Background: an optimization exercise with open tools, aiming at small area and a short achievable clock period. Do not read the settings as production practice.
RTL that was checked went through simulation tests only; none was proved equivalent to the original.
The series may have gaps, and a smaller design here may also do less where the tests do not look.
For run 7, only the layout was checked, not whether the RTL still works.

===== flow/flow/run.sh =====
#!/bin/bash
# The standard layout with two changes:
#  - synthesis maps the logic with ABC using flow/abc.script (a yosys tcl
#    wrapper swaps the script; the rest of the standard synthesis is unchanged);
#  - plain buffers (buf_2) on the ports instead of the delay cell that
#    buffer_ports picks by default. Every port still gets a buffer.
set -euo pipefail
W=$(pwd)
cat > "$W/my_synth.tcl" <<EOT
proc abc {args} {
  set i [lsearch -exact \$args -script]
  if { \$i >= 0 } { lset args [expr {\$i+1}] $W/flow/abc.script }
  yosys abc {*}\$args
}
source $W/synth_recipe.tcl
EOT
sed "s#$W/synth_recipe.tcl#$W/my_synth.tcl#g" standard.sh > my_standard.sh
grep -q my_synth.tcl my_standard.sh
export BUFFER_PORTS_ARGS="-buffer_cell sky130_fd_sc_hd__buf_2"
bash my_standard.sh > standard.log 2>&1

===== flow/flow/abc.script =====
strash
dch
map -D 15000
topo
stime -c
upsize -c -D 15000
dnsize -c -D 15000

===== flow/standard.sh =====
#!/bin/bash
# synth_recipe.tcl (not shown) runs the flow's synth.tcl, then flattens the netlist and writes it again
# the make line also repeats each setting of config.mk as NAME=value (left out here)
make -C /OpenROAD-flow-scripts/flow DESIGN_CONFIG=/design/flow/config.mk WORK_HOME=/design/flow/orfs CLKGATE_MAP_FILE= SYNTH_SCRIPT=/design/flow/synth_recipe.tcl "${@:-finish}"

===== flow/config.mk =====
export PLATFORM = sky130hd
export DESIGN_NAME = mbox
export DESIGN_NICKNAME = mbox
export VERILOG_FILES = /design/flow/design.v
export SDC_FILE = /design/flow/constraint.sdc
export NUM_CORES = 4
export LEC_CHECK = 0
export ABC_AREA = 1
export CAP_MARGIN = 20
export CORE_MARGIN = 2
export CORE_UTILIZATION = 65
export SLEW_MARGIN = 20
export SYNTH_HIERARCHICAL = 1
export SYNTH_MINIMUM_KEEP_SIZE = 0

===== flow/constraint.sdc =====
create_clock -name core_clock -period 125.0 [get_ports {clk}]
set_input_delay 25.0000 -clock core_clock [delete_from_list [all_inputs] [get_ports {clk}]]
set_output_delay 25.0000 -clock core_clock [all_outputs]
set_load 0.01 [all_outputs]

===== flow/design.v =====
module c_inv  (input logic a, output logic y); assign y = ~a; endmodule
module c_nand2(input logic a, input logic b, output logic y); assign y = ~(a & b); endmodule
module c_nor2 (input logic a, input logic b, output logic y); assign y = ~(a | b); endmodule
module c_aoi21(input logic a1, input logic a2, input logic b1, output logic y);
  assign y = ~((a1 & a2) | b1);
endmodule
module c_oai21(input logic a1, input logic a2, input logic b1, output logic y);
  assign y = ~((a1 | a2) & b1);
endmodule
module c_xor2 (input logic a, input logic b, output logic y); assign y = a ^ b; endmodule
module c_xnor2(input logic a, input logic b, output logic y); assign y = ~(a ^ b); endmodule
module c_fa (input logic a, input logic b, input logic c, output logic s, output logic co);
  assign s  = a ^ b ^ c;
  assign co = (a & b) | (c & (a | b));
endmodule
module c_ha (input logic a, input logic b, output logic s, output logic co);
  assign s  = a ^ b;
  assign co = a & b;
endmodule
module mb_div (input logic [15:0] n, input logic [15:0] d,
               output logic [15:0] q, output logic dz);
  localparam N = 16;
  logic [N:0] hz;      
  assign hz[N] = 1'b1;
  genvar j, k;
  generate
    for (j = N-1; j >= 0; j = j - 1) begin : g_hz
      assign hz[j] = hz[j+1] & ~d[j];
    end
  endgenerate
  assign dz = hz[0];
  logic [N-1:0] rem [0:N];     
  assign rem[0] = '0;
  generate
    for (k = N-1; k >= 0; k = k - 1) begin : g_row
      localparam W = N - k;
      logic [W-1:0] t, dx;
      logic [W:0] cy;
      if (W > 1) begin : g_t
        assign t = {rem[W-1][W-2:0], n[k]};
      end else begin : g_t1
        assign t = n[k];
      end
      assign cy[0] = 1'b1;
      for (j = 0; j < W; j = j + 1) begin : g_bit
        logic nb;
        assign nb = ~d[j];
        assign dx[j] = nb ^ cy[j];
        assign cy[j+1] = (t[j] & nb) | (cy[j] & (t[j] | nb));
      end
      assign q[k] = hz[W] & cy[W];
      if (k > 0) begin : g_rem
        assign rem[W] = {{(N-W){1'b0}}, (t ^ ({W{q[k]}} & dx))};
      end else begin : g_last
        assign rem[W] = '0;
      end
    end
  endgenerate
endmodule
module mbox(clk, rst, op1, op2, mdsel, out);
  parameter XLEN = 32;
  input logic clk;
  input logic rst;
  input logic [(XLEN/2)-1:0] op1;
  input logic [(XLEN/2)-1:0] op2;
  input logic mdsel;
  output logic [XLEN-1:0] out;
  logic [15:0] a_n, b_n;    
  c_inv u1 (.a(op1[0]), .y(a_n[0]));
  c_inv u2 (.a(op2[0]), .y(b_n[0]));
  c_inv u3 (.a(op1[1]), .y(a_n[1]));
  c_inv u4 (.a(op2[1]), .y(b_n[1]));
  c_inv u5 (.a(op1[2]), .y(a_n[2]));
  c_inv u6 (.a(op2[2]), .y(b_n[2]));
  c_inv u7 (.a(op1[3]), .y(a_n[3]));
  c_inv u8 (.a(op2[3]), .y(b_n[3]));
  c_inv u9 (.a(op1[4]), .y(a_n[4]));
  c_inv u10 (.a(op2[4]), .y(b_n[4]));
  c_inv u11 (.a(op1[5]), .y(a_n[5]));
  c_inv u12 (.a(op2[5]), .y(b_n[5]));
  c_inv u13 (.a(op1[6]), .y(a_n[6]));
  c_inv u14 (.a(op2[6]), .y(b_n[6]));
  c_inv u15 (.a(op1[7]), .y(a_n[7]));
  c_inv u16 (.a(op2[7]), .y(b_n[7]));
  c_inv u17 (.a(op1[8]), .y(a_n[8]));
  c_inv u18 (.a(op2[8]), .y(b_n[8]));
  c_inv u19 (.a(op1[9]), .y(a_n[9]));
  c_inv u20 (.a(op2[9]), .y(b_n[9]));
  c_inv u21 (.a(op1[10]), .y(a_n[10]));
  c_inv u22 (.a(op2[10]), .y(b_n[10]));
  c_inv u23 (.a(op1[11]), .y(a_n[11]));
  c_inv u24 (.a(op2[11]), .y(b_n[11]));
  c_inv u25 (.a(op1[12]), .y(a_n[12]));
  c_inv u26 (.a(op2[12]), .y(b_n[12]));
  c_inv u27 (.a(op1[13]), .y(a_n[13]));
  c_inv u28 (.a(op2[13]), .y(b_n[13]));
  c_inv u29 (.a(op1[14]), .y(a_n[14]));
  c_inv u30 (.a(op2[14]), .y(b_n[14]));
  c_inv u31 (.a(op1[15]), .y(a_n[15]));
  c_inv u32 (.a(op2[15]), .y(b_n[15]));
  logic [31:0] prod;
  logic pp [0:15][0:15];    
  c_nor2 u33 (.a(a_n[0]), .b(b_n[0]), .y(pp[0][0]));
  c_nor2 u34 (.a(a_n[1]), .b(b_n[0]), .y(pp[0][1]));
  c_nor2 u35 (.a(a_n[2]), .b(b_n[0]), .y(pp[0][2]));
  c_nor2 u36 (.a(a_n[3]), .b(b_n[0]), .y(pp[0][3]));
  c_nor2 u37 (.a(a_n[4]), .b(b_n[0]), .y(pp[0][4]));
  c_nor2 u38 (.a(a_n[5]), .b(b_n[0]), .y(pp[0][5]));
  c_nor2 u39 (.a(a_n[6]), .b(b_n[0]), .y(pp[0][6]));
  c_nor2 u40 (.a(a_n[7]), .b(b_n[0]), .y(pp[0][7]));
  c_nor2 u41 (.a(a_n[8]), .b(b_n[0]), .y(pp[0][8]));
  c_nor2 u42 (.a(a_n[9]), .b(b_n[0]), .y(pp[0][9]));
  c_nor2 u43 (.a(a_n[10]), .b(b_n[0]), .y(pp[0][10]));
  c_nor2 u44 (.a(a_n[11]), .b(b_n[0]), .y(pp[0][11]));
  c_nor2 u45 (.a(a_n[12]), .b(b_n[0]), .y(pp[0][12]));
  c_nor2 u46 (.a(a_n[13]), .b(b_n[0]), .y(pp[0][13]));
  c_nor2 u47 (.a(a_n[14]), .b(b_n[0]), .y(pp[0][14]));
  c_nor2 u48 (.a(a_n[15]), .b(b_n[0]), .y(pp[0][15]));
  c_nor2 u49 (.a(a_n[0]), .b(b_n[1]), .y(pp[1][0]));
  c_nor2 u50 (.a(a_n[1]), .b(b_n[1]), .y(pp[1][1]));
  c_nor2 u51 (.a(a_n[2]), .b(b_n[1]), .y(pp[1][2]));
  c_nor2 u52 (.a(a_n[3]), .b(b_n[1]), .y(pp[1][3]));
  c_nor2 u53 (.a(a_n[4]), .b(b_n[1]), .y(pp[1][4]));
  c_nor2 u54 (.a(a_n[5]), .b(b_n[1]), .y(pp[1][5]));
  c_nor2 u55 (.a(a_n[6]), .b(b_n[1]), .y(pp[1][6]));
  c_nor2 u56 (.a(a_n[7]), .b(b_n[1]), .y(pp[1][7]));
  c_nor2 u57 (.a(a_n[8]), .b(b_n[1]), .y(pp[1][8]));
  c_nor2 u58 (.a(a_n[9]), .b(b_n[1]), .y(pp[1][9]));
  c_nor2 u59 (.a(a_n[10]), .b(b_n[1]), .y(pp[1][10]));
  c_nor2 u60 (.a(a_n[11]), .b(b_n[1]), .y(pp[1][11]));
  c_nor2 u61 (.a(a_n[12]), .b(b_n[1]), .y(pp[1][12]));
  c_nor2 u62 (.a(a_n[13]), .b(b_n[1]), .y(pp[1][13]));
  c_nor2 u63 (.a(a_n[14]), .b(b_n[1]), .y(pp[1][14]));
  c_nor2 u64 (.a(a_n[15]), .b(b_n[1]), .y(pp[1][15]));
  c_nor2 u65 (.a(a_n[0]), .b(b_n[2]), .y(pp[2][0]));
  c_nor2 u66 (.a(a_n[1]), .b(b_n[2]), .y(pp[2][1]));
  c_nor2 u67 (.a(a_n[2]), .b(b_n[2]), .y(pp[2][2]));
  c_nor2 u68 (.a(a_n[3]), .b(b_n[2]), .y(pp[2][3]));
  c_nor2 u69 (.a(a_n[4]), .b(b_n[2]), .y(pp[2][4]));
  c_nor2 u70 (.a(a_n[5]), .b(b_n[2]), .y(pp[2][5]));
  c_nor2 u71 (.a(a_n[6]), .b(b_n[2]), .y(pp[2][6]));
  c_nor2 u72 (.a(a_n[7]), .b(b_n[2]), .y(pp[2][7]));
  c_nor2 u73 (.a(a_n[8]), .b(b_n[2]), .y(pp[2][8]));
  c_nor2 u74 (.a(a_n[9]), .b(b_n[2]), .y(pp[2][9]));
  c_nor2 u75 (.a(a_n[10]), .b(b_n[2]), .y(pp[2][10]));
  c_nor2 u76 (.a(a_n[11]), .b(b_n[2]), .y(pp[2][11]));
  c_nor2 u77 (.a(a_n[12]), .b(b_n[2]), .y(pp[2][12]));
  c_nor2 u78 (.a(a_n[13]), .b(b_n[2]), .y(pp[2][13]));
  c_nor2 u79 (.a(a_n[14]), .b(b_n[2]), .y(pp[2][14]));
  c_nor2 u80 (.a(a_n[15]), .b(b_n[2]), .y(pp[2][15]));
  c_nor2 u81 (.a(a_n[0]), .b(b_n[3]), .y(pp[3][0]));
  c_nor2 u82 (.a(a_n[1]), .b(b_n[3]), .y(pp[3][1]));
  c_nor2 u83 (.a(a_n[2]), .b(b_n[3]), .y(pp[3][2]));
  c_nor2 u84 (.a(a_n[3]), .b(b_n[3]), .y(pp[3][3]));
  c_nor2 u85 (.a(a_n[4]), .b(b_n[3]), .y(pp[3][4]));
  c_nor2 u86 (.a(a_n[5]), .b(b_n[3]), .y(pp[3][5]));
  c_nor2 u87 (.a(a_n[6]), .b(b_n[3]), .y(pp[3][6]));
  c_nor2 u88 (.a(a_n[7]), .b(b_n[3]), .y(pp[3][7]));
  c_nor2 u89 (.a(a_n[8]), .b(b_n[3]), .y(pp[3][8]));
  c_nor2 u90 (.a(a_n[9]), .b(b_n[3]), .y(pp[3][9]));
  c_nor2 u91 (.a(a_n[10]), .b(b_n[3]), .y(pp[3][10]));
  c_nor2 u92 (.a(a_n[11]), .b(b_n[3]), .y(pp[3][11]));
  c_nor2 u93 (.a(a_n[12]), .b(b_n[3]), .y(pp[3][12]));
  c_nor2 u94 (.a(a_n[13]), .b(b_n[3]), .y(pp[3][13]));
  c_nor2 u95 (.a(a_n[14]), .b(b_n[3]), .y(pp[3][14]));
  c_nor2 u96 (.a(a_n[15]), .b(b_n[3]), .y(pp[3][15]));
  c_nor2 u97 (.a(a_n[0]), .b(b_n[4]), .y(pp[4][0]));
  c_nor2 u98 (.a(a_n[1]), .b(b_n[4]), .y(pp[4][1]));
  c_nor2 u99 (.a(a_n[2]), .b(b_n[4]), .y(pp[4][2]));
  c_nor2 u100 (.a(a_n[3]), .b(b_n[4]), .y(pp[4][3]));
  c_nor2 u101 (.a(a_n[4]), .b(b_n[4]), .y(pp[4][4]));
  c_nor2 u102 (.a(a_n[5]), .b(b_n[4]), .y(pp[4][5]));
  c_nor2 u103 (.a(a_n[6]), .b(b_n[4]), .y(pp[4][6]));
  c_nor2 u104 (.a(a_n[7]), .b(b_n[4]), .y(pp[4][7]));
  c_nor2 u105 (.a(a_n[8]), .b(b_n[4]), .y(pp[4][8]));
  c_nor2 u106 (.a(a_n[9]), .b(b_n[4]), .y(pp[4][9]));
  c_nor2 u107 (.a(a_n[10]), .b(b_n[4]), .y(pp[4][10]));
  c_nor2 u108 (.a(a_n[11]), .b(b_n[4]), .y(pp[4][11]));
  c_nor2 u109 (.a(a_n[12]), .b(b_n[4]), .y(pp[4][12]));
  c_nor2 u110 (.a(a_n[13]), .b(b_n[4]), .y(pp[4][13]));
  c_nor2 u111 (.a(a_n[14]), .b(b_n[4]), .y(pp[4][14]));
  c_nor2 u112 (.a(a_n[15]), .b(b_n[4]), .y(pp[4][15]));
  c_nor2 u113 (.a(a_n[0]), .b(b_n[5]), .y(pp[5][0]));
  c_nor2 u114 (.a(a_n[1]), .b(b_n[5]), .y(pp[5][1]));
  c_nor2 u115 (.a(a_n[2]), .b(b_n[5]), .y(pp[5][2]));
  c_nor2 u116 (.a(a_n[3]), .b(b_n[5]), .y(pp[5][3]));
  c_nor2 u117 (.a(a_n[4]), .b(b_n[5]), .y(pp[5][4]));
  c_nor2 u118 (.a(a_n[5]), .b(b_n[5]), .y(pp[5][5]));
  c_nor2 u119 (.a(a_n[6]), .b(b_n[5]), .y(pp[5][6]));
  c_nor2 u120 (.a(a_n[7]), .b(b_n[5]), .y(pp[5][7]));
  c_nor2 u121 (.a(a_n[8]), .b(b_n[5]), .y(pp[5][8]));
  c_nor2 u122 (.a(a_n[9]), .b(b_n[5]), .y(pp[5][9]));
  c_nor2 u123 (.a(a_n[10]), .b(b_n[5]), .y(pp[5][10]));
  c_nor2 u124 (.a(a_n[11]), .b(b_n[5]), .y(pp[5][11]));
  c_nor2 u125 (.a(a_n[12]), .b(b_n[5]), .y(pp[5][12]));
  c_nor2 u126 (.a(a_n[13]), .b(b_n[5]), .y(pp[5][13]));
  c_nor2 u127 (.a(a_n[14]), .b(b_n[5]), .y(pp[5][14]));
  c_nor2 u128 (.a(a_n[15]), .b(b_n[5]), .y(pp[5][15]));
  c_nor2 u129 (.a(a_n[0]), .b(b_n[6]), .y(pp[6][0]));
  c_nor2 u130 (.a(a_n[1]), .b(b_n[6]), .y(pp[6][1]));
  c_nor2 u131 (.a(a_n[2]), .b(b_n[6]), .y(pp[6][2]));
  c_nor2 u132 (.a(a_n[3]), .b(b_n[6]), .y(pp[6][3]));
  c_nor2 u133 (.a(a_n[4]), .b(b_n[6]), .y(pp[6][4]));
  c_nor2 u134 (.a(a_n[5]), .b(b_n[6]), .y(pp[6][5]));
  c_nor2 u135 (.a(a_n[6]), .b(b_n[6]), .y(pp[6][6]));
  c_nor2 u136 (.a(a_n[7]), .b(b_n[6]), .y(pp[6][7]));
  c_nor2 u137 (.a(a_n[8]), .b(b_n[6]), .y(pp[6][8]));
  c_nor2 u138 (.a(a_n[9]), .b(b_n[6]), .y(pp[6][9]));
  c_nor2 u139 (.a(a_n[10]), .b(b_n[6]), .y(pp[6][10]));
  c_nor2 u140 (.a(a_n[11]), .b(b_n[6]), .y(pp[6][11]));
  c_nor2 u141 (.a(a_n[12]), .b(b_n[6]), .y(pp[6][12]));
  c_nor2 u142 (.a(a_n[13]), .b(b_n[6]), .y(pp[6][13]));
  c_nor2 u143 (.a(a_n[14]), .b(b_n[6]), .y(pp[6][14]));
  c_nor2 u144 (.a(a_n[15]), .b(b_n[6]), .y(pp[6][15]));
  c_nor2 u145 (.a(a_n[0]), .b(b_n[7]), .y(pp[7][0]));
  c_nor2 u146 (.a(a_n[1]), .b(b_n[7]), .y(pp[7][1]));
  c_nor2 u147 (.a(a_n[2]), .b(b_n[7]), .y(pp[7][2]));
  c_nor2 u148 (.a(a_n[3]), .b(b_n[7]), .y(pp[7][3]));
  c_nor2 u149 (.a(a_n[4]), .b(b_n[7]), .y(pp[7][4]));
  c_nor2 u150 (.a(a_n[5]), .b(b_n[7]), .y(pp[7][5]));
  c_nor2 u151 (.a(a_n[6]), .b(b_n[7]), .y(pp[7][6]));
  c_nor2 u152 (.a(a_n[7]), .b(b_n[7]), .y(pp[7][7]));
  c_nor2 u153 (.a(a_n[8]), .b(b_n[7]), .y(pp[7][8]));
  c_nor2 u154 (.a(a_n[9]), .b(b_n[7]), .y(pp[7][9]));
  c_nor2 u155 (.a(a_n[10]), .b(b_n[7]), .y(pp[7][10]));
  c_nor2 u156 (.a(a_n[11]), .b(b_n[7]), .y(pp[7][11]));
  c_nor2 u157 (.a(a_n[12]), .b(b_n[7]), .y(pp[7][12]));
  c_nor2 u158 (.a(a_n[13]), .b(b_n[7]), .y(pp[7][13]));
  c_nor2 u159 (.a(a_n[14]), .b(b_n[7]), .y(pp[7][14]));
  c_nor2 u160 (.a(a_n[15]), .b(b_n[7]), .y(pp[7][15]));
  c_nor2 u161 (.a(a_n[0]), .b(b_n[8]), .y(pp[8][0]));
  c_nor2 u162 (.a(a_n[1]), .b(b_n[8]), .y(pp[8][1]));
  c_nor2 u163 (.a(a_n[2]), .b(b_n[8]), .y(pp[8][2]));
  c_nor2 u164 (.a(a_n[3]), .b(b_n[8]), .y(pp[8][3]));
  c_nor2 u165 (.a(a_n[4]), .b(b_n[8]), .y(pp[8][4]));
  c_nor2 u166 (.a(a_n[5]), .b(b_n[8]), .y(pp[8][5]));
  c_nor2 u167 (.a(a_n[6]), .b(b_n[8]), .y(pp[8][6]));
  c_nor2 u168 (.a(a_n[7]), .b(b_n[8]), .y(pp[8][7]));
  c_nor2 u169 (.a(a_n[8]), .b(b_n[8]), .y(pp[8][8]));
  c_nor2 u170 (.a(a_n[9]), .b(b_n[8]), .y(pp[8][9]));
  c_nor2 u171 (.a(a_n[10]), .b(b_n[8]), .y(pp[8][10]));
  c_nor2 u172 (.a(a_n[11]), .b(b_n[8]), .y(pp[8][11]));
  c_nor2 u173 (.a(a_n[12]), .b(b_n[8]), .y(pp[8][12]));
  c_nor2 u174 (.a(a_n[13]), .b(b_n[8]), .y(pp[8][13]));
  c_nor2 u175 (.a(a_n[14]), .b(b_n[8]), .y(pp[8][14]));
  c_nor2 u176 (.a(a_n[15]), .b(b_n[8]), .y(pp[8][15]));
  c_nor2 u177 (.a(a_n[0]), .b(b_n[9]), .y(pp[9][0]));
  c_nor2 u178 (.a(a_n[1]), .b(b_n[9]), .y(pp[9][1]));
  c_nor2 u179 (.a(a_n[2]), .b(b_n[9]), .y(pp[9][2]));
  c_nor2 u180 (.a(a_n[3]), .b(b_n[9]), .y(pp[9][3]));
  c_nor2 u181 (.a(a_n[4]), .b(b_n[9]), .y(pp[9][4]));
  c_nor2 u182 (.a(a_n[5]), .b(b_n[9]), .y(pp[9][5]));
  c_nor2 u183 (.a(a_n[6]), .b(b_n[9]), .y(pp[9][6]));
  c_nor2 u184 (.a(a_n[7]), .b(b_n[9]), .y(pp[9][7]));
  c_nor2 u185 (.a(a_n[8]), .b(b_n[9]), .y(pp[9][8]));
  c_nor2 u186 (.a(a_n[9]), .b(b_n[9]), .y(pp[9][9]));
  c_nor2 u187 (.a(a_n[10]), .b(b_n[9]), .y(pp[9][10]));
  c_nor2 u188 (.a(a_n[11]), .b(b_n[9]), .y(pp[9][11]));
  c_nor2 u189 (.a(a_n[12]), .b(b_n[9]), .y(pp[9][12]));
  c_nor2 u190 (.a(a_n[13]), .b(b_n[9]), .y(pp[9][13]));
  c_nor2 u191 (.a(a_n[14]), .b(b_n[9]), .y(pp[9][14]));
  c_nor2 u192 (.a(a_n[15]), .b(b_n[9]), .y(pp[9][15]));
  c_nor2 u193 (.a(a_n[0]), .b(b_n[10]), .y(pp[10][0]));
  c_nor2 u194 (.a(a_n[1]), .b(b_n[10]), .y(pp[10][1]));
  c_nor2 u195 (.a(a_n[2]), .b(b_n[10]), .y(pp[10][2]));
  c_nor2 u196 (.a(a_n[3]), .b(b_n[10]), .y(pp[10][3]));
  c_nor2 u197 (.a(a_n[4]), .b(b_n[10]), .y(pp[10][4]));
  c_nor2 u198 (.a(a_n[5]), .b(b_n[10]), .y(pp[10][5]));
  c_nor2 u199 (.a(a_n[6]), .b(b_n[10]), .y(pp[10][6]));
  c_nor2 u200 (.a(a_n[7]), .b(b_n[10]), .y(pp[10][7]));
  c_nor2 u201 (.a(a_n[8]), .b(b_n[10]), .y(pp[10][8]));
  c_nor2 u202 (.a(a_n[9]), .b(b_n[10]), .y(pp[10][9]));
  c_nor2 u203 (.a(a_n[10]), .b(b_n[10]), .y(pp[10][10]));
  c_nor2 u204 (.a(a_n[11]), .b(b_n[10]), .y(pp[10][11]));
  c_nor2 u205 (.a(a_n[12]), .b(b_n[10]), .y(pp[10][12]));
  c_nor2 u206 (.a(a_n[13]), .b(b_n[10]), .y(pp[10][13]));
  c_nor2 u207 (.a(a_n[14]), .b(b_n[10]), .y(pp[10][14]));
  c_nor2 u208 (.a(a_n[15]), .b(b_n[10]), .y(pp[10][15]));
  c_nor2 u209 (.a(a_n[0]), .b(b_n[11]), .y(pp[11][0]));
  c_nor2 u210 (.a(a_n[1]), .b(b_n[11]), .y(pp[11][1]));
  c_nor2 u211 (.a(a_n[2]), .b(b_n[11]), .y(pp[11][2]));
  c_nor2 u212 (.a(a_n[3]), .b(b_n[11]), .y(pp[11][3]));
  c_nor2 u213 (.a(a_n[4]), .b(b_n[11]), .y(pp[11][4]));
  c_nor2 u214 (.a(a_n[5]), .b(b_n[11]), .y(pp[11][5]));
  c_nor2 u215 (.a(a_n[6]), .b(b_n[11]), .y(pp[11][6]));
  c_nor2 u216 (.a(a_n[7]), .b(b_n[11]), .y(pp[11][7]));
  c_nor2 u217 (.a(a_n[8]), .b(b_n[11]), .y(pp[11][8]));
  c_nor2 u218 (.a(a_n[9]), .b(b_n[11]), .y(pp[11][9]));
  c_nor2 u219 (.a(a_n[10]), .b(b_n[11]), .y(pp[11][10]));
  c_nor2 u220 (.a(a_n[11]), .b(b_n[11]), .y(pp[11][11]));
  c_nor2 u221 (.a(a_n[12]), .b(b_n[11]), .y(pp[11][12]));
  c_nor2 u222 (.a(a_n[13]), .b(b_n[11]), .y(pp[11][13]));
  c_nor2 u223 (.a(a_n[14]), .b(b_n[11]), .y(pp[11][14]));
  c_nor2 u224 (.a(a_n[15]), .b(b_n[11]), .y(pp[11][15]));
  c_nor2 u225 (.a(a_n[0]), .b(b_n[12]), .y(pp[12][0]));
  c_nor2 u226 (.a(a_n[1]), .b(b_n[12]), .y(pp[12][1]));
  c_nor2 u227 (.a(a_n[2]), .b(b_n[12]), .y(pp[12][2]));
  c_nor2 u228 (.a(a_n[3]), .b(b_n[12]), .y(pp[12][3]));
  c_nor2 u229 (.a(a_n[4]), .b(b_n[12]), .y(pp[12][4]));
  c_nor2 u230 (.a(a_n[5]), .b(b_n[12]), .y(pp[12][5]));
  c_nor2 u231 (.a(a_n[6]), .b(b_n[12]), .y(pp[12][6]));
  c_nor2 u232 (.a(a_n[7]), .b(b_n[12]), .y(pp[12][7]));
  c_nor2 u233 (.a(a_n[8]), .b(b_n[12]), .y(pp[12][8]));
  c_nor2 u234 (.a(a_n[9]), .b(b_n[12]), .y(pp[12][9]));
  c_nor2 u235 (.a(a_n[10]), .b(b_n[12]), .y(pp[12][10]));
  c_nor2 u236 (.a(a_n[11]), .b(b_n[12]), .y(pp[12][11]));
  c_nor2 u237 (.a(a_n[12]), .b(b_n[12]), .y(pp[12][12]));
  c_nor2 u238 (.a(a_n[13]), .b(b_n[12]), .y(pp[12][13]));
  c_nor2 u239 (.a(a_n[14]), .b(b_n[12]), .y(pp[12][14]));
  c_nor2 u240 (.a(a_n[15]), .b(b_n[12]), .y(pp[12][15]));
  c_nor2 u241 (.a(a_n[0]), .b(b_n[13]), .y(pp[13][0]));
  c_nor2 u242 (.a(a_n[1]), .b(b_n[13]), .y(pp[13][1]));
  c_nor2 u243 (.a(a_n[2]), .b(b_n[13]), .y(pp[13][2]));
  c_nor2 u244 (.a(a_n[3]), .b(b_n[13]), .y(pp[13][3]));
  c_nor2 u245 (.a(a_n[4]), .b(b_n[13]), .y(pp[13][4]));
  c_nor2 u246 (.a(a_n[5]), .b(b_n[13]), .y(pp[13][5]));
  c_nor2 u247 (.a(a_n[6]), .b(b_n[13]), .y(pp[13][6]));
  c_nor2 u248 (.a(a_n[7]), .b(b_n[13]), .y(pp[13][7]));
  c_nor2 u249 (.a(a_n[8]), .b(b_n[13]), .y(pp[13][8]));
  c_nor2 u250 (.a(a_n[9]), .b(b_n[13]), .y(pp[13][9]));
  c_nor2 u251 (.a(a_n[10]), .b(b_n[13]), .y(pp[13][10]));
  c_nor2 u252 (.a(a_n[11]), .b(b_n[13]), .y(pp[13][11]));
  c_nor2 u253 (.a(a_n[12]), .b(b_n[13]), .y(pp[13][12]));
  c_nor2 u254 (.a(a_n[13]), .b(b_n[13]), .y(pp[13][13]));
  c_nor2 u255 (.a(a_n[14]), .b(b_n[13]), .y(pp[13][14]));
  c_nor2 u256 (.a(a_n[15]), .b(b_n[13]), .y(pp[13][15]));
  c_nor2 u257 (.a(a_n[0]), .b(b_n[14]), .y(pp[14][0]));
  c_nor2 u258 (.a(a_n[1]), .b(b_n[14]), .y(pp[14][1]));
  c_nor2 u259 (.a(a_n[2]), .b(b_n[14]), .y(pp[14][2]));
  c_nor2 u260 (.a(a_n[3]), .b(b_n[14]), .y(pp[14][3]));
  c_nor2 u261 (.a(a_n[4]), .b(b_n[14]), .y(pp[14][4]));
  c_nor2 u262 (.a(a_n[5]), .b(b_n[14]), .y(pp[14][5]));
  c_nor2 u263 (.a(a_n[6]), .b(b_n[14]), .y(pp[14][6]));
  c_nor2 u264 (.a(a_n[7]), .b(b_n[14]), .y(pp[14][7]));
  c_nor2 u265 (.a(a_n[8]), .b(b_n[14]), .y(pp[14][8]));
  c_nor2 u266 (.a(a_n[9]), .b(b_n[14]), .y(pp[14][9]));
  c_nor2 u267 (.a(a_n[10]), .b(b_n[14]), .y(pp[14][10]));
  c_nor2 u268 (.a(a_n[11]), .b(b_n[14]), .y(pp[14][11]));
  c_nor2 u269 (.a(a_n[12]), .b(b_n[14]), .y(pp[14][12]));
  c_nor2 u270 (.a(a_n[13]), .b(b_n[14]), .y(pp[14][13]));
  c_nor2 u271 (.a(a_n[14]), .b(b_n[14]), .y(pp[14][14]));
  c_nor2 u272 (.a(a_n[15]), .b(b_n[14]), .y(pp[14][15]));
  c_nor2 u273 (.a(a_n[0]), .b(b_n[15]), .y(pp[15][0]));
  c_nor2 u274 (.a(a_n[1]), .b(b_n[15]), .y(pp[15][1]));
  c_nor2 u275 (.a(a_n[2]), .b(b_n[15]), .y(pp[15][2]));
  c_nor2 u276 (.a(a_n[3]), .b(b_n[15]), .y(pp[15][3]));
  c_nor2 u277 (.a(a_n[4]), .b(b_n[15]), .y(pp[15][4]));
  c_nor2 u278 (.a(a_n[5]), .b(b_n[15]), .y(pp[15][5]));
  c_nor2 u279 (.a(a_n[6]), .b(b_n[15]), .y(pp[15][6]));
  c_nor2 u280 (.a(a_n[7]), .b(b_n[15]), .y(pp[15][7]));
  c_nor2 u281 (.a(a_n[8]), .b(b_n[15]), .y(pp[15][8]));
  c_nor2 u282 (.a(a_n[9]), .b(b_n[15]), .y(pp[15][9]));
  c_nor2 u283 (.a(a_n[10]), .b(b_n[15]), .y(pp[15][10]));
  c_nor2 u284 (.a(a_n[11]), .b(b_n[15]), .y(pp[15][11]));
  c_nor2 u285 (.a(a_n[12]), .b(b_n[15]), .y(pp[15][12]));
  c_nor2 u286 (.a(a_n[13]), .b(b_n[15]), .y(pp[15][13]));
  c_nor2 u287 (.a(a_n[14]), .b(b_n[15]), .y(pp[15][14]));
  c_nor2 u288 (.a(a_n[15]), .b(b_n[15]), .y(pp[15][15]));
  logic ms [0:15][0:15];
  logic mc [1:15][0:15];
  assign ms[0][0] = pp[0][0];
  assign ms[0][1] = pp[0][1];
  assign ms[0][2] = pp[0][2];
  assign ms[0][3] = pp[0][3];
  assign ms[0][4] = pp[0][4];
  assign ms[0][5] = pp[0][5];
  assign ms[0][6] = pp[0][6];
  assign ms[0][7] = pp[0][7];
  assign ms[0][8] = pp[0][8];
  assign ms[0][9] = pp[0][9];
  assign ms[0][10] = pp[0][10];
  assign ms[0][11] = pp[0][11];
  assign ms[0][12] = pp[0][12];
  assign ms[0][13] = pp[0][13];
  assign ms[0][14] = pp[0][14];
  assign ms[0][15] = pp[0][15];
  c_ha u289 (.a(pp[1][0]), .b(ms[0][1]), .s(ms[1][0]), .co(mc[1][0]));
  c_ha u290 (.a(pp[1][1]), .b(ms[0][2]), .s(ms[1][1]), .co(mc[1][1]));
  c_ha u291 (.a(pp[1][2]), .b(ms[0][3]), .s(ms[1][2]), .co(mc[1][2]));
  c_ha u292 (.a(pp[1][3]), .b(ms[0][4]), .s(ms[1][3]), .co(mc[1][3]));
  c_ha u293 (.a(pp[1][4]), .b(ms[0][5]), .s(ms[1][4]), .co(mc[1][4]));
  c_ha u294 (.a(pp[1][5]), .b(ms[0][6]), .s(ms[1][5]), .co(mc[1][5]));
  c_ha u295 (.a(pp[1][6]), .b(ms[0][7]), .s(ms[1][6]), .co(mc[1][6]));
  c_ha u296 (.a(pp[1][7]), .b(ms[0][8]), .s(ms[1][7]), .co(mc[1][7]));
  c_ha u297 (.a(pp[1][8]), .b(ms[0][9]), .s(ms[1][8]), .co(mc[1][8]));
  c_ha u298 (.a(pp[1][9]), .b(ms[0][10]), .s(ms[1][9]), .co(mc[1][9]));
  c_ha u299 (.a(pp[1][10]), .b(ms[0][11]), .s(ms[1][10]), .co(mc[1][10]));
  c_ha u300 (.a(pp[1][11]), .b(ms[0][12]), .s(ms[1][11]), .co(mc[1][11]));
  c_ha u301 (.a(pp[1][12]), .b(ms[0][13]), .s(ms[1][12]), .co(mc[1][12]));
  c_ha u302 (.a(pp[1][13]), .b(ms[0][14]), .s(ms[1][13]), .co(mc[1][13]));
  c_ha u303 (.a(pp[1][14]), .b(ms[0][15]), .s(ms[1][14]), .co(mc[1][14]));
  assign ms[1][15] = pp[1][15];
  assign mc[1][15] = 1'b0;
  c_fa u304 (.a(pp[2][0]), .b(ms[1][1]), .c(mc[1][0]), .s(ms[2][0]), .co(mc[2][0]));
  c_fa u305 (.a(pp[2][1]), .b(ms[1][2]), .c(mc[1][1]), .s(ms[2][1]), .co(mc[2][1]));
  c_fa u306 (.a(pp[2][2]), .b(ms[1][3]), .c(mc[1][2]), .s(ms[2][2]), .co(mc[2][2]));
  c_fa u307 (.a(pp[2][3]), .b(ms[1][4]), .c(mc[1][3]), .s(ms[2][3]), .co(mc[2][3]));
  c_fa u308 (.a(pp[2][4]), .b(ms[1][5]), .c(mc[1][4]), .s(ms[2][4]), .co(mc[2][4]));
  c_fa u309 (.a(pp[2][5]), .b(ms[1][6]), .c(mc[1][5]), .s(ms[2][5]), .co(mc[2][5]));
  c_fa u310 (.a(pp[2][6]), .b(ms[1][7]), .c(mc[1][6]), .s(ms[2][6]), .co(mc[2][6]));
  c_fa u311 (.a(pp[2][7]), .b(ms[1][8]), .c(mc[1][7]), .s(ms[2][7]), .co(mc[2][7]));
  c_fa u312 (.a(pp[2][8]), .b(ms[1][9]), .c(mc[1][8]), .s(ms[2][8]), .co(mc[2][8]));
  c_fa u313 (.a(pp[2][9]), .b(ms[1][10]), .c(mc[1][9]), .s(ms[2][9]), .co(mc[2][9]));
  c_fa u314 (.a(pp[2][10]), .b(ms[1][11]), .c(mc[1][10]), .s(ms[2][10]), .co(mc[2][10]));
  c_fa u315 (.a(pp[2][11]), .b(ms[1][12]), .c(mc[1][11]), .s(ms[2][11]), .co(mc[2][11]));
  c_fa u316 (.a(pp[2][12]), .b(ms[1][13]), .c(mc[1][12]), .s(ms[2][12]), .co(mc[2][12]));
  c_fa u317 (.a(pp[2][13]), .b(ms[1][14]), .c(mc[1][13]), .s(ms[2][13]), .co(mc[2][13]));
  c_fa u318 (.a(pp[2][14]), .b(ms[1][15]), .c(mc[1][14]), .s(ms[2][14]), .co(mc[2][14]));
  assign ms[2][15] = pp[2][15];
  assign mc[2][15] = 1'b0;
  c_fa u319 (.a(pp[3][0]), .b(ms[2][1]), .c(mc[2][0]), .s(ms[3][0]), .co(mc[3][0]));
  c_fa u320 (.a(pp[3][1]), .b(ms[2][2]), .c(mc[2][1]), .s(ms[3][1]), .co(mc[3][1]));
  c_fa u321 (.a(pp[3][2]), .b(ms[2][3]), .c(mc[2][2]), .s(ms[3][2]), .co(mc[3][2]));
  c_fa u322 (.a(pp[3][3]), .b(ms[2][4]), .c(mc[2][3]), .s(ms[3][3]), .co(mc[3][3]));
  c_fa u323 (.a(pp[3][4]), .b(ms[2][5]), .c(mc[2][4]), .s(ms[3][4]), .co(mc[3][4]));
  c_fa u324 (.a(pp[3][5]), .b(ms[2][6]), .c(mc[2][5]), .s(ms[3][5]), .co(mc[3][5]));
  c_fa u325 (.a(pp[3][6]), .b(ms[2][7]), .c(mc[2][6]), .s(ms[3][6]), .co(mc[3][6]));
  c_fa u326 (.a(pp[3][7]), .b(ms[2][8]), .c(mc[2][7]), .s(ms[3][7]), .co(mc[3][7]));
  c_fa u327 (.a(pp[3][8]), .b(ms[2][9]), .c(mc[2][8]), .s(ms[3][8]), .co(mc[3][8]));
  c_fa u328 (.a(pp[3][9]), .b(ms[2][10]), .c(mc[2][9]), .s(ms[3][9]), .co(mc[3][9]));
  c_fa u329 (.a(pp[3][10]), .b(ms[2][11]), .c(mc[2][10]), .s(ms[3][10]), .co(mc[3][10]));
  c_fa u330 (.a(pp[3][11]), .b(ms[2][12]), .c(mc[2][11]), .s(ms[3][11]), .co(mc[3][11]));
  c_fa u331 (.a(pp[3][12]), .b(ms[2][13]), .c(mc[2][12]), .s(ms[3][12]), .co(mc[3][12]));
  c_fa u332 (.a(pp[3][13]), .b(ms[2][14]), .c(mc[2][13]), .s(ms[3][13]), .co(mc[3][13]));
  c_fa u333 (.a(pp[3][14]), .b(ms[2][15]), .c(mc[2][14]), .s(ms[3][14]), .co(mc[3][14]));
  c_ha u334 (.a(pp[3][15]), .b(mc[2][15]), .s(ms[3][15]), .co(mc[3][15]));
  c_fa u335 (.a(pp[4][0]), .b(ms[3][1]), .c(mc[3][0]), .s(ms[4][0]), .co(mc[4][0]));
  c_fa u336 (.a(pp[4][1]), .b(ms[3][2]), .c(mc[3][1]), .s(ms[4][1]), .co(mc[4][1]));
  c_fa u337 (.a(pp[4][2]), .b(ms[3][3]), .c(mc[3][2]), .s(ms[4][2]), .co(mc[4][2]));
  c_fa u338 (.a(pp[4][3]), .b(ms[3][4]), .c(mc[3][3]), .s(ms[4][3]), .co(mc[4][3]));
  c_fa u339 (.a(pp[4][4]), .b(ms[3][5]), .c(mc[3][4]), .s(ms[4][4]), .co(mc[4][4]));
  c_fa u340 (.a(pp[4][5]), .b(ms[3][6]), .c(mc[3][5]), .s(ms[4][5]), .co(mc[4][5]));
  c_fa u341 (.a(pp[4][6]), .b(ms[3][7]), .c(mc[3][6]), .s(ms[4][6]), .co(mc[4][6]));
  c_fa u342 (.a(pp[4][7]), .b(ms[3][8]), .c(mc[3][7]), .s(ms[4][7]), .co(mc[4][7]));
  c_fa u343 (.a(pp[4][8]), .b(ms[3][9]), .c(mc[3][8]), .s(ms[4][8]), .co(mc[4][8]));
  c_fa u344 (.a(pp[4][9]), .b(ms[3][10]), .c(mc[3][9]), .s(ms[4][9]), .co(mc[4][9]));
  c_fa u345 (.a(pp[4][10]), .b(ms[3][11]), .c(mc[3][10]), .s(ms[4][10]), .co(mc[4][10]));
  c_fa u346 (.a(pp[4][11]), .b(ms[3][12]), .c(mc[3][11]), .s(ms[4][11]), .co(mc[4][11]));
  c_fa u347 (.a(pp[4][12]), .b(ms[3][13]), .c(mc[3][12]), .s(ms[4][12]), .co(mc[4][12]));
  c_fa u348 (.a(pp[4][13]), .b(ms[3][14]), .c(mc[3][13]), .s(ms[4][13]), .co(mc[4][13]));
  c_fa u349 (.a(pp[4][14]), .b(ms[3][15]), .c(mc[3][14]), .s(ms[4][14]), .co(mc[4][14]));
  c_ha u350 (.a(pp[4][15]), .b(mc[3][15]), .s(ms[4][15]), .co(mc[4][15]));
  c_fa u351 (.a(pp[5][0]), .b(ms[4][1]), .c(mc[4][0]), .s(ms[5][0]), .co(mc[5][0]));
  c_fa u352 (.a(pp[5][1]), .b(ms[4][2]), .c(mc[4][1]), .s(ms[5][1]), .co(mc[5][1]));
  c_fa u353 (.a(pp[5][2]), .b(ms[4][3]), .c(mc[4][2]), .s(ms[5][2]), .co(mc[5][2]));
  c_fa u354 (.a(pp[5][3]), .b(ms[4][4]), .c(mc[4][3]), .s(ms[5][3]), .co(mc[5][3]));
  c_fa u355 (.a(pp[5][4]), .b(ms[4][5]), .c(mc[4][4]), .s(ms[5][4]), .co(mc[5][4]));
  c_fa u356 (.a(pp[5][5]), .b(ms[4][6]), .c(mc[4][5]), .s(ms[5][5]), .co(mc[5][5]));
  c_fa u357 (.a(pp[5][6]), .b(ms[4][7]), .c(mc[4][6]), .s(ms[5][6]), .co(mc[5][6]));
  c_fa u358 (.a(pp[5][7]), .b(ms[4][8]), .c(mc[4][7]), .s(ms[5][7]), .co(mc[5][7]));
  c_fa u359 (.a(pp[5][8]), .b(ms[4][9]), .c(mc[4][8]), .s(ms[5][8]), .co(mc[5][8]));
  c_fa u360 (.a(pp[5][9]), .b(ms[4][10]), .c(mc[4][9]), .s(ms[5][9]), .co(mc[5][9]));
  c_fa u361 (.a(pp[5][10]), .b(ms[4][11]), .c(mc[4][10]), .s(ms[5][10]), .co(mc[5][10]));
  c_fa u362 (.a(pp[5][11]), .b(ms[4][12]), .c(mc[4][11]), .s(ms[5][11]), .co(mc[5][11]));
  c_fa u363 (.a(pp[5][12]), .b(ms[4][13]), .c(mc[4][12]), .s(ms[5][12]), .co(mc[5][12]));
  c_fa u364 (.a(pp[5][13]), .b(ms[4][14]), .c(mc[4][13]), .s(ms[5][13]), .co(mc[5][13]));
  c_fa u365 (.a(pp[5][14]), .b(ms[4][15]), .c(mc[4][14]), .s(ms[5][14]), .co(mc[5][14]));
  c_ha u366 (.a(pp[5][15]), .b(mc[4][15]), .s(ms[5][15]), .co(mc[5][15]));
  c_fa u367 (.a(pp[6][0]), .b(ms[5][1]), .c(mc[5][0]), .s(ms[6][0]), .co(mc[6][0]));
  c_fa u368 (.a(pp[6][1]), .b(ms[5][2]), .c(mc[5][1]), .s(ms[6][1]), .co(mc[6][1]));
  c_fa u369 (.a(pp[6][2]), .b(ms[5][3]), .c(mc[5][2]), .s(ms[6][2]), .co(mc[6][2]));
  c_fa u370 (.a(pp[6][3]), .b(ms[5][4]), .c(mc[5][3]), .s(ms[6][3]), .co(mc[6][3]));
  c_fa u371 (.a(pp[6][4]), .b(ms[5][5]), .c(mc[5][4]), .s(ms[6][4]), .co(mc[6][4]));
  c_fa u372 (.a(pp[6][5]), .b(ms[5][6]), .c(mc[5][5]), .s(ms[6][5]), .co(mc[6][5]));
  c_fa u373 (.a(pp[6][6]), .b(ms[5][7]), .c(mc[5][6]), .s(ms[6][6]), .co(mc[6][6]));
  c_fa u374 (.a(pp[6][7]), .b(ms[5][8]), .c(mc[5][7]), .s(ms[6][7]), .co(mc[6][7]));
  c_fa u375 (.a(pp[6][8]), .b(ms[5][9]), .c(mc[5][8]), .s(ms[6][8]), .co(mc[6][8]));
  c_fa u376 (.a(pp[6][9]), .b(ms[5][10]), .c(mc[5][9]), .s(ms[6][9]), .co(mc[6][9]));
  c_fa u377 (.a(pp[6][10]), .b(ms[5][11]), .c(mc[5][10]), .s(ms[6][10]), .co(mc[6][10]));
  c_fa u378 (.a(pp[6][11]), .b(ms[5][12]), .c(mc[5][11]), .s(ms[6][11]), .co(mc[6][11]));
  c_fa u379 (.a(pp[6][12]), .b(ms[5][13]), .c(mc[5][12]), .s(ms[6][12]), .co(mc[6][12]));
  c_fa u380 (.a(pp[6][13]), .b(ms[5][14]), .c(mc[5][13]), .s(ms[6][13]), .co(mc[6][13]));
  c_fa u381 (.a(pp[6][14]), .b(ms[5][15]), .c(mc[5][14]), .s(ms[6][14]), .co(mc[6][14]));
  c_ha u382 (.a(pp[6][15]), .b(mc[5][15]), .s(ms[6][15]), .co(mc[6][15]));
  c_fa u383 (.a(pp[7][0]), .b(ms[6][1]), .c(mc[6][0]), .s(ms[7][0]), .co(mc[7][0]));
  c_fa u384 (.a(pp[7][1]), .b(ms[6][2]), .c(mc[6][1]), .s(ms[7][1]), .co(mc[7][1]));
  c_fa u385 (.a(pp[7][2]), .b(ms[6][3]), .c(mc[6][2]), .s(ms[7][2]), .co(mc[7][2]));
  c_fa u386 (.a(pp[7][3]), .b(ms[6][4]), .c(mc[6][3]), .s(ms[7][3]), .co(mc[7][3]));
  c_fa u387 (.a(pp[7][4]), .b(ms[6][5]), .c(mc[6][4]), .s(ms[7][4]), .co(mc[7][4]));
  c_fa u388 (.a(pp[7][5]), .b(ms[6][6]), .c(mc[6][5]), .s(ms[7][5]), .co(mc[7][5]));
  c_fa u389 (.a(pp[7][6]), .b(ms[6][7]), .c(mc[6][6]), .s(ms[7][6]), .co(mc[7][6]));
  c_fa u390 (.a(pp[7][7]), .b(ms[6][8]), .c(mc[6][7]), .s(ms[7][7]), .co(mc[7][7]));
  c_fa u391 (.a(pp[7][8]), .b(ms[6][9]), .c(mc[6][8]), .s(ms[7][8]), .co(mc[7][8]));
  c_fa u392 (.a(pp[7][9]), .b(ms[6][10]), .c(mc[6][9]), .s(ms[7][9]), .co(mc[7][9]));
  c_fa u393 (.a(pp[7][10]), .b(ms[6][11]), .c(mc[6][10]), .s(ms[7][10]), .co(mc[7][10]));
  c_fa u394 (.a(pp[7][11]), .b(ms[6][12]), .c(mc[6][11]), .s(ms[7][11]), .co(mc[7][11]));
  c_fa u395 (.a(pp[7][12]), .b(ms[6][13]), .c(mc[6][12]), .s(ms[7][12]), .co(mc[7][12]));
  c_fa u396 (.a(pp[7][13]), .b(ms[6][14]), .c(mc[6][13]), .s(ms[7][13]), .co(mc[7][13]));
  c_fa u397 (.a(pp[7][14]), .b(ms[6][15]), .c(mc[6][14]), .s(ms[7][14]), .co(mc[7][14]));
  c_ha u398 (.a(pp[7][15]), .b(mc[6][15]), .s(ms[7][15]), .co(mc[7][15]));
  c_fa u399 (.a(pp[8][0]), .b(ms[7][1]), .c(mc[7][0]), .s(ms[8][0]), .co(mc[8][0]));
  c_fa u400 (.a(pp[8][1]), .b(ms[7][2]), .c(mc[7][1]), .s(ms[8][1]), .co(mc[8][1]));
  c_fa u401 (.a(pp[8][2]), .b(ms[7][3]), .c(mc[7][2]), .s(ms[8][2]), .co(mc[8][2]));
  c_fa u402 (.a(pp[8][3]), .b(ms[7][4]), .c(mc[7][3]), .s(ms[8][3]), .co(mc[8][3]));
  c_fa u403 (.a(pp[8][4]), .b(ms[7][5]), .c(mc[7][4]), .s(ms[8][4]), .co(mc[8][4]));
  c_fa u404 (.a(pp[8][5]), .b(ms[7][6]), .c(mc[7][5]), .s(ms[8][5]), .co(mc[8][5]));
  c_fa u405 (.a(pp[8][6]), .b(ms[7][7]), .c(mc[7][6]), .s(ms[8][6]), .co(mc[8][6]));
  c_fa u406 (.a(pp[8][7]), .b(ms[7][8]), .c(mc[7][7]), .s(ms[8][7]), .co(mc[8][7]));
  c_fa u407 (.a(pp[8][8]), .b(ms[7][9]), .c(mc[7][8]), .s(ms[8][8]), .co(mc[8][8]));
  c_fa u408 (.a(pp[8][9]), .b(ms[7][10]), .c(mc[7][9]), .s(ms[8][9]), .co(mc[8][9]));
  c_fa u409 (.a(pp[8][10]), .b(ms[7][11]), .c(mc[7][10]), .s(ms[8][10]), .co(mc[8][10]));
  c_fa u410 (.a(pp[8][11]), .b(ms[7][12]), .c(mc[7][11]), .s(ms[8][11]), .co(mc[8][11]));
  c_fa u411 (.a(pp[8][12]), .b(ms[7][13]), .c(mc[7][12]), .s(ms[8][12]), .co(mc[8][12]));
  c_fa u412 (.a(pp[8][13]), .b(ms[7][14]), .c(mc[7][13]), .s(ms[8][13]), .co(mc[8][13]));
  c_fa u413 (.a(pp[8][14]), .b(ms[7][15]), .c(mc[7][14]), .s(ms[8][14]), .co(mc[8][14]));
  c_ha u414 (.a(pp[8][15]), .b(mc[7][15]), .s(ms[8][15]), .co(mc[8][15]));
  c_fa u415 (.a(pp[9][0]), .b(ms[8][1]), .c(mc[8][0]), .s(ms[9][0]), .co(mc[9][0]));
  c_fa u416 (.a(pp[9][1]), .b(ms[8][2]), .c(mc[8][1]), .s(ms[9][1]), .co(mc[9][1]));
  c_fa u417 (.a(pp[9][2]), .b(ms[8][3]), .c(mc[8][2]), .s(ms[9][2]), .co(mc[9][2]));
  c_fa u418 (.a(pp[9][3]), .b(ms[8][4]), .c(mc[8][3]), .s(ms[9][3]), .co(mc[9][3]));
  c_fa u419 (.a(pp[9][4]), .b(ms[8][5]), .c(mc[8][4]), .s(ms[9][4]), .co(mc[9][4]));
  c_fa u420 (.a(pp[9][5]), .b(ms[8][6]), .c(mc[8][5]), .s(ms[9][5]), .co(mc[9][5]));
  c_fa u421 (.a(pp[9][6]), .b(ms[8][7]), .c(mc[8][6]), .s(ms[9][6]), .co(mc[9][6]));
  c_fa u422 (.a(pp[9][7]), .b(ms[8][8]), .c(mc[8][7]), .s(ms[9][7]), .co(mc[9][7]));
  c_fa u423 (.a(pp[9][8]), .b(ms[8][9]), .c(mc[8][8]), .s(ms[9][8]), .co(mc[9][8]));
  c_fa u424 (.a(pp[9][9]), .b(ms[8][10]), .c(mc[8][9]), .s(ms[9][9]), .co(mc[9][9]));
  c_fa u425 (.a(pp[9][10]), .b(ms[8][11]), .c(mc[8][10]), .s(ms[9][10]), .co(mc[9][10]));
  c_fa u426 (.a(pp[9][11]), .b(ms[8][12]), .c(mc[8][11]), .s(ms[9][11]), .co(mc[9][11]));
  c_fa u427 (.a(pp[9][12]), .b(ms[8][13]), .c(mc[8][12]), .s(ms[9][12]), .co(mc[9][12]));
  c_fa u428 (.a(pp[9][13]), .b(ms[8][14]), .c(mc[8][13]), .s(ms[9][13]), .co(mc[9][13]));
  c_fa u429 (.a(pp[9][14]), .b(ms[8][15]), .c(mc[8][14]), .s(ms[9][14]), .co(mc[9][14]));
  c_ha u430 (.a(pp[9][15]), .b(mc[8][15]), .s(ms[9][15]), .co(mc[9][15]));
  c_fa u431 (.a(pp[10][0]), .b(ms[9][1]), .c(mc[9][0]), .s(ms[10][0]), .co(mc[10][0]));
  c_fa u432 (.a(pp[10][1]), .b(ms[9][2]), .c(mc[9][1]), .s(ms[10][1]), .co(mc[10][1]));
  c_fa u433 (.a(pp[10][2]), .b(ms[9][3]), .c(mc[9][2]), .s(ms[10][2]), .co(mc[10][2]));
  c_fa u434 (.a(pp[10][3]), .b(ms[9][4]), .c(mc[9][3]), .s(ms[10][3]), .co(mc[10][3]));
  c_fa u435 (.a(pp[10][4]), .b(ms[9][5]), .c(mc[9][4]), .s(ms[10][4]), .co(mc[10][4]));
  c_fa u436 (.a(pp[10][5]), .b(ms[9][6]), .c(mc[9][5]), .s(ms[10][5]), .co(mc[10][5]));
  c_fa u437 (.a(pp[10][6]), .b(ms[9][7]), .c(mc[9][6]), .s(ms[10][6]), .co(mc[10][6]));
  c_fa u438 (.a(pp[10][7]), .b(ms[9][8]), .c(mc[9][7]), .s(ms[10][7]), .co(mc[10][7]));
  c_fa u439 (.a(pp[10][8]), .b(ms[9][9]), .c(mc[9][8]), .s(ms[10][8]), .co(mc[10][8]));
  c_fa u440 (.a(pp[10][9]), .b(ms[9][10]), .c(mc[9][9]), .s(ms[10][9]), .co(mc[10][9]));
  c_fa u441 (.a(pp[10][10]), .b(ms[9][11]), .c(mc[9][10]), .s(ms[10][10]), .co(mc[10][10]));
  c_fa u442 (.a(pp[10][11]), .b(ms[9][12]), .c(mc[9][11]), .s(ms[10][11]), .co(mc[10][11]));
  c_fa u443 (.a(pp[10][12]), .b(ms[9][13]), .c(mc[9][12]), .s(ms[10][12]), .co(mc[10][12]));
  c_fa u444 (.a(pp[10][13]), .b(ms[9][14]), .c(mc[9][13]), .s(ms[10][13]), .co(mc[10][13]));
  c_fa u445 (.a(pp[10][14]), .b(ms[9][15]), .c(mc[9][14]), .s(ms[10][14]), .co(mc[10][14]));
  c_ha u446 (.a(pp[10][15]), .b(mc[9][15]), .s(ms[10][15]), .co(mc[10][15]));
  c_fa u447 (.a(pp[11][0]), .b(ms[10][1]), .c(mc[10][0]), .s(ms[11][0]), .co(mc[11][0]));
  c_fa u448 (.a(pp[11][1]), .b(ms[10][2]), .c(mc[10][1]), .s(ms[11][1]), .co(mc[11][1]));
  c_fa u449 (.a(pp[11][2]), .b(ms[10][3]), .c(mc[10][2]), .s(ms[11][2]), .co(mc[11][2]));
  c_fa u450 (.a(pp[11][3]), .b(ms[10][4]), .c(mc[10][3]), .s(ms[11][3]), .co(mc[11][3]));
  c_fa u451 (.a(pp[11][4]), .b(ms[10][5]), .c(mc[10][4]), .s(ms[11][4]), .co(mc[11][4]));
  c_fa u452 (.a(pp[11][5]), .b(ms[10][6]), .c(mc[10][5]), .s(ms[11][5]), .co(mc[11][5]));
  c_fa u453 (.a(pp[11][6]), .b(ms[10][7]), .c(mc[10][6]), .s(ms[11][6]), .co(mc[11][6]));
  c_fa u454 (.a(pp[11][7]), .b(ms[10][8]), .c(mc[10][7]), .s(ms[11][7]), .co(mc[11][7]));
  c_fa u455 (.a(pp[11][8]), .b(ms[10][9]), .c(mc[10][8]), .s(ms[11][8]), .co(mc[11][8]));
  c_fa u456 (.a(pp[11][9]), .b(ms[10][10]), .c(mc[10][9]), .s(ms[11][9]), .co(mc[11][9]));
  c_fa u457 (.a(pp[11][10]), .b(ms[10][11]), .c(mc[10][10]), .s(ms[11][10]), .co(mc[11][10]));
  c_fa u458 (.a(pp[11][11]), .b(ms[10][12]), .c(mc[10][11]), .s(ms[11][11]), .co(mc[11][11]));
  c_fa u459 (.a(pp[11][12]), .b(ms[10][13]), .c(mc[10][12]), .s(ms[11][12]), .co(mc[11][12]));
  c_fa u460 (.a(pp[11][13]), .b(ms[10][14]), .c(mc[10][13]), .s(ms[11][13]), .co(mc[11][13]));
  c_fa u461 (.a(pp[11][14]), .b(ms[10][15]), .c(mc[10][14]), .s(ms[11][14]), .co(mc[11][14]));
  c_ha u462 (.a(pp[11][15]), .b(mc[10][15]), .s(ms[11][15]), .co(mc[11][15]));
  c_fa u463 (.a(pp[12][0]), .b(ms[11][1]), .c(mc[11][0]), .s(ms[12][0]), .co(mc[12][0]));
  c_fa u464 (.a(pp[12][1]), .b(ms[11][2]), .c(mc[11][1]), .s(ms[12][1]), .co(mc[12][1]));
  c_fa u465 (.a(pp[12][2]), .b(ms[11][3]), .c(mc[11][2]), .s(ms[12][2]), .co(mc[12][2]));
  c_fa u466 (.a(pp[12][3]), .b(ms[11][4]), .c(mc[11][3]), .s(ms[12][3]), .co(mc[12][3]));
  c_fa u467 (.a(pp[12][4]), .b(ms[11][5]), .c(mc[11][4]), .s(ms[12][4]), .co(mc[12][4]));
  c_fa u468 (.a(pp[12][5]), .b(ms[11][6]), .c(mc[11][5]), .s(ms[12][5]), .co(mc[12][5]));
  c_fa u469 (.a(pp[12][6]), .b(ms[11][7]), .c(mc[11][6]), .s(ms[12][6]), .co(mc[12][6]));
  c_fa u470 (.a(pp[12][7]), .b(ms[11][8]), .c(mc[11][7]), .s(ms[12][7]), .co(mc[12][7]));
  c_fa u471 (.a(pp[12][8]), .b(ms[11][9]), .c(mc[11][8]), .s(ms[12][8]), .co(mc[12][8]));
  c_fa u472 (.a(pp[12][9]), .b(ms[11][10]), .c(mc[11][9]), .s(ms[12][9]), .co(mc[12][9]));
  c_fa u473 (.a(pp[12][10]), .b(ms[11][11]), .c(mc[11][10]), .s(ms[12][10]), .co(mc[12][10]));
  c_fa u474 (.a(pp[12][11]), .b(ms[11][12]), .c(mc[11][11]), .s(ms[12][11]), .co(mc[12][11]));
  c_fa u475 (.a(pp[12][12]), .b(ms[11][13]), .c(mc[11][12]), .s(ms[12][12]), .co(mc[12][12]));
  c_fa u476 (.a(pp[12][13]), .b(ms[11][14]), .c(mc[11][13]), .s(ms[12][13]), .co(mc[12][13]));
  c_fa u477 (.a(pp[12][14]), .b(ms[11][15]), .c(mc[11][14]), .s(ms[12][14]), .co(mc[12][14]));
  c_ha u478 (.a(pp[12][15]), .b(mc[11][15]), .s(ms[12][15]), .co(mc[12][15]));
  c_fa u479 (.a(pp[13][0]), .b(ms[12][1]), .c(mc[12][0]), .s(ms[13][0]), .co(mc[13][0]));
  c_fa u480 (.a(pp[13][1]), .b(ms[12][2]), .c(mc[12][1]), .s(ms[13][1]), .co(mc[13][1]));
  c_fa u481 (.a(pp[13][2]), .b(ms[12][3]), .c(mc[12][2]), .s(ms[13][2]), .co(mc[13][2]));
  c_fa u482 (.a(pp[13][3]), .b(ms[12][4]), .c(mc[12][3]), .s(ms[13][3]), .co(mc[13][3]));
  c_fa u483 (.a(pp[13][4]), .b(ms[12][5]), .c(mc[12][4]), .s(ms[13][4]), .co(mc[13][4]));
  c_fa u484 (.a(pp[13][5]), .b(ms[12][6]), .c(mc[12][5]), .s(ms[13][5]), .co(mc[13][5]));
  c_fa u485 (.a(pp[13][6]), .b(ms[12][7]), .c(mc[12][6]), .s(ms[13][6]), .co(mc[13][6]));
  c_fa u486 (.a(pp[13][7]), .b(ms[12][8]), .c(mc[12][7]), .s(ms[13][7]), .co(mc[13][7]));
  c_fa u487 (.a(pp[13][8]), .b(ms[12][9]), .c(mc[12][8]), .s(ms[13][8]), .co(mc[13][8]));
  c_fa u488 (.a(pp[13][9]), .b(ms[12][10]), .c(mc[12][9]), .s(ms[13][9]), .co(mc[13][9]));
  c_fa u489 (.a(pp[13][10]), .b(ms[12][11]), .c(mc[12][10]), .s(ms[13][10]), .co(mc[13][10]));
  c_fa u490 (.a(pp[13][11]), .b(ms[12][12]), .c(mc[12][11]), .s(ms[13][11]), .co(mc[13][11]));
  c_fa u491 (.a(pp[13][12]), .b(ms[12][13]), .c(mc[12][12]), .s(ms[13][12]), .co(mc[13][12]));
  c_fa u492 (.a(pp[13][13]), .b(ms[12][14]), .c(mc[12][13]), .s(ms[13][13]), .co(mc[13][13]));
  c_fa u493 (.a(pp[13][14]), .b(ms[12][15]), .c(mc[12][14]), .s(ms[13][14]), .co(mc[13][14]));
  c_ha u494 (.a(pp[13][15]), .b(mc[12][15]), .s(ms[13][15]), .co(mc[13][15]));
  c_fa u495 (.a(pp[14][0]), .b(ms[13][1]), .c(mc[13][0]), .s(ms[14][0]), .co(mc[14][0]));
  c_fa u496 (.a(pp[14][1]), .b(ms[13][2]), .c(mc[13][1]), .s(ms[14][1]), .co(mc[14][1]));
  c_fa u497 (.a(pp[14][2]), .b(ms[13][3]), .c(mc[13][2]), .s(ms[14][2]), .co(mc[14][2]));
  c_fa u498 (.a(pp[14][3]), .b(ms[13][4]), .c(mc[13][3]), .s(ms[14][3]), .co(mc[14][3]));
  c_fa u499 (.a(pp[14][4]), .b(ms[13][5]), .c(mc[13][4]), .s(ms[14][4]), .co(mc[14][4]));
  c_fa u500 (.a(pp[14][5]), .b(ms[13][6]), .c(mc[13][5]), .s(ms[14][5]), .co(mc[14][5]));
  c_fa u501 (.a(pp[14][6]), .b(ms[13][7]), .c(mc[13][6]), .s(ms[14][6]), .co(mc[14][6]));
  c_fa u502 (.a(pp[14][7]), .b(ms[13][8]), .c(mc[13][7]), .s(ms[14][7]), .co(mc[14][7]));
  c_fa u503 (.a(pp[14][8]), .b(ms[13][9]), .c(mc[13][8]), .s(ms[14][8]), .co(mc[14][8]));
  c_fa u504 (.a(pp[14][9]), .b(ms[13][10]), .c(mc[13][9]), .s(ms[14][9]), .co(mc[14][9]));
  c_fa u505 (.a(pp[14][10]), .b(ms[13][11]), .c(mc[13][10]), .s(ms[14][10]), .co(mc[14][10]));
  c_fa u506 (.a(pp[14][11]), .b(ms[13][12]), .c(mc[13][11]), .s(ms[14][11]), .co(mc[14][11]));
  c_fa u507 (.a(pp[14][12]), .b(ms[13][13]), .c(mc[13][12]), .s(ms[14][12]), .co(mc[14][12]));
  c_fa u508 (.a(pp[14][13]), .b(ms[13][14]), .c(mc[13][13]), .s(ms[14][13]), .co(mc[14][13]));
  c_fa u509 (.a(pp[14][14]), .b(ms[13][15]), .c(mc[13][14]), .s(ms[14][14]), .co(mc[14][14]));
  c_ha u510 (.a(pp[14][15]), .b(mc[13][15]), .s(ms[14][15]), .co(mc[14][15]));
  c_fa u511 (.a(pp[15][0]), .b(ms[14][1]), .c(mc[14][0]), .s(ms[15][0]), .co(mc[15][0]));
  c_fa u512 (.a(pp[15][1]), .b(ms[14][2]), .c(mc[14][1]), .s(ms[15][1]), .co(mc[15][1]));
  c_fa u513 (.a(pp[15][2]), .b(ms[14][3]), .c(mc[14][2]), .s(ms[15][2]), .co(mc[15][2]));
  c_fa u514 (.a(pp[15][3]), .b(ms[14][4]), .c(mc[14][3]), .s(ms[15][3]), .co(mc[15][3]));
  c_fa u515 (.a(pp[15][4]), .b(ms[14][5]), .c(mc[14][4]), .s(ms[15][4]), .co(mc[15][4]));
  c_fa u516 (.a(pp[15][5]), .b(ms[14][6]), .c(mc[14][5]), .s(ms[15][5]), .co(mc[15][5]));
  c_fa u517 (.a(pp[15][6]), .b(ms[14][7]), .c(mc[14][6]), .s(ms[15][6]), .co(mc[15][6]));
  c_fa u518 (.a(pp[15][7]), .b(ms[14][8]), .c(mc[14][7]), .s(ms[15][7]), .co(mc[15][7]));
  c_fa u519 (.a(pp[15][8]), .b(ms[14][9]), .c(mc[14][8]), .s(ms[15][8]), .co(mc[15][8]));
  c_fa u520 (.a(pp[15][9]), .b(ms[14][10]), .c(mc[14][9]), .s(ms[15][9]), .co(mc[15][9]));
  c_fa u521 (.a(pp[15][10]), .b(ms[14][11]), .c(mc[14][10]), .s(ms[15][10]), .co(mc[15][10]));
  c_fa u522 (.a(pp[15][11]), .b(ms[14][12]), .c(mc[14][11]), .s(ms[15][11]), .co(mc[15][11]));
  c_fa u523 (.a(pp[15][12]), .b(ms[14][13]), .c(mc[14][12]), .s(ms[15][12]), .co(mc[15][12]));
  c_fa u524 (.a(pp[15][13]), .b(ms[14][14]), .c(mc[14][13]), .s(ms[15][13]), .co(mc[15][13]));
  c_fa u525 (.a(pp[15][14]), .b(ms[14][15]), .c(mc[14][14]), .s(ms[15][14]), .co(mc[15][14]));
  c_ha u526 (.a(pp[15][15]), .b(mc[14][15]), .s(ms[15][15]), .co(mc[15][15]));
  assign prod[0] = ms[0][0];
  assign prod[1] = ms[1][0];
  assign prod[2] = ms[2][0];
  assign prod[3] = ms[3][0];
  assign prod[4] = ms[4][0];
  assign prod[5] = ms[5][0];
  assign prod[6] = ms[6][0];
  assign prod[7] = ms[7][0];
  assign prod[8] = ms[8][0];
  assign prod[9] = ms[9][0];
  assign prod[10] = ms[10][0];
  assign prod[11] = ms[11][0];
  assign prod[12] = ms[12][0];
  assign prod[13] = ms[13][0];
  assign prod[14] = ms[14][0];
  assign prod[15] = ms[15][0];
  logic [15:0] fc;
  c_ha u527 (.a(ms[15][1]), .b(mc[15][0]), .s(prod[16]), .co(fc[1]));
  c_fa u528 (.a(ms[15][2]), .b(mc[15][1]), .c(fc[1]), .s(prod[17]), .co(fc[2]));
  c_fa u529 (.a(ms[15][3]), .b(mc[15][2]), .c(fc[2]), .s(prod[18]), .co(fc[3]));
  c_fa u530 (.a(ms[15][4]), .b(mc[15][3]), .c(fc[3]), .s(prod[19]), .co(fc[4]));
  c_fa u531 (.a(ms[15][5]), .b(mc[15][4]), .c(fc[4]), .s(prod[20]), .co(fc[5]));
  c_fa u532 (.a(ms[15][6]), .b(mc[15][5]), .c(fc[5]), .s(prod[21]), .co(fc[6]));
  c_fa u533 (.a(ms[15][7]), .b(mc[15][6]), .c(fc[6]), .s(prod[22]), .co(fc[7]));
  c_fa u534 (.a(ms[15][8]), .b(mc[15][7]), .c(fc[7]), .s(prod[23]), .co(fc[8]));
  c_fa u535 (.a(ms[15][9]), .b(mc[15][8]), .c(fc[8]), .s(prod[24]), .co(fc[9]));
  c_fa u536 (.a(ms[15][10]), .b(mc[15][9]), .c(fc[9]), .s(prod[25]), .co(fc[10]));
  c_fa u537 (.a(ms[15][11]), .b(mc[15][10]), .c(fc[10]), .s(prod[26]), .co(fc[11]));
  c_fa u538 (.a(ms[15][12]), .b(mc[15][11]), .c(fc[11]), .s(prod[27]), .co(fc[12]));
  c_fa u539 (.a(ms[15][13]), .b(mc[15][12]), .c(fc[12]), .s(prod[28]), .co(fc[13]));
  c_fa u540 (.a(ms[15][14]), .b(mc[15][13]), .c(fc[13]), .s(prod[29]), .co(fc[14]));
  c_fa u541 (.a(ms[15][15]), .b(mc[15][14]), .c(fc[14]), .s(prod[30]), .co(fc[15]));
  c_xor2 u542 (.a(mc[15][15]), .b(fc[15]), .y(prod[31]));
  logic [15:0] quo;
  logic dz;
  mb_div u_div (.n(op1), .d(op2), .q(quo), .dz(dz));
  always @(posedge clk) begin
    if (rst)
      out <= 0;
    else if (mdsel == 0)
      out <= prod;
    else
      out <= {{16{dz}}, quo};
  end
endmodule

### Close-up of the layout, run 1

Scale bar: 5 um. Region (62, 91) to (82, 111) um. Cells in gray, sequential cells in the stronger gray; small squares are vias.
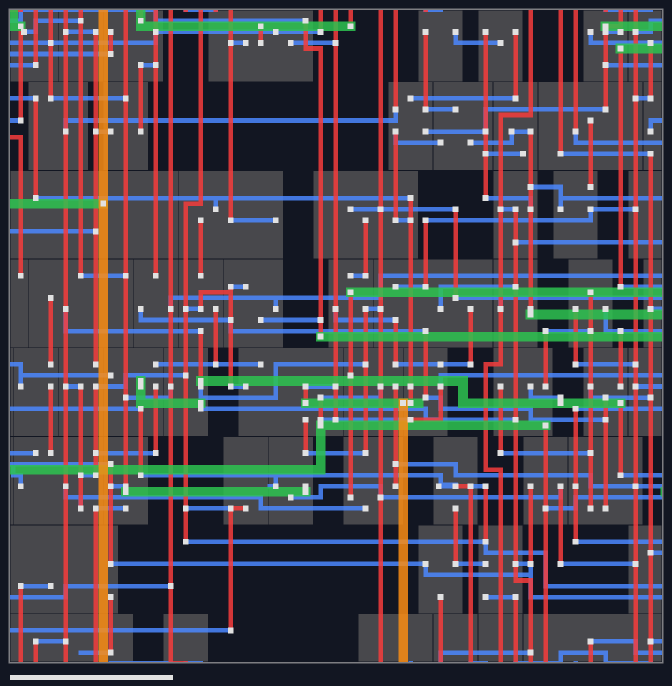
legend:
  blue:
    layer: metal 1
  green:
    layer: metal 3
  red:
    layer: metal 2
  orange:
    layer: metal 4
most frequent: nand2_1 (20), nand3_1 (7), nor2_1 (6)
cells with their middle in the window: 54
sequential cells in the window: 0

### The routed nets, run 1

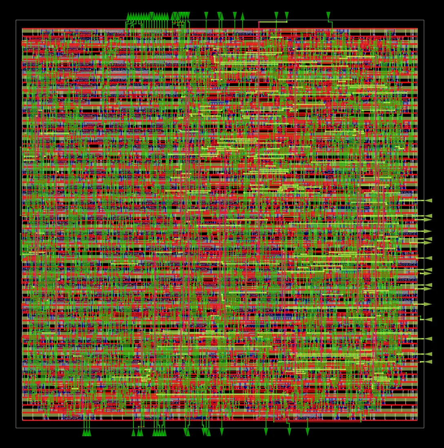
max layer used: met4
metal2 WL: 17.0 mm
DR WL met3: 1.64 mm
WL/cell: 15.9 um

==> metrics.md, run 1 <==
| Metric | Value |
|---|---|
| Status | `finished clean` |
| Reg area | `641 um2` |
| CTS tree | `yes` |
| #FFs+latches synth | `32` |
| FMAX | `23.1 MHz` |
| Most used cell, CP | `nand3_2` |
| Final non-filler cell total | `2080` |
| Worst setup SP type | `primary input` |
| Fillers | `1744` |
| Most used flip-flop cell after synthesis | `dfxtp_1` |
| Final WS setup | `81710 ps` |
| Cells after synthesis | `1737` |
| Sequential area share after synthesis | `4.99%` |
| Post-synth top area share | `34.9%` |
| Worst Max-Slew Pin Slew | `767 ps` |
| Die Span X | `145 um` |
| Biggest register | `out` |
| Final Hold Vio Count | `0` |
| Met1 usage | `41.2%` |
| P&R area growth vs syn | `6.82%` |
| Setup CP Type | `primary input to register` |
| Post-synthesis simple-gate area fraction | `36.2%` |
| EDFF count, synth | `0` |
| Synth Area in Compound Gates | `8.88%` |
| Dpl ws | `81610 ps` |
| WL met1 | `13.2 mm` |
| Initial Util | `66.2%` |
| Final Slew Violations | `0` |
| Dpl cells | `2071` |
| Worst EP required | `125170 ps` |
| Worst Hold Class | `primary input to register` |
| Post-Synth Adder-Cell Area | `37.8%` |
| Max FFs per register | `32` |
| GRT met2 Usage | `60.4%` |
| Global-route wire length before repair | `55.1 mm` |
| Pin count of the biggest net entering global routing | `35` |
| # hold bufs at CTS | `0` |
| WHS Path Cells | `2` |
| Crit. End Element | `register` |
| Final net count | `2101` |
| GR Overflow Total | `0` |
| Final core occ | `70.7%` |
### Routed metal, one color a layer, run 1

Scale bar: 50 um.
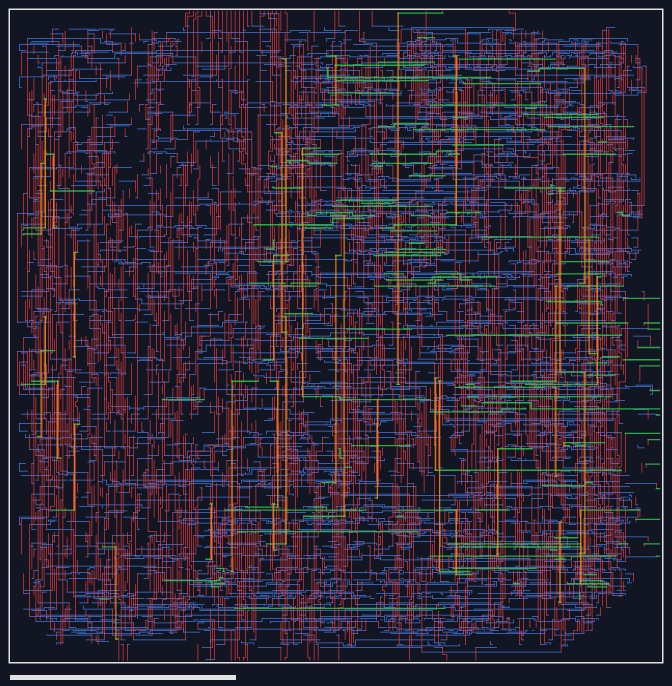
legend:
  green:
    layer: metal 3
    wire_length: 1640 um
  blue:
    layer: metal 1
    wire_length: 13200 um
  red:
    layer: metal 2
    wire_length: 17000 um
  orange:
    layer: metal 4
    wire_length: 1110 um
Total GRT Usage: 33.2%
DR vias: 11900

## run 1: cells in the mapped netlist (3+ instances only)
cell type	n
inv_2	13
o21bai_2	5
inv_4	3
o22ai_1	5
dfxtp_1	32
o21ai_1	6
inv_1	41
nand4_1	33
nand3_1	101
nand3_4	5
nand2_2	19
o2bb2ai_1	4
xor2_1	97
xnor2_1	5
nor2_2	9
a21oi_1	72
and3_1	7
or2_1	11
nor2_1	379
or2_2	7
o21ai_0	25
nor3_1	3
a31oi_2	4
o31ai_1	3
nand3_2	57
ha_1	29
a21oi_2	6
o21a_1	3
fa_1	224
clkinv_1	110
o21ai_2	3
nor2_4	3
and2_1	5
a31oi_1	4
a31o_1	5
o21bai_1	3
nand2_1	368
## run 1: kinds of logic after synthesis
group	Yosys count
compound gates	167
xor+xnor	103
fa+ha+maj	253
buf+inv	168
flops	32
other cells	1
simple gates	1013
## run 1: per-module statistics from Yosys, one instance, submodules excluded
module / cells / times used / cell area (um2) / flip-flops and latches
mbox: 116 / 1 / 996 / 32
c_inv: 1 / 32 / 3.75 / 0
c_ha: 1 / 29 / 12.5 / 0
c_fa: 1 / 224 / 20.0 / 0
c_nor2: 1 / 256 / 3.75 / 0
mb_div: 1079 / 1 / 5900 / 0
c_xor2: 1 / 1 / 8.76 / 0
## run 1: worst max-delay path, delay by kind of cell
family	cells	cell delay [ps]
buffers and inverters	4	410
AO/OA/AOI/OAI	32	5030
AND/OR/NAND/NOR	111	11810
XOR/XNOR	4	1140
## run 1: cell usage in the layout (no fill, tap or decap), types with 32 or more instances in the layout
cell,synthesis,routed
buf_2,0,66
nand2_1,368,368
nand4_1,33,33
nand3_2,57,57
dfxtp_1,32,32
xor2_1,97,97
clkinv_1,110,110
fa_1,224,224
nand3_1,101,101
a21oi_1,72,72
nor2_1,379,379
inv_1,41,41
## run 1: final cells by class
cell class / count / area share [%]
timing repair buffer: 69 / 2.72
inverter: 168 / 4.71
multi-input combinational: 1537 / 84.2
clock buffer: 5 / 0.913
sequential: 32 / 4.67
antenna: 1 / 0.0183
clock inverter: 3 / 0.310
tap: 265 / 2.42
==> inputs of run 2 (changes only) <==
==> flow/flow/abc.script (replaced) <==
strash
dch
map -D 15000
topo
stime -c
buffer -c
upsize -c -D 15000
dnsize -c -D 15000
### Placed cells, one color a class, run 2

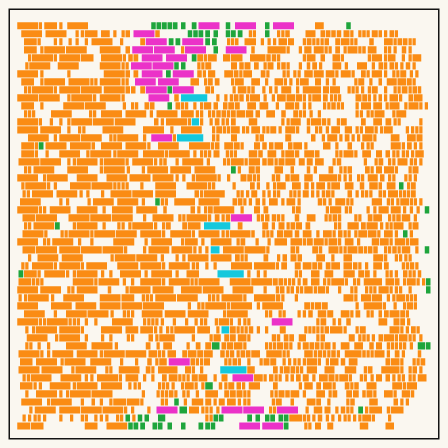
legend:
  cyan:
    class: clock drivers and dummy loads
    cells: 8
    share_of_their_area: 1.1%
  magenta:
    class: flops
    cells: 32
    share_of_their_area: 4.8%
  orange:
    class: combinational and other logic
    cells: 1705
    share_of_their_area: 91%
  green:
    class: other buffers and delay cells
    cells: 71
    share_of_their_area: 2.8%
fraction of area in registers: 4.70%
Final Instance Area: 13600 um2
core box area: 19500 um2
final core occ: 69.8%
Core Rows: 51

==> run 2 against run 1 <==
  * First-iteration DRC count down 14%
  * Critical endpoint unchanged
  * Cell area down 0.60%
  * Hold slack better by 4.1 ps
  * Core utilization down 0.88 points
  * Critical path depth down 3
  * Still clean
  * Sequential share of layout area about the same
  * Area after synthesis up 1.3%
  * Synthesized cell count up 2.6%
  * Global-route usage down 1.5 points
  * Wire length down 0.78%
  * Count of clock-buffer cells in the layout unchanged
  * Final cell count about the same
==> metrics.md, run 2 <==
| Metric | Value |
|---|---|
| Status | `finished clean` |
| Cells after synthesis | `1783` |
| Post-synth top area share | `34.5%` |
| Most used cell, CP | `nand3_2` |
| Setup CP Type | `primary input to register` |
| Pin count of the biggest net entering global routing | `35` |
| Final Hold Vio Count | `0` |
| EDFF count, synth | `0` |
| Top delay family on crit path | `simple AND/OR/NAND/NOR gates` |
| Worst EP required | `125170 ps` |
| Sequential area share after synthesis | `4.93%` |
| WL/cell | `15.7 um` |
| Final net count | `2103` |
| #FFs+latches synth | `32` |
| Die Span X | `145 um` |
| Most frequent cells in the layout | `nor2_1, nand2_1, fa_1` |
| Count leader, synth | `nor2_1` |
| # hold bufs at CTS | `0` |
| FMAX | `22.9 MHz` |
| Crit. End Element | `register` |
| Biggest register | `out` |
| Total GRT Usage | `31.8%` |
| Global-route wire length before repair | `56.0 mm` |
| Most common cell after layout, fill and taps aside | `nor2_1` |
| Worst Max-Slew Pin Slew | `755 ps` |
| Initial Util | `66.6%` |
| Most frequent cells after synthesis | `nor2_1, nand2_1, fa_1` |
| GR Overflow Total | `0` |
| Max FFs per register | `32` |
### Routed metal, one color a layer, run 2

Scale bar: 50 um.
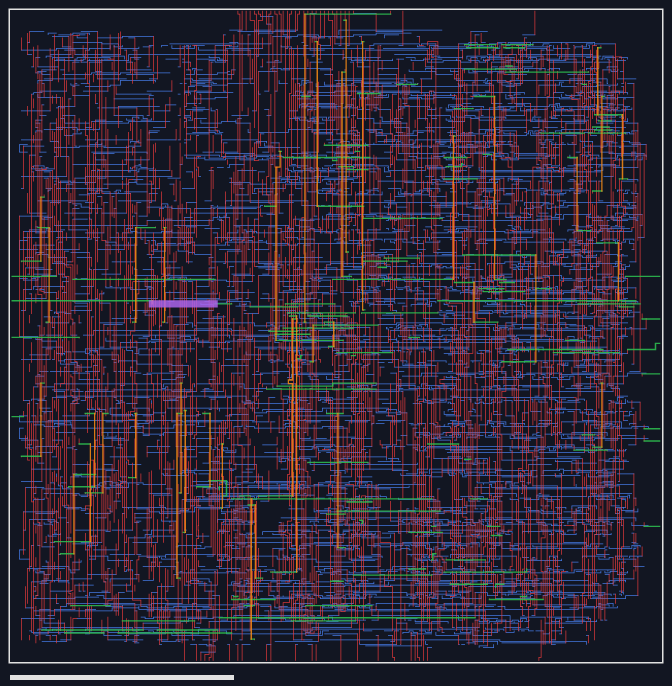
legend:
  purple:
    layer: metal 5
    wire_length: 13.8 um
  green:
    layer: metal 3
    wire_length: 1260 um
  blue:
    layer: metal 1
    wire_length: 13600 um
  orange:
    layer: metal 4
    wire_length: 996 um
  red:
    layer: metal 2
    wire_length: 16900 um

==> run 2: cell count changes after synthesis, sizes merged <==
cell | previous run | this run
inv | 58 | 162
clkbuf | 0 | 21
clkinv | 110 | 6
buf | 0 | 25
==> run 2: cell families (layout without fill, tap and decap cells) <==
family	count (synthesis)	after routing	share of synthesized area (%)
simple gates	1013	1013	35.6
fa+ha+maj	253	253	37.3
buf+inv	214	247	6.63
compound gates	167	167	8.58
xor+xnor	103	103	7.00
flops	32	32	4.93
other cells	1	2	0.0288
==> run 2: layout make-up <==
type,instances,area [um2]
well taps,265,332
clock buffers,5,125
flip-flops and latches,32,641
repair buffers,71,368
clock inverters,3,23.8
multi-input cells,1537,11500
inverters,168,633
fillers,1761,5900
diodes,1,2.50
==> run 2: worst paths after layout <==
check                           endpoint  cells after the start
worst max-delay path   out[0]$_SDFF_PP0_                    148
worst min-delay path  out[16]$_SDFF_PP0_                      2
==> run 2: metrics by stage <==
step                setup slack [ps]  instance area [um2]  hold slack, ps  std cells
floorplan                      84700                13000           25180       1783
finish                         81340                13600           25070       2082
global placement               81970                13500           25370       2073
CTS                            81640                13600           25070       2081
global route                   78900                13600           25110       2082
detailed placement             81380                13500           25370       2073
==> run 2: modules after synthesis, one instance, submodules excluded, excerpt <==
module / cells inside / area, um2 / flip-flops and latches / times used
c_inv: 1 / 3.75 / 0 / 32
c_xor2: 1 / 8.76 / 0 / 1
mb_div: 1117 / 6040 / 0 / 1
c_ha: 1 / 12.5 / 0 / 29
mbox: 124 / 1030 / 32 / 1
c_fa: 1 / 20.0 / 0 / 224
==> run 2: routing by layer <==
metal	wire length (um)	global-route usage [%]
met5	13	0
met4	995	12.1
met3	1260	2.10
met2	16900	58.5
met1	13600	39.3
==> inputs of run 3 (changes only) <==
==> flow/flow/abc.script (replaced) <==
strash
dch
map -D 14000
topo
stime -c
buffer -c
upsize -c -D 14000
dnsize -c -D 14000
### Routed metal, one color a layer, run 3

Scale bar: 50 um.
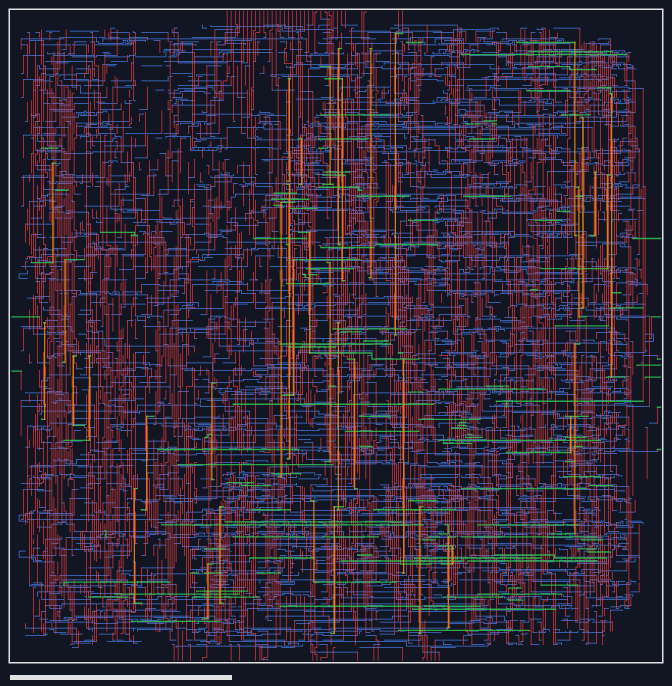
DR vias: 12200
Total GRT Usage: 33.6%

==> run 3 against run 2 <==
  * Core utilization fell by 0.76 points
  * Non-clock buffer count shrank 2
  * Global-route usage increased by 1.8 points
  * Area after synthesis rose by 2.3%
  * Via count up 2.6%
  * Synthesized cell count rose by 1.2%
  * Largest cell class unchanged
  * Highest routed layer is now met4
==> metrics.md, run 3 <==
| Metric | Value |
|---|---|
| Dpl ws | `82760 ps` |
| Worst Max-Slew Pin Slew | `691 ps` |
| Final WS setup | `82770 ps` |
| Synth Area in Compound Gates | `8.81%` |
| Final Slew Violations | `0` |
| Post-Synth Adder-Cell Area | `36.4%` |
| FMAX | `23.7 MHz` |
| Most used flip-flop cell after synthesis | `dfxtp_1` |
| Met3 usage | `1.12%` |
| Core box area | `20200 um2` |
| #FFs+latches synth | `32` |
| Ant. Diodes | `0` |
| Die Span X | `147 um` |
| Initial Util | `66.0%` |
| Count leader, synth | `nand2_1` |
| Final Hold Vio Count | `0` |
| Hold slack | `25070 ps` |
| Setup CP Type | `primary input to register` |
| Most common cell after layout, fill and taps aside | `nand2_1` |
| Area after DPL | `13800 um2` |
| Mux cell area share after synthesis | `0%` |
| Worst setup SP type | `primary input` |
| Status | `finished clean` |
| Global-route wire length before repair | `59.3 mm` |
| Final Instance Area | `13900 um2` |
| GR Overflow Total | `0` |
| WL/cell | `16.4 um` |
| Core Rows | `52` |
| Worst Hold Class | `primary input to register` |
| Most frequent cells in the layout | `nand2_1, nor2_1, fa_1` |
| Crit. End Element | `register` |
| Worst EP required | `125200 ps` |
| # hold bufs at CTS | `0` |
| Post-synthesis xor/xnor area fraction | `7.56%` |
| EDFF count, synth | `0` |
| WHS Path Cells | `2` |
| Post-synthesis simple-gate area fraction | `35.3%` |
| Main combinational cell family by area after synthesis | `adder cells` |
| Pin count of the biggest net entering global routing | `34` |
| GRT met2 Usage | `62.2%` |
| Most frequent cells after synthesis | `nand2_1, nor2_1, fa_1` |
| Most used cell, CP | `nand3_2` |
| Post-synth top area share | `33.7%` |
### Routed clock nets over the placement, run 3

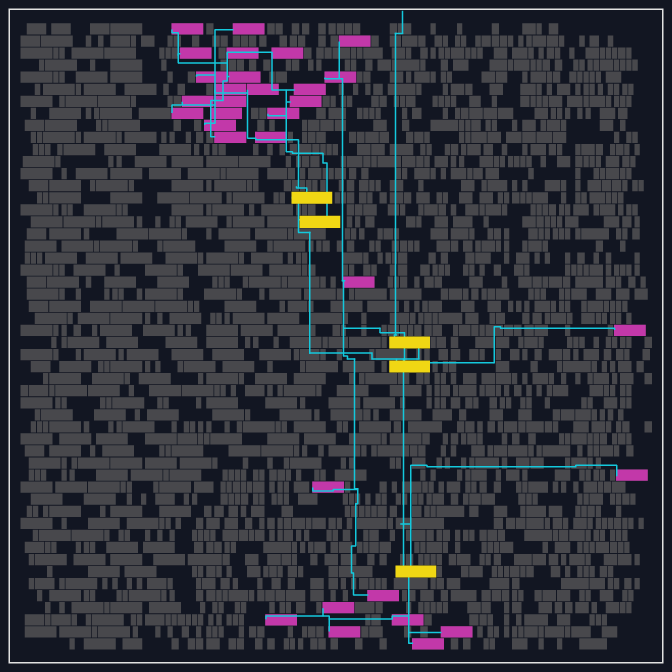
legend:
  magenta:
    item: flip-flops
    count: 32
  yellow:
    item: clock drivers
    count: 5
  cyan:
    item: clock wires
    length: 774 um
routed clock nets: 6

run 3: changes by cell type after synthesis, moves of 6 or more:
| cell | before | now |
|---|---|---|
| nand2_1 | 374 | 397 |
| nand3_1 | 102 | 88 |
| nand3_2 | 55 | 49 |
| and3_1 | 7 | 1 |
| nand3_4 | 6 | 12 |
| xor2_1 | 97 | 111 |
| a21oi_1 | 71 | 55 |
| inv_1 | 151 | 165 |
| nand4_1 | 33 | 42 |
run 3: layer usage:
metal	share of wire [%]	vias up
met4	3.4	0
met3	4.6	81
li1	-	5777
met1	40	5942
met5	0	-
met2	52	362
run 3: Yosys stat by module, one instance, submodules excluded:
module | times used | cells inside
c_nor2 | 256 | 1
c_inv | 32 | 1
mbox | 1 | 124
c_fa | 224 | 1
mb_div | 1 | 1139
c_ha | 29 | 1
c_xor2 | 1 | 1
run 3: cell type report:
type                       instances  area (um2)
multi-input combinational       1545       11700
fill                            1760        6250
clock buffer                       5         125
timing repair buffer              69         353
sequential                        32         641
clock inverter                     3        42.5
tap                              270         338
inverter                         182         691
run 3: cell families after synthesis:
| group | count (synthesis) |
|---|---|
| compound gates | 160 |
| xor+xnor | 114 |
| fa+ha+maj | 253 |
| buf+inv | 228 |
| flops | 32 |
| other cells | 1 |
| simple gates | 1017 |
run 3: worst max path at each step:
stage	startpoint	end	slack [ps]	depth (start not counted)
2_1_floorplan	op2[15]	out[0]$_SDFF_PP0_	85620	140
4_1_cts	op2[15]	out[0]$_SDFF_PP0_	83040	138
6_report	op2[7]	out[0]$_SDFF_PP0_	82770	132
3_3_place_gp	op2[15]	out[0]$_SDFF_PP0_	83400	139
5_1_grt	op2[15]	out[0]$_SDFF_PP0_	80800	141
3_5_place_dp	op2[15]	out[0]$_SDFF_PP0_	82760	138
run 3: through the flow:
stage,cells,utilization [%]
floorplan,1805,-
global placement,2098,68.2
detailed placement,2098,68.2
CTS,2106,69.0
global route,2106,69.0
finish,2106,69.0
==> inputs of run 4 (changes only) <==
==> flow/flow/abc.script (replaced) <==
strash
dch
map -D 14000
topo
stime -c
upsize -c -D 14000
dnsize -c -D 14000
### Placed cells, one color a class, run 4

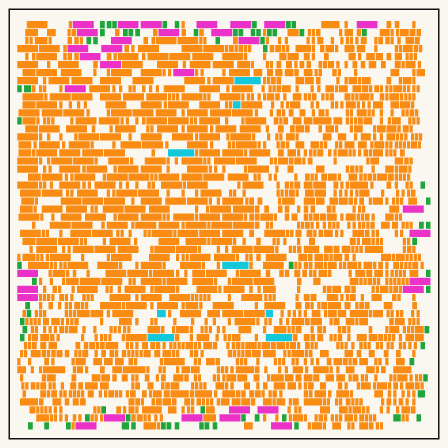
legend:
  magenta:
    class: flops
    cells: 32
    share_of_their_area: 4.8%
  orange:
    class: combinational and other logic
    cells: 1727
    share_of_their_area: 91%
  green:
    class: other buffers and delay cells
    cells: 70
    share_of_their_area: 2.7%
  cyan:
    class: clock drivers and dummy loads
    cells: 8
    share_of_their_area: 1.1%

==> run 4 against run 3 <==
  * Final cell count decreased by 0.19%
  * Hold slack got worse by 14 ps
  * Die area decreased by 2.8%
  * Wire length decreased by 4.3%
  * First-iteration DRC count decreased by 27%
  * Maximum frequency about the same
  * Area after synthesis decreased by 2.9%
  * Critical path type unchanged
  * Largest cell class unchanged
  * Highest routed layer unchanged
==> metrics.md, run 4 <==
| Metric | Value |
|---|---|
| Starting DRC count in detailed routing | `546` |
| CP Launch Point | `op2[15]` |
| Initial antenna violation count | `0` |
| Fillers | `1664` |
| I/O pins | `67` |
| P&R area growth vs syn | `6.51%` |
| Largest area contributor in the netlist | `fa_1` |
| Endpoints failing setup | `0` |
| Sequential area share after synthesis | `4.96%` |
| Core box area | `19500 um2` |
| EDFF count, synth | `0` |
| Biggest register | `out` |
| Setup CP Type | `primary input to register` |
| Most used flip-flop cell after synthesis | `dfxtp_1` |
| Worst Hold Class | `primary input to register` |
| Die Span X | `145 um` |
| Post-CTS Resized | `0` |
| Dpl ws | `82590 ps` |
| Most used cell, CP | `nand3_2` |
| Post-synth top area share | `34.7%` |
| Final Hold Vio Count | `0` |
| Count leader, synth | `nand2_1` |
| Cells after synthesis | `1759` |
| Die Y-Extent | `145 um` |
| Worst EP required | `125180 ps` |
| Final WS setup | `82730 ps` |
| Max FFs per register | `32` |
| Slowest stage delay, CP | `340 ps` |
| Layout cells sized above 1 | `11.2%` |
| Final Slew Violations | `0` |
| Most frequent cells after synthesis | `nand2_1, nor2_1, fa_1` |
| Global-route wire length before repair | `56.8 mm` |
| Final net count | `2124` |
| Max-Cap Viols | `0` |
| Ant. Diodes | `0` |
| Die ar. | `21000 um2` |
| Pin count of the biggest net entering global routing | `34` |
| Status | `finished clean` |
| #FFs+latches synth | `32` |
| Most frequent cells in the layout | `nand2_1, nor2_1, fa_1` |
| Worst Max-Slew Pin Slew | `848 ps` |
| Most common cell after layout, fill and taps aside | `nand2_1` |
| Initial Util | `66.4%` |
| GR Overflow Total | `0` |
| Hold slack | `25060 ps` |
| FMAX | `23.7 MHz` |
| Crit. End Element | `register` |
| # hold bufs at CTS | `0` |
| Worst setup SP type | `primary input` |
| CTS tree | `yes` |
| # H-tree levels | `2` |
| Core Rows | `51` |
| Routed Antenna Nets | `0` |
| Fin crit period | `42270 ps` |
| CP max FO | `16` |
### Routed metal, one color a layer, run 4

Scale bar: 50 um.
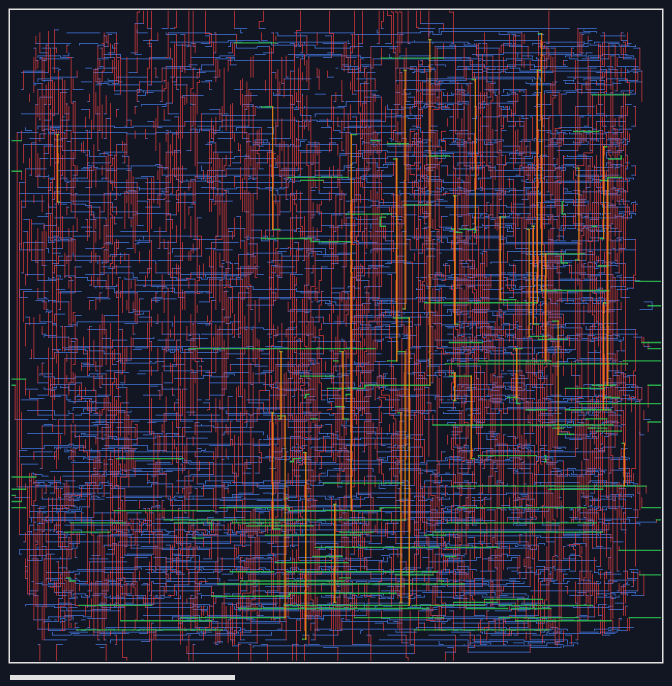
legend:
  red:
    layer: metal 2
    wire_length: 17000 um
  blue:
    layer: metal 1
    wire_length: 13500 um
  green:
    layer: metal 3
    wire_length: 1550 um
  orange:
    layer: metal 4
    wire_length: 1050 um
WL/cell: 15.7 um
Total GRT Usage: 33.1%
routed wire length: 33.1 mm
DR vias: 12000

## run 4: metal layers
| layer | up-vias | routed length, um | GRT usage [%] |
|---|---|---|---|
| met5 | - | 0 | 0 |
| met4 | 0 | 1050 | 13.1 |
| met3 | 68 | 1550 | 3.36 |
| met2 | 288 | 17000 | 59.8 |
| met1 | 5815 | 13500 | 40.7 |
| li1 | 5792 | - | - |
## run 4: stage by stage
step	instances	utilization (%)	cell area, um2
2_1_floorplan	1759	-	12900
3_3_place_gp	2094	70.0	13600
3_5_place_dp	2094	70.0	13600
4_1_cts	2102	70.7	13800
5_1_grt	2102	70.7	13800
6_report	2102	70.7	13800
## run 4: Yosys stat by module, one instance, submodules excluded
module | flip-flops and latches | cells | area (um2) | times used
mb_div | 0 | 1101 | 5990 | 1
mbox | 32 | 116 | 996 | 1
c_fa | 0 | 1 | 20.0 | 224
c_ha | 0 | 1 | 12.5 | 29
c_xor2 | 0 | 1 | 8.76 | 1
c_inv | 0 | 1 | 3.75 | 32
c_nor2 | 0 | 1 | 3.75 | 256
## run 4: worst max-delay path: cells and delay by family
family | cells | cell delay (ps)
buffers and inverters | 7 | 710
AOI/OAI and AO/OA | 33 | 5280
and+or+nand+nor | 99 | 10480
xor gates and xnor gates | 3 | 920
## run 4: logic make-up (layout without fill, tap and decap cells)
family          count (synthesis)  in the layout  share of synthesized area [%]
fa+ha+maj                     253            253                           37.5
buf+inv                       182            260                           5.49
flops                          32             32                           4.96
simple gates                 1017           1017                           35.6
xor+xnor                      114            114                           7.78
other cells                     1              1                         0.0290
compound gates                160            160                           8.66
## run 4: final cells by class
cell class	count	area, um2	share of cell area (%)
inverter	182	709	5.15
multi-input combinational	1545	11600	84.1
tap	265	332	2.41
timing repair buffer	70	360	2.62
clock buffer	5	125	0.909
sequential	32	641	4.65
clock inverter	3	23.8	0.173
## run 4: final timing paths
| path | slack [ps] | endpoint | depth (start not counted) |
|---|---|---|---|
| min | 25060 | out[19]$_SDFF_PP0_ | 2 |
| max | 82730 | out[0]$_SDFF_PP0_ | 142 |
==> inputs of run 5 (changes only) <==
--- a/flow/flow/run.sh
+++ b/flow/flow/run.sh
@@ -17,4 +17,4 @@
 sed "s#$W/synth_recipe.tcl#$W/my_synth.tcl#g" standard.sh > my_standard.sh
 grep -q my_synth.tcl my_standard.sh
-export BUFFER_PORTS_ARGS="-buffer_cell sky130_fd_sc_hd__buf_2"
+export BUFFER_PORTS_ARGS="-buffer_cell sky130_fd_sc_hd__buf_4"
 bash my_standard.sh > standard.log 2>&1
==> flow/flow/abc.script (replaced) <==
strash
dch
map
topo
stime -c
buffer -c
upsize -c
dnsize -c
### Close-up of the layout, run 5

Scale bar: 5 um. Region (64, 94) to (84, 114) um. Cells in gray, sequential cells in the stronger gray; small squares are vias.
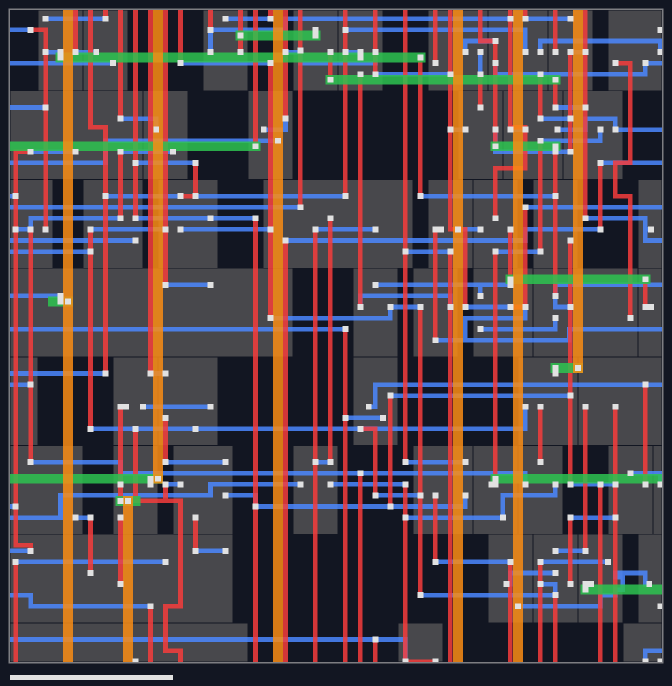
legend:
  blue:
    layer: metal 1
  orange:
    layer: metal 4
  green:
    layer: metal 3
  red:
    layer: metal 2
sequential cells in the window: 0
most frequent: inv_1 (11), nor2_1 (10), nand2_1 (6)
cells with their middle in the window: 46

==> run 5 against run 4 <==
  * Die area grew 4.4%
  * Final cell count grew 0.48%
  * Worst setup slack lost 210 ps
  * Highest routed layer unchanged
  * Core utilization shrank 1.2 points
  * Count of clock-buffer cells in the layout is the same
  * Still clean
  * Sequential share of layout area shrank 0.12 points
==> metrics.md, run 5 <==
| Metric | Value |
|---|---|
| Status | `finished clean` |
| Endpoints failing setup | `0` |
| Worst EP required | `125180 ps` |
| Most common cell after layout, fill and taps aside | `nand2_1` |
| Core Rows | `52` |
| Die ar. | `21900 um2` |
| Cells after synthesis | `1815` |
| Core box area | `20300 um2` |
| CP bufs+invs | `5` |
| Worst setup SP type | `primary input` |
| Most frequent cells in the layout | `nand2_1, nor2_1, fa_1` |
| Top delay family on crit path | `simple AND/OR/NAND/NOR gates` |
| Crit. End Element | `register` |
| Post-synth top area share | `33.2%` |
| Count leader, synth | `nand2_1` |
| Initial Util | `66.5%` |
| Biggest register | `out` |
| Sequential area share after synthesis | `4.74%` |
| #FFs+latches synth | `32` |
| Most used cell, CP | `nand3_2` |
| Ant. Diodes | `0` |
| # hold bufs at CTS | `0` |
| EDFF count, synth | `0` |
| Setup CP Type | `primary input to register` |
| Worst Hold Class | `primary input to register` |
| Slowest stage delay, CP | `510 ps` |
| Layout cells sized above 1 | `12.3%` |
| CTS tree | `yes` |
| Global-route wire length before repair | `59.1 mm` |
| Hold slack | `25010 ps` |
| Routed Antenna Nets | `0` |
| Most frequent cells after synthesis | `nand2_1, nor2_1, fa_1` |
| I/O pins | `67` |
| FMAX | `23.5 MHz` |
| Starting DRC count in detailed routing | `534` |
| Pin count of the biggest net entering global routing | `50` |
| P&R area growth vs syn | `4.51%` |
| Largest area contributor in the netlist | `fa_1` |
| WP depth | `143` |
| Max clock buf depth | `2` |
| Die Span X | `148 um` |
| Worst Max-Slew Pin Slew | `990 ps` |
| Final net count | `2129` |
| CP Launch Point | `op2[12]` |
| Final Slew Violations | `0` |
| CP max FO | `17` |
| Initial antenna violation count | `0` |
| Most used flip-flop cell after synthesis | `dfxtp_1` |
| Max FFs per register | `32` |
| Die Y-Extent | `148 um` |
| CP endpoint | `out[0]$_SDFF_PP0_` |
| Fin crit period | `42480 ps` |
| GR Overflow Total | `0` |
### Routed metal, one color a layer, run 5

Scale bar: 50 um.
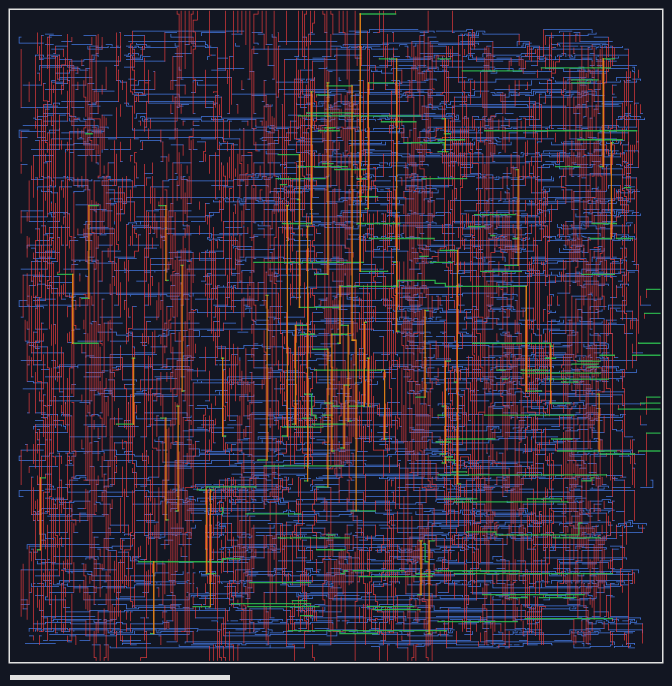
legend:
  blue:
    layer: metal 1
    wire_length: 13900 um
  green:
    layer: metal 3
    wire_length: 1260 um
  red:
    layer: metal 2
    wire_length: 17700 um
  orange:
    layer: metal 4
    wire_length: 1170 um
DR vias: 12100
WL/cell: 16.1 um
Total GRT Usage: 32.9%
routed wire length: 34.0 mm

==> run 5: cell count changes in the layout (fill, tap and decap cells not counted), sizes merged, moves of 3 or more <==
cell	before	now
o21ai	37	31
nand4	44	38
clkinv	130	5
xor2	112	106
buf	70	67
nand2	414	397
nand3	149	161
a21oi	64	88
nor2	384	357
nand2b	0	18
inv	52	190
==> run 5: layout make-up <==
cell class | count | area [um2]
clock buffers | 5 | 125
clock inverters | 3 | 18.8
fillers | 1794 | 6190
inverters | 193 | 736
multi-input cells | 1542 | 11800
flip-flops and latches | 32 | 641
well taps | 270 | 338
repair buffers | 67 | 503
==> run 5: logic make-up after synthesis <==
group / share of synthesized area (%)
and+or+nand+nor: 34.8
buffers and inverters: 8.23
DFF: 4.74
xor gates and xnor gates: 7.13
other: 0.0278
AOI/OAI and AO/OA: 9.13
adders and majority gates: 36.0
==> run 5: metal layers <==
| layer | GRT usage (%) | share of wire, % |
|---|---|---|
| met1 | 41.0 | 41 |
| met3 | 2.27 | 3.7 |
| met4 | 12.1 | 3.4 |
| met2 | 60.3 | 52 |
| met5 | 0 | 0 |
==> run 5: modules after synthesis (local to each module, per instance) <==
module	cells inside	copies in the design	cell area (um2)	flip-flops and latches
c_nor2	1	256	3.75	0
c_ha	1	29	12.5	0
mbox	124	1	1110	32
c_inv	1	32	3.75	0
mb_div	1147	1	6440	0
c_fa	1	224	20.0	0
c_xor2	3	1	16.3	0
==> run 5: metrics by stage <==
stage	instances	cell area, um2	setup WS (ps)	util [%]
final	2112	14100	82520	69.5
after floorplan	1815	13500	85630	-
after detailed placement	2104	14000	82350	68.8
after CTS	2112	14100	82640	69.5
after global routing	2112	14100	80520	69.5
after global placement	2104	14000	83000	68.8
==> run 5: how the worst min path moves through the flow <==
stage | end | cells after the start | from | slack [ps]
2_1_floorplan | out[16]$_SDFF_PP0_ | 2 | mdsel | 25210
3_3_place_gp | out[24]$_SDFF_PP0_ | 2 | rst | 25300
3_5_place_dp | out[29]$_SDFF_PP0_ | 2 | rst | 25300
4_1_cts | out[24]$_SDFF_PP0_ | 2 | rst | 24990
5_1_grt | out[24]$_SDFF_PP0_ | 2 | rst | 25020
6_report | out[18]$_SDFF_PP0_ | 2 | rst | 25010
==> inputs of run 6 (changes only) <==
--- a/flow/flow/run.sh
+++ b/flow/flow/run.sh
@@ -3,5 +3,5 @@
 #  - synthesis maps the logic with ABC using flow/abc.script (a yosys tcl
 #    wrapper swaps the script; the rest of the standard synthesis is unchanged);
-#  - plain buffers (buf_2) on the ports instead of the delay cell that
+#  - plain buffers (buf_4) on the ports instead of the delay cell that
 #    buffer_ports picks by default. Every port still gets a buffer.
 set -euo pipefail
==> flow/flow/abc.script (replaced) <==
strash
dch
map -D 14000
topo
stime -c
buffer -c
upsize -c -D 14000
dnsize -c -D 14000
### The routed nets, run 6

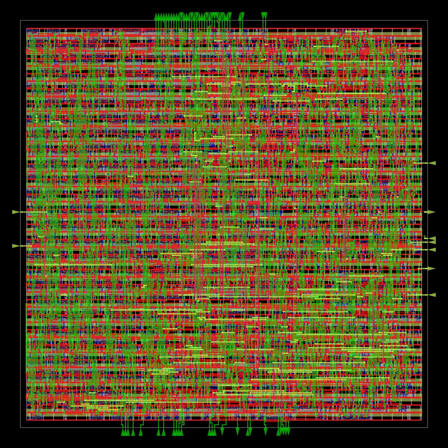
WL/cell: 16.4 um
Total GRT Usage: 33.0%
DR vias: 12100

==> run 6 against run 5 <==
  * Wire length increased by 1.2%
  * Die area decreased by 1.4%
  * Area after synthesis decreased by 1.5%
  * Core utilization increased by 0.31 points
  * Cell area decreased by 0.20%
  * Sequential cell count unchanged
  * Global-route usage increased by 0.12 points
  * Critical endpoint unchanged
==> metrics.md, run 6 <==
| Metric | Value |
|---|---|
| Worst Hold Class | `primary input to register` |
| FMAX | `23.7 MHz` |
| Max clock buf depth | `2` |
| WP depth | `141` |
| Slowest stage delay, CP | `480 ps` |
| GR Overflow Total | `0` |
| CP endpoint | `out[0]$_SDFF_PP0_` |
| Post-synth top area share | `33.7%` |
| CP bufs+invs | `7` |
| Post-synthesis simple-gate area fraction | `35.3%` |
| Status | `finished clean` |
| Sequential area share after synthesis | `4.81%` |
| Final core occ | `69.8%` |
| Final net count | `2123` |
| Core box area | `20200 um2` |
| Met3 usage | `1.55%` |
| Pin count of the biggest net entering global routing | `34` |
| Worst Max-Slew Pin Slew | `679 ps` |
| Die Span X | `147 um` |
| Final Hold Vio Count | `0` |
| Most used flip-flop cell after synthesis | `dfxtp_1` |
| P&R area growth vs syn | `5.85%` |
| Routed wire length | `34.4 mm` |
| Starting DRC count in detailed routing | `686` |
| Die ar. | `21600 um2` |
| CP max FO | `17` |
| # hold bufs at CTS | `0` |
| Synth Area in Compound Gates | `8.81%` |
| Worst EP required | `125190 ps` |
| Core Rows | `52` |
| Busiest grt layer | `met2` |
| Ant. Diodes | `0` |
| Global-route wire length before repair | `58.4 mm` |
| Post-synthesis xor/xnor area fraction | `7.56%` |
| Worst setup SP type | `primary input` |
| CP Launch Point | `op2[15]` |
| Most common cell after layout, fill and taps aside | `nand2_1` |
| Post-CTS Resized | `0` |
| HP Start | `rst` |
| Count leader, synth | `nand2_1` |
| Setup CP Type | `primary input to register` |
| Most frequent cells after synthesis | `nand2_1, nor2_1, fa_1` |
| I/O pins | `67` |
| Initial antenna violation count | `0` |
| Fin crit period | `42110 ps` |
### Routed clock nets over the placement, run 6

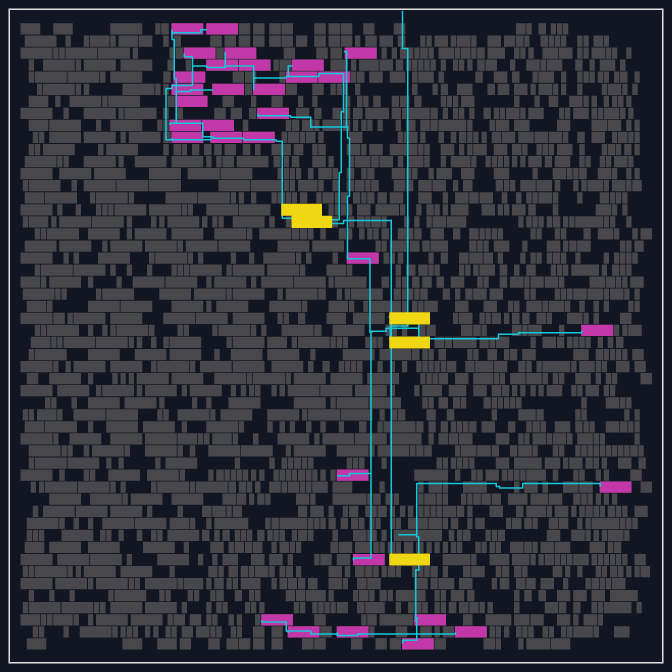
legend:
  yellow:
    item: clock drivers
    count: 5
  cyan:
    item: clock wires
    length: 751 um
  magenta:
    item: flip-flops
    count: 32
routed clock nets: 6

## run 6: final cells by class
cell class                 instances  area, um2
multi-input combinational       1545      11700
fill                            1788       6080
inverter                         182        691
sequential                        32        641
timing repair buffer              69        518
tap                              270        338
clock buffer                       5        125
clock inverter                     3       42.5
## run 6: modules after synthesis, one instance, submodules excluded
module / flip-flops and latches / cells inside / times used / cell area [um2]
c_inv: 0 / 1 / 32 / 3.75
c_fa: 0 / 1 / 224 / 20.0
c_nor2: 0 / 1 / 256 / 3.75
c_ha: 0 / 1 / 29 / 12.5
c_xor2: 0 / 1 / 1 / 8.76
mbox: 32 / 124 / 1 / 1030
mb_div: 0 / 1139 / 1 / 6340
## run 6: kinds of logic after synthesis
family                   after synthesis
other                                  1
adder cells (fa/ha/maj)              253
buffers and inverters                228
XOR/XNOR                             114
flip-flops                            32
AND/OR/NAND/NOR                     1017
AO/OA/AOI/OAI                        160
## run 6: worst min-delay path by stage
stage | to | depth (start not counted)
3_5_place_dp | out[17]$_SDFF_PP0_ | 2
5_1_grt | out[29]$_SDFF_PP0_ | 2
6_report | out[17]$_SDFF_PP0_ | 2
3_3_place_gp | out[17]$_SDFF_PP0_ | 2
4_1_cts | out[19]$_SDFF_PP0_ | 2
2_1_floorplan | out[1]$_SDFF_PP0_ | 2
## run 6: per-stage QoR
stage / setup slack, ps / hold WS, ps / instances / cell area (um2)
finish: 82890 / 25010 / 2106 / 14100
global route: 80830 / 25030 / 2106 / 14100
CTS: 83090 / 25000 / 2106 / 14100
detailed placement: 82810 / 25300 / 2098 / 13900
global placement: 83580 / 25300 / 2098 / 13900
floorplan: 85620 / 25180 / 1805 / 13300
## run 6: routing by layer
| metal | routed length (um) | vias to the layer above |
|---|---|---|
| met4 | 886 | 0 |
| li1 | - | 5767 |
| met3 | 1500 | 67 |
| met1 | 13800 | 5990 |
| met5 | 0 | - |
| met2 | 18200 | 313 |
==> inputs of run 7 (changes only) <==
--- a/flow/design.v
+++ b/flow/design.v
@@ -19,4 +19,5 @@
 endmodule
 module mb_div (input logic [15:0] n, input logic [15:0] d,
+               input logic [15:0] dnh, input logic [15:0] dnl,
                output logic [15:0] q, output logic dz);
   localparam N = 16;
@@ -45,5 +46,5 @@
       for (j = 0; j < W; j = j + 1) begin : g_bit
         logic nb;
-        assign nb = ~d[j];
+        assign nb = (k >= 8) ? dnh[j] : dnl[j];
         assign dx[j] = nb ^ cy[j];
         assign cy[j+1] = (t[j] & nb) | (cy[j] & (t[j] | nb));
@@ -652,5 +653,38 @@
   logic [15:0] quo;
   logic dz;
-  mb_div u_div (.n(op1), .d(op2), .q(quo), .dz(dz));
+  logic [15:0] dnh, dnl;
+  c_inv u543 (.a(op2[0]), .y(dnh[0]));
+  c_inv u544 (.a(op2[0]), .y(dnl[0]));
+  c_inv u545 (.a(op2[1]), .y(dnh[1]));
+  c_inv u546 (.a(op2[1]), .y(dnl[1]));
+  c_inv u547 (.a(op2[2]), .y(dnh[2]));
+  c_inv u548 (.a(op2[2]), .y(dnl[2]));
+  c_inv u549 (.a(op2[3]), .y(dnh[3]));
+  c_inv u550 (.a(op2[3]), .y(dnl[3]));
+  c_inv u551 (.a(op2[4]), .y(dnh[4]));
+  c_inv u552 (.a(op2[4]), .y(dnl[4]));
+  c_inv u553 (.a(op2[5]), .y(dnh[5]));
+  c_inv u554 (.a(op2[5]), .y(dnl[5]));
+  c_inv u555 (.a(op2[6]), .y(dnh[6]));
+  c_inv u556 (.a(op2[6]), .y(dnl[6]));
+  c_inv u557 (.a(op2[7]), .y(dnh[7]));
+  c_inv u558 (.a(op2[7]), .y(dnl[7]));
+  c_inv u559 (.a(op2[8]), .y(dnh[8]));
+  c_inv u560 (.a(op2[8]), .y(dnl[8]));
+  c_inv u561 (.a(op2[9]), .y(dnh[9]));
+  c_inv u562 (.a(op2[9]), .y(dnl[9]));
+  c_inv u563 (.a(op2[10]), .y(dnh[10]));
+  c_inv u564 (.a(op2[10]), .y(dnl[10]));
+  c_inv u565 (.a(op2[11]), .y(dnh[11]));
+  c_inv u566 (.a(op2[11]), .y(dnl[11]));
+  c_inv u567 (.a(op2[12]), .y(dnh[12]));
+  c_inv u568 (.a(op2[12]), .y(dnl[12]));
+  c_inv u569 (.a(op2[13]), .y(dnh[13]));
+  c_inv u570 (.a(op2[13]), .y(dnl[13]));
+  c_inv u571 (.a(op2[14]), .y(dnh[14]));
+  c_inv u572 (.a(op2[14]), .y(dnl[14]));
+  c_inv u573 (.a(op2[15]), .y(dnh[15]));
+  c_inv u574 (.a(op2[15]), .y(dnl[15]));
+  mb_div u_div (.n(op1), .d(op2), .dnh(dnh), .dnl(dnl), .q(quo), .dz(dz));
   always @(posedge clk) begin
     if (rst)
--- a/flow/flow/run.sh
+++ b/flow/flow/run.sh
@@ -3,5 +3,5 @@
 #  - synthesis maps the logic with ABC using flow/abc.script (a yosys tcl
 #    wrapper swaps the script; the rest of the standard synthesis is unchanged);
-#  - plain buffers (buf_4) on the ports instead of the delay cell that
+#  - plain buffers (buf_2) on the ports instead of the delay cell that
 #    buffer_ports picks by default. Every port still gets a buffer.
 set -euo pipefail
@@ -17,4 +17,4 @@
 sed "s#$W/synth_recipe.tcl#$W/my_synth.tcl#g" standard.sh > my_standard.sh
 grep -q my_synth.tcl my_standard.sh
-export BUFFER_PORTS_ARGS="-buffer_cell sky130_fd_sc_hd__buf_4"
+export BUFFER_PORTS_ARGS="-buffer_cell sky130_fd_sc_hd__buf_2"
 bash my_standard.sh > standard.log 2>&1
==> flow/flow/abc.script (replaced) <==
strash
dch
map -D 15000
topo
stime -c
buffer -c
upsize -c -D 15000
dnsize -c -D 15000
### Placed cells, one color a class, run 7

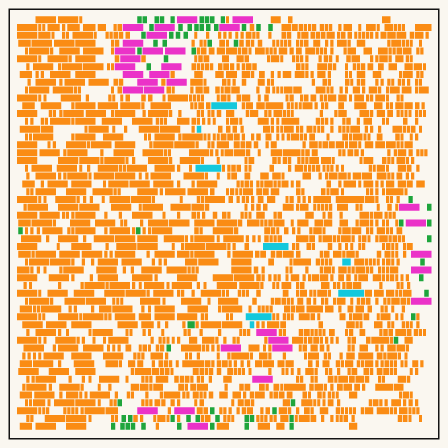
Final Instance Area: 14100 um2
Core Rows: 53
fraction of area in registers: 4.55%
final core occ: 67.7%
core box area: 20800 um2

==> run 7 against run 6 <==
  * First-iteration DRC count is 1.3% higher
  * Synthesized cell count grew 3.0%
  * Core utilization is 2.1 points lower
  * Non-clock buffer count decreased by 2
  * Worst setup slack worse by 1100 ps
  * Largest cell class unchanged
  * Cell area hardly changed
  * Global-route usage down 0.72 points
==> metrics.md, run 7 <==
| Metric | Value |
|---|---|
| Status | `finished clean` |
| Initial Util | `65.5%` |
| Routed Antenna Nets | `0` |
| Most frequent cells in the layout | `nand2_1, nor2_1, fa_1` |
| Max clock buf depth | `2` |
| Dpl cells | `2160` |
| CTS tree | `yes` |
| Biggest register | `out` |
| P&R area growth vs syn | `3.27%` |
| Starting DRC count in detailed routing | `695` |
| Worst setup SP type | `primary input` |
| Crit. End Element | `register` |
| CP max FO | `14` |
| Via density | `5.59` |
| Max-Cap Viols | `0` |
| Initial antenna violation count | `1` |
| FMAX | `23.1 MHz` |
| Slowest stage delay, CP | `320 ps` |
| GR Overflow Total | `0` |
| Fin crit period | `43240 ps` |
| # hold bufs at CTS | `0` |
| Post-CTS Resized | `0` |
| Layout cells sized above 1 | `12.6%` |
| Global-route wire length before repair | `58.0 mm` |
| Worst Max-Slew Pin Slew | `758 ps` |
| Area of the multi-input gates | `11800 um2` |
| Die ar. | `22200 um2` |
| Most used cell, CP | `nand3_2` |
| Final Hold Vio Count | `0` |
| Hold slack | `25070 ps` |
| Fillers | `1903` |
| Reg area | `641 um2` |
| Pin count of the biggest net entering global routing | `25` |
| Final net count | `2180` |
| Final Slew Violations | `0` |
| Worst Hold Class | `primary input to register` |
| Worst EP required | `125170 ps` |
| Cells after synthesis | `1860` |
| Endpoints failing setup | `0` |
| Most common cell after layout, fill and taps aside | `nand2_1` |
| Die Span X | `149 um` |
| Final non-filler cell total | `2169` |
| Die Y-Extent | `149 um` |
| Setup CP Type | `primary input to register` |
| # H-tree levels | `2` |
### Routed metal, one color a layer, run 7

Scale bar: 50 um.
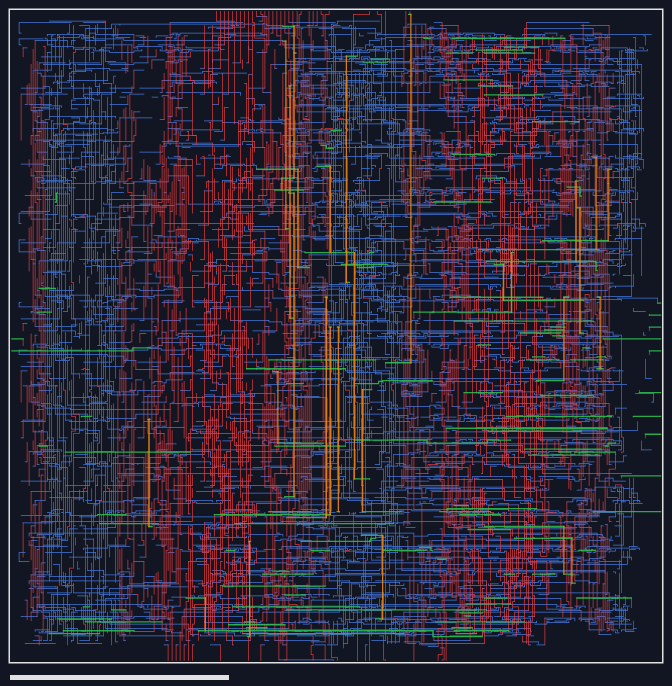
legend:
  green:
    layer: metal 3
    wire_length: 1510 um
  red:
    layer: metal 2
    wire_length: 17400 um
  blue:
    layer: metal 1
    wire_length: 14400 um
  orange:
    layer: metal 4
    wire_length: 843 um
routed wire length: 34.1 mm
DR vias: 12100
WL/cell: 15.7 um
Total GRT Usage: 32.3%

run 7: stage by stage:
stage / worst slack, ps / util (%) / instance area [um2]
after floorplan: 84820 / - / 13600
after global placement: 82170 / 67.0 / 13900
after detailed placement: 81630 / 67.0 / 13900
after CTS: 81900 / 67.7 / 14100
after global routing: 79490 / 67.7 / 14100
final: 81760 / 67.7 / 14100
run 7: critical path: cells and delay by family:
| kind | cells | cell delay [ps] |
|---|---|---|
| simple gates | 117 | 12660 |
| xor+xnor | 5 | 1100 |
| compound gates | 27 | 4340 |
| buf+inv | 3 | 270 |
run 7: cell type report:
class	count	share of cell area, %
Inverter	225	6.13
Clock buffer	5	0.888
Tap cell	275	2.44
Antenna cell	1	0.0178
Timing Repair Buffer	67	2.40
Multi-Input combinational cell	1561	83.4
Clock inverter	3	0.133
Sequential cell	32	4.55
run 7: final timing paths:
path / from / end / slack, ps / depth (start not counted)
worst max-delay path: op2[15] / out[0]$_SDFF_PP0_ / 81760 / 152
worst min-delay path: rst / out[21]$_SDFF_PP0_ / 25070 / 2
run 7: routing by layer:
metal | track usage, % | part of all wire [%] | wire length, um | up-vias
li1 | - | - | - | 5883
met1 | 41.1 | 42 | 14400 | 5894
met2 | 59.0 | 51 | 17400 | 287
met3 | 2.57 | 4.4 | 1510 | 61
met4 | 9.14 | 2.5 | 842 | 0
met5 | 0 | 0 | 0 | -
==> run 8: too many edits to list; what changed since run 7 <==
flow/design.v: 697 -> 1408 lines; modules unchanged: 9
  mbox: edited, 637 -> 1389 lines
  removed: mb_div
==> flow/run.sh (new file) <==
#!/bin/bash
# synth_recipe.tcl (not shown) runs the flow's synth.tcl, then flattens the netlist and writes it again
# the make line also repeats each setting of config.mk as NAME=value (left out here)
make -C /OpenROAD-flow-scripts/flow DESIGN_CONFIG=/design/flow/config.mk WORK_HOME=/design/flow/orfs CLKGATE_MAP_FILE= SYNTH_SCRIPT=/design/flow/synth_recipe.tcl finish
--- a/flow/config.mk
+++ b/flow/config.mk
@@ -6,8 +6,7 @@
 export NUM_CORES = 4
 export LEC_CHECK = 0
-export ABC_AREA = 1
 export CAP_MARGIN = 20
 export CORE_MARGIN = 2
-export CORE_UTILIZATION = 65
+export CORE_UTILIZATION = 40
 export SLEW_MARGIN = 20
 export SYNTH_HIERARCHICAL = 1
removed: flow/flow/run.sh
removed: flow/flow/abc.script
removed: flow/standard.sh
### Placed cells, one color a class, run 8

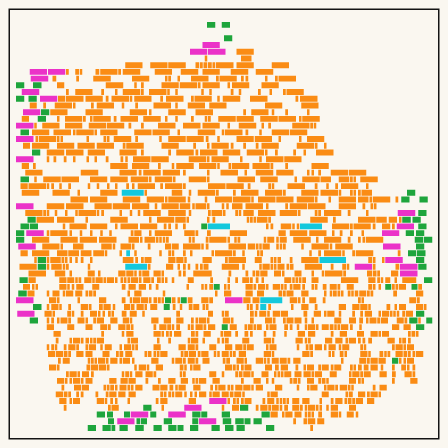
legend:
  green:
    class: other buffers and delay cells
    cells: 85
    share_of_their_area: 6.4%
  orange:
    class: combinational and other logic
    cells: 1375
    share_of_their_area: 87%
  cyan:
    class: clock drivers and dummy loads
    cells: 8
    share_of_their_area: 1.4%
  magenta:
    class: flops
    cells: 32
    share_of_their_area: 5.2%
final core occ: 45.9%
Final Instance Area: 12900 um2

==> run 8 against run 7 <==
  * Largest cell class unchanged
  * Maximum frequency shrank 26%
  * Critical path type unchanged
==> metrics.md, run 8 <==
| Metric | Value |
|---|---|
| Status | `finished clean` |
| Worst EP required | `125230 ps` |
| Final non-filler cell total | `1878` |
| Final Hold Vio Count | `0` |
| Most used cell, CP | `a21oi_2` |
| Worst Max-Slew Pin Slew | `988 ps` |
| Final WS setup | `66450 ps` |
| Global-route wire length before repair | `51.0 mm` |
| EDFF count, synth | `0` |
| P&R area growth vs syn | `12.2%` |
| Fillers | `2827` |
| Final Slew Violations | `0` |
| Routed wire length | `30.2 mm` |
| Hold endpoint | `out[2]$_SDFF_PP0_` |
| FMAX | `17.1 MHz` |
| Count leader, synth | `nor2_1` |
| #FFs+latches synth | `32` |
| Most frequent cells after synthesis | `nor2_1, nand2_1, fa_1` |
| Routed Antenna Nets | `0` |
| Max FFs per register | `32` |
| CP max FO | `24` |
| CTS tree | `yes` |
| Initial Util | `40.9%` |
| Crit. End Element | `register` |
| Worst Hold Class | `primary input to register` |
| Worst setup SP type | `primary input` |
| Most frequent cells in the layout | `nor2_1, nand2_1, fa_1` |
| Fin crit period | `58550 ps` |
| Post-CTS Resized | `0` |
| I/O pins | `67` |
| DR vias | `9583` |
| Endpoints failing setup | `0` |
| Slowest stage delay, CP | `790 ps` |
| Via density | `5.10` |
| Core Rows | `61` |
| # H-tree levels | `2` |
| Sequential area share after synthesis | `5.59%` |
| Most common cell after layout, fill and taps aside | `nor2_1` |
| Post-synthesis xor/xnor area fraction | `17.3%` |
| Post-Synth Adder-Cell Area | `42.3%` |
| Largest area contributor in the netlist | `fa_1` |
| Die ar. | `30000 um2` |
### Close-up of the layout, run 8

Scale bar: 5 um. Region (77, 111) to (97, 131) um. Cells in gray, sequential cells in the stronger gray; small squares are vias.
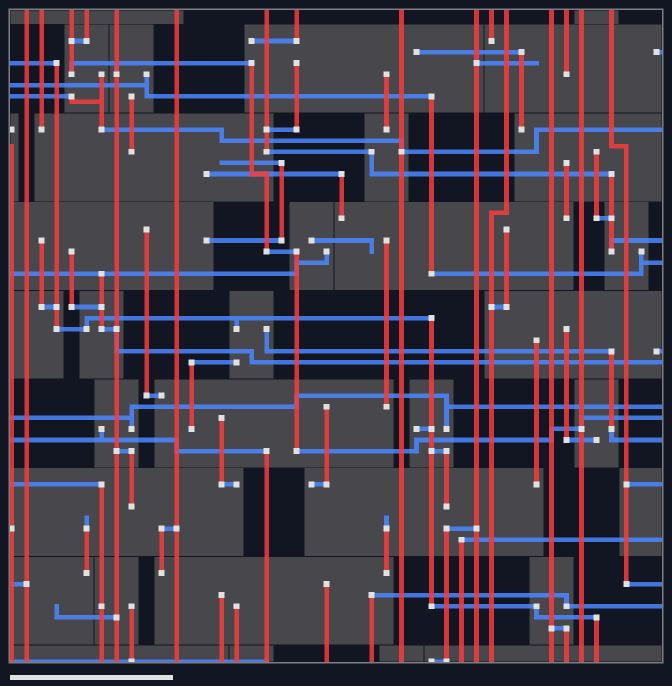

run 8: final cells by class:
cell class	instances	area, um2	area share (%)
Clock buffer	5	125	0.973
Clock inverter	3	42.5	0.331
Inverter	36	135	1.05
Multi-Input combinational cell	1339	10600	82.8
Sequential cell	32	641	4.98
Tap cell	378	473	3.68
Timing Repair Buffer	85	793	6.17
run 8: Yosys stat by module (local to each module, per instance):
module | cells | flops+latches | cell area, um2
c_ha | 1 | 0 | 12.5
c_xor2 | 1 | 0 | 8.76
c_nand2 | 1 | 0 | 3.75
c_oai21 | 1 | 0 | 5.00
mbox | 152 | 32 | 1310
c_inv | 1 | 0 | 3.75
c_aoi21 | 1 | 0 | 8.76
c_fa | 1 | 0 | 20.0
c_nor2 | 1 | 0 | 3.75
c_xnor2 | 1 | 0 | 8.76
run 8: cell families after synthesis:
logic type,after synthesis
and+or+nand+nor,707
adders and majority gates,253
xor gates and xnor gates,226
AOI/OAI and AO/OA,150
buffers and inverters,44
DFF,32
muxes,2
other,1
run 8: how the worst max path moves through the flow:
stage,start,endpoint,cells past startpoint
finish,op2[13],out[0]$_SDFF_PP0_,190
global route,op2[8],out[0]$_SDFF_PP0_,190
CTS,op2[8],out[0]$_SDFF_PP0_,191
detailed placement,op2[8],out[0]$_SDFF_PP0_,192
global placement,op2[8],out[0]$_SDFF_PP0_,189
floorplan,op2[12],out[0]$_SDFF_PP0_,191
run 8: through the flow:
step                hold slack [ps]  area [um2]
global placement              25740       12700
finish                        25640       12900
floorplan                     25110       11500
CTS                           25620       12900
global route                  25650       12900
detailed placement            25740       12700
run 8: metal layers:
metal  wire length (um)  track usage, %  part of all wire (%)
met5                  0               0                     0
met4                170            1.80                  0.56
met3               1350            1.97                   4.5
met2              14900            37.2                    49
met1              13800            29.1                    46
run 8: worst max-delay path: cells and delay by family:
kind	cells	cell delay, ps
AO/OA/AOI/OAI	116	17780
XOR/XNOR	15	3910
buffers and inverters	5	1500
AND/OR/NAND/NOR	54	10440

==> re-timing with driven ports <==
No port has a modelled driver above. Below, the same layouts with a new extraction and two added sets of constraints. Step 1, drivers: a clkbuf_16 drives clk and a buf_2 each remaining input, both assumed. Step 2 moves the port delays by t, midway between the first and last clock arrival at a register: inputs arrive t later, outputs are due t later. That takes back most of the time a late clock gives input paths. Slacks: ideal ports / drivers / drivers and shift; pairs: ideal ports / drivers.
run	t, ns	setup slack, ns	slew at the worst register clock pin (ns)	pins driven straight from the clock port
run 1	0.332	81.714 / 81.735 / 81.403	0.06 / 0.06	1
run 2	0.335	81.338 / 81.357 / 81.022	0.07 / 0.07	1
run 3	0.336	82.767 / 82.784 / 82.448	0.08 / 0.08	1
run 4	0.349	82.726 / 82.750 / 82.401	0.07 / 0.07	1
run 5	0.329	82.519 / 82.530 / 82.202	0.07 / 0.07	1
run 6	0.330	82.889 / 82.897 / 82.568	0.07 / 0.07	1
run 7	0.332	81.758 / 81.779 / 81.447	0.06 / 0.06	1
run 8	0.345	66.447 / 66.466 / 66.122	0.07 / 0.07	1
After both steps every run listed still meets setup and hold.
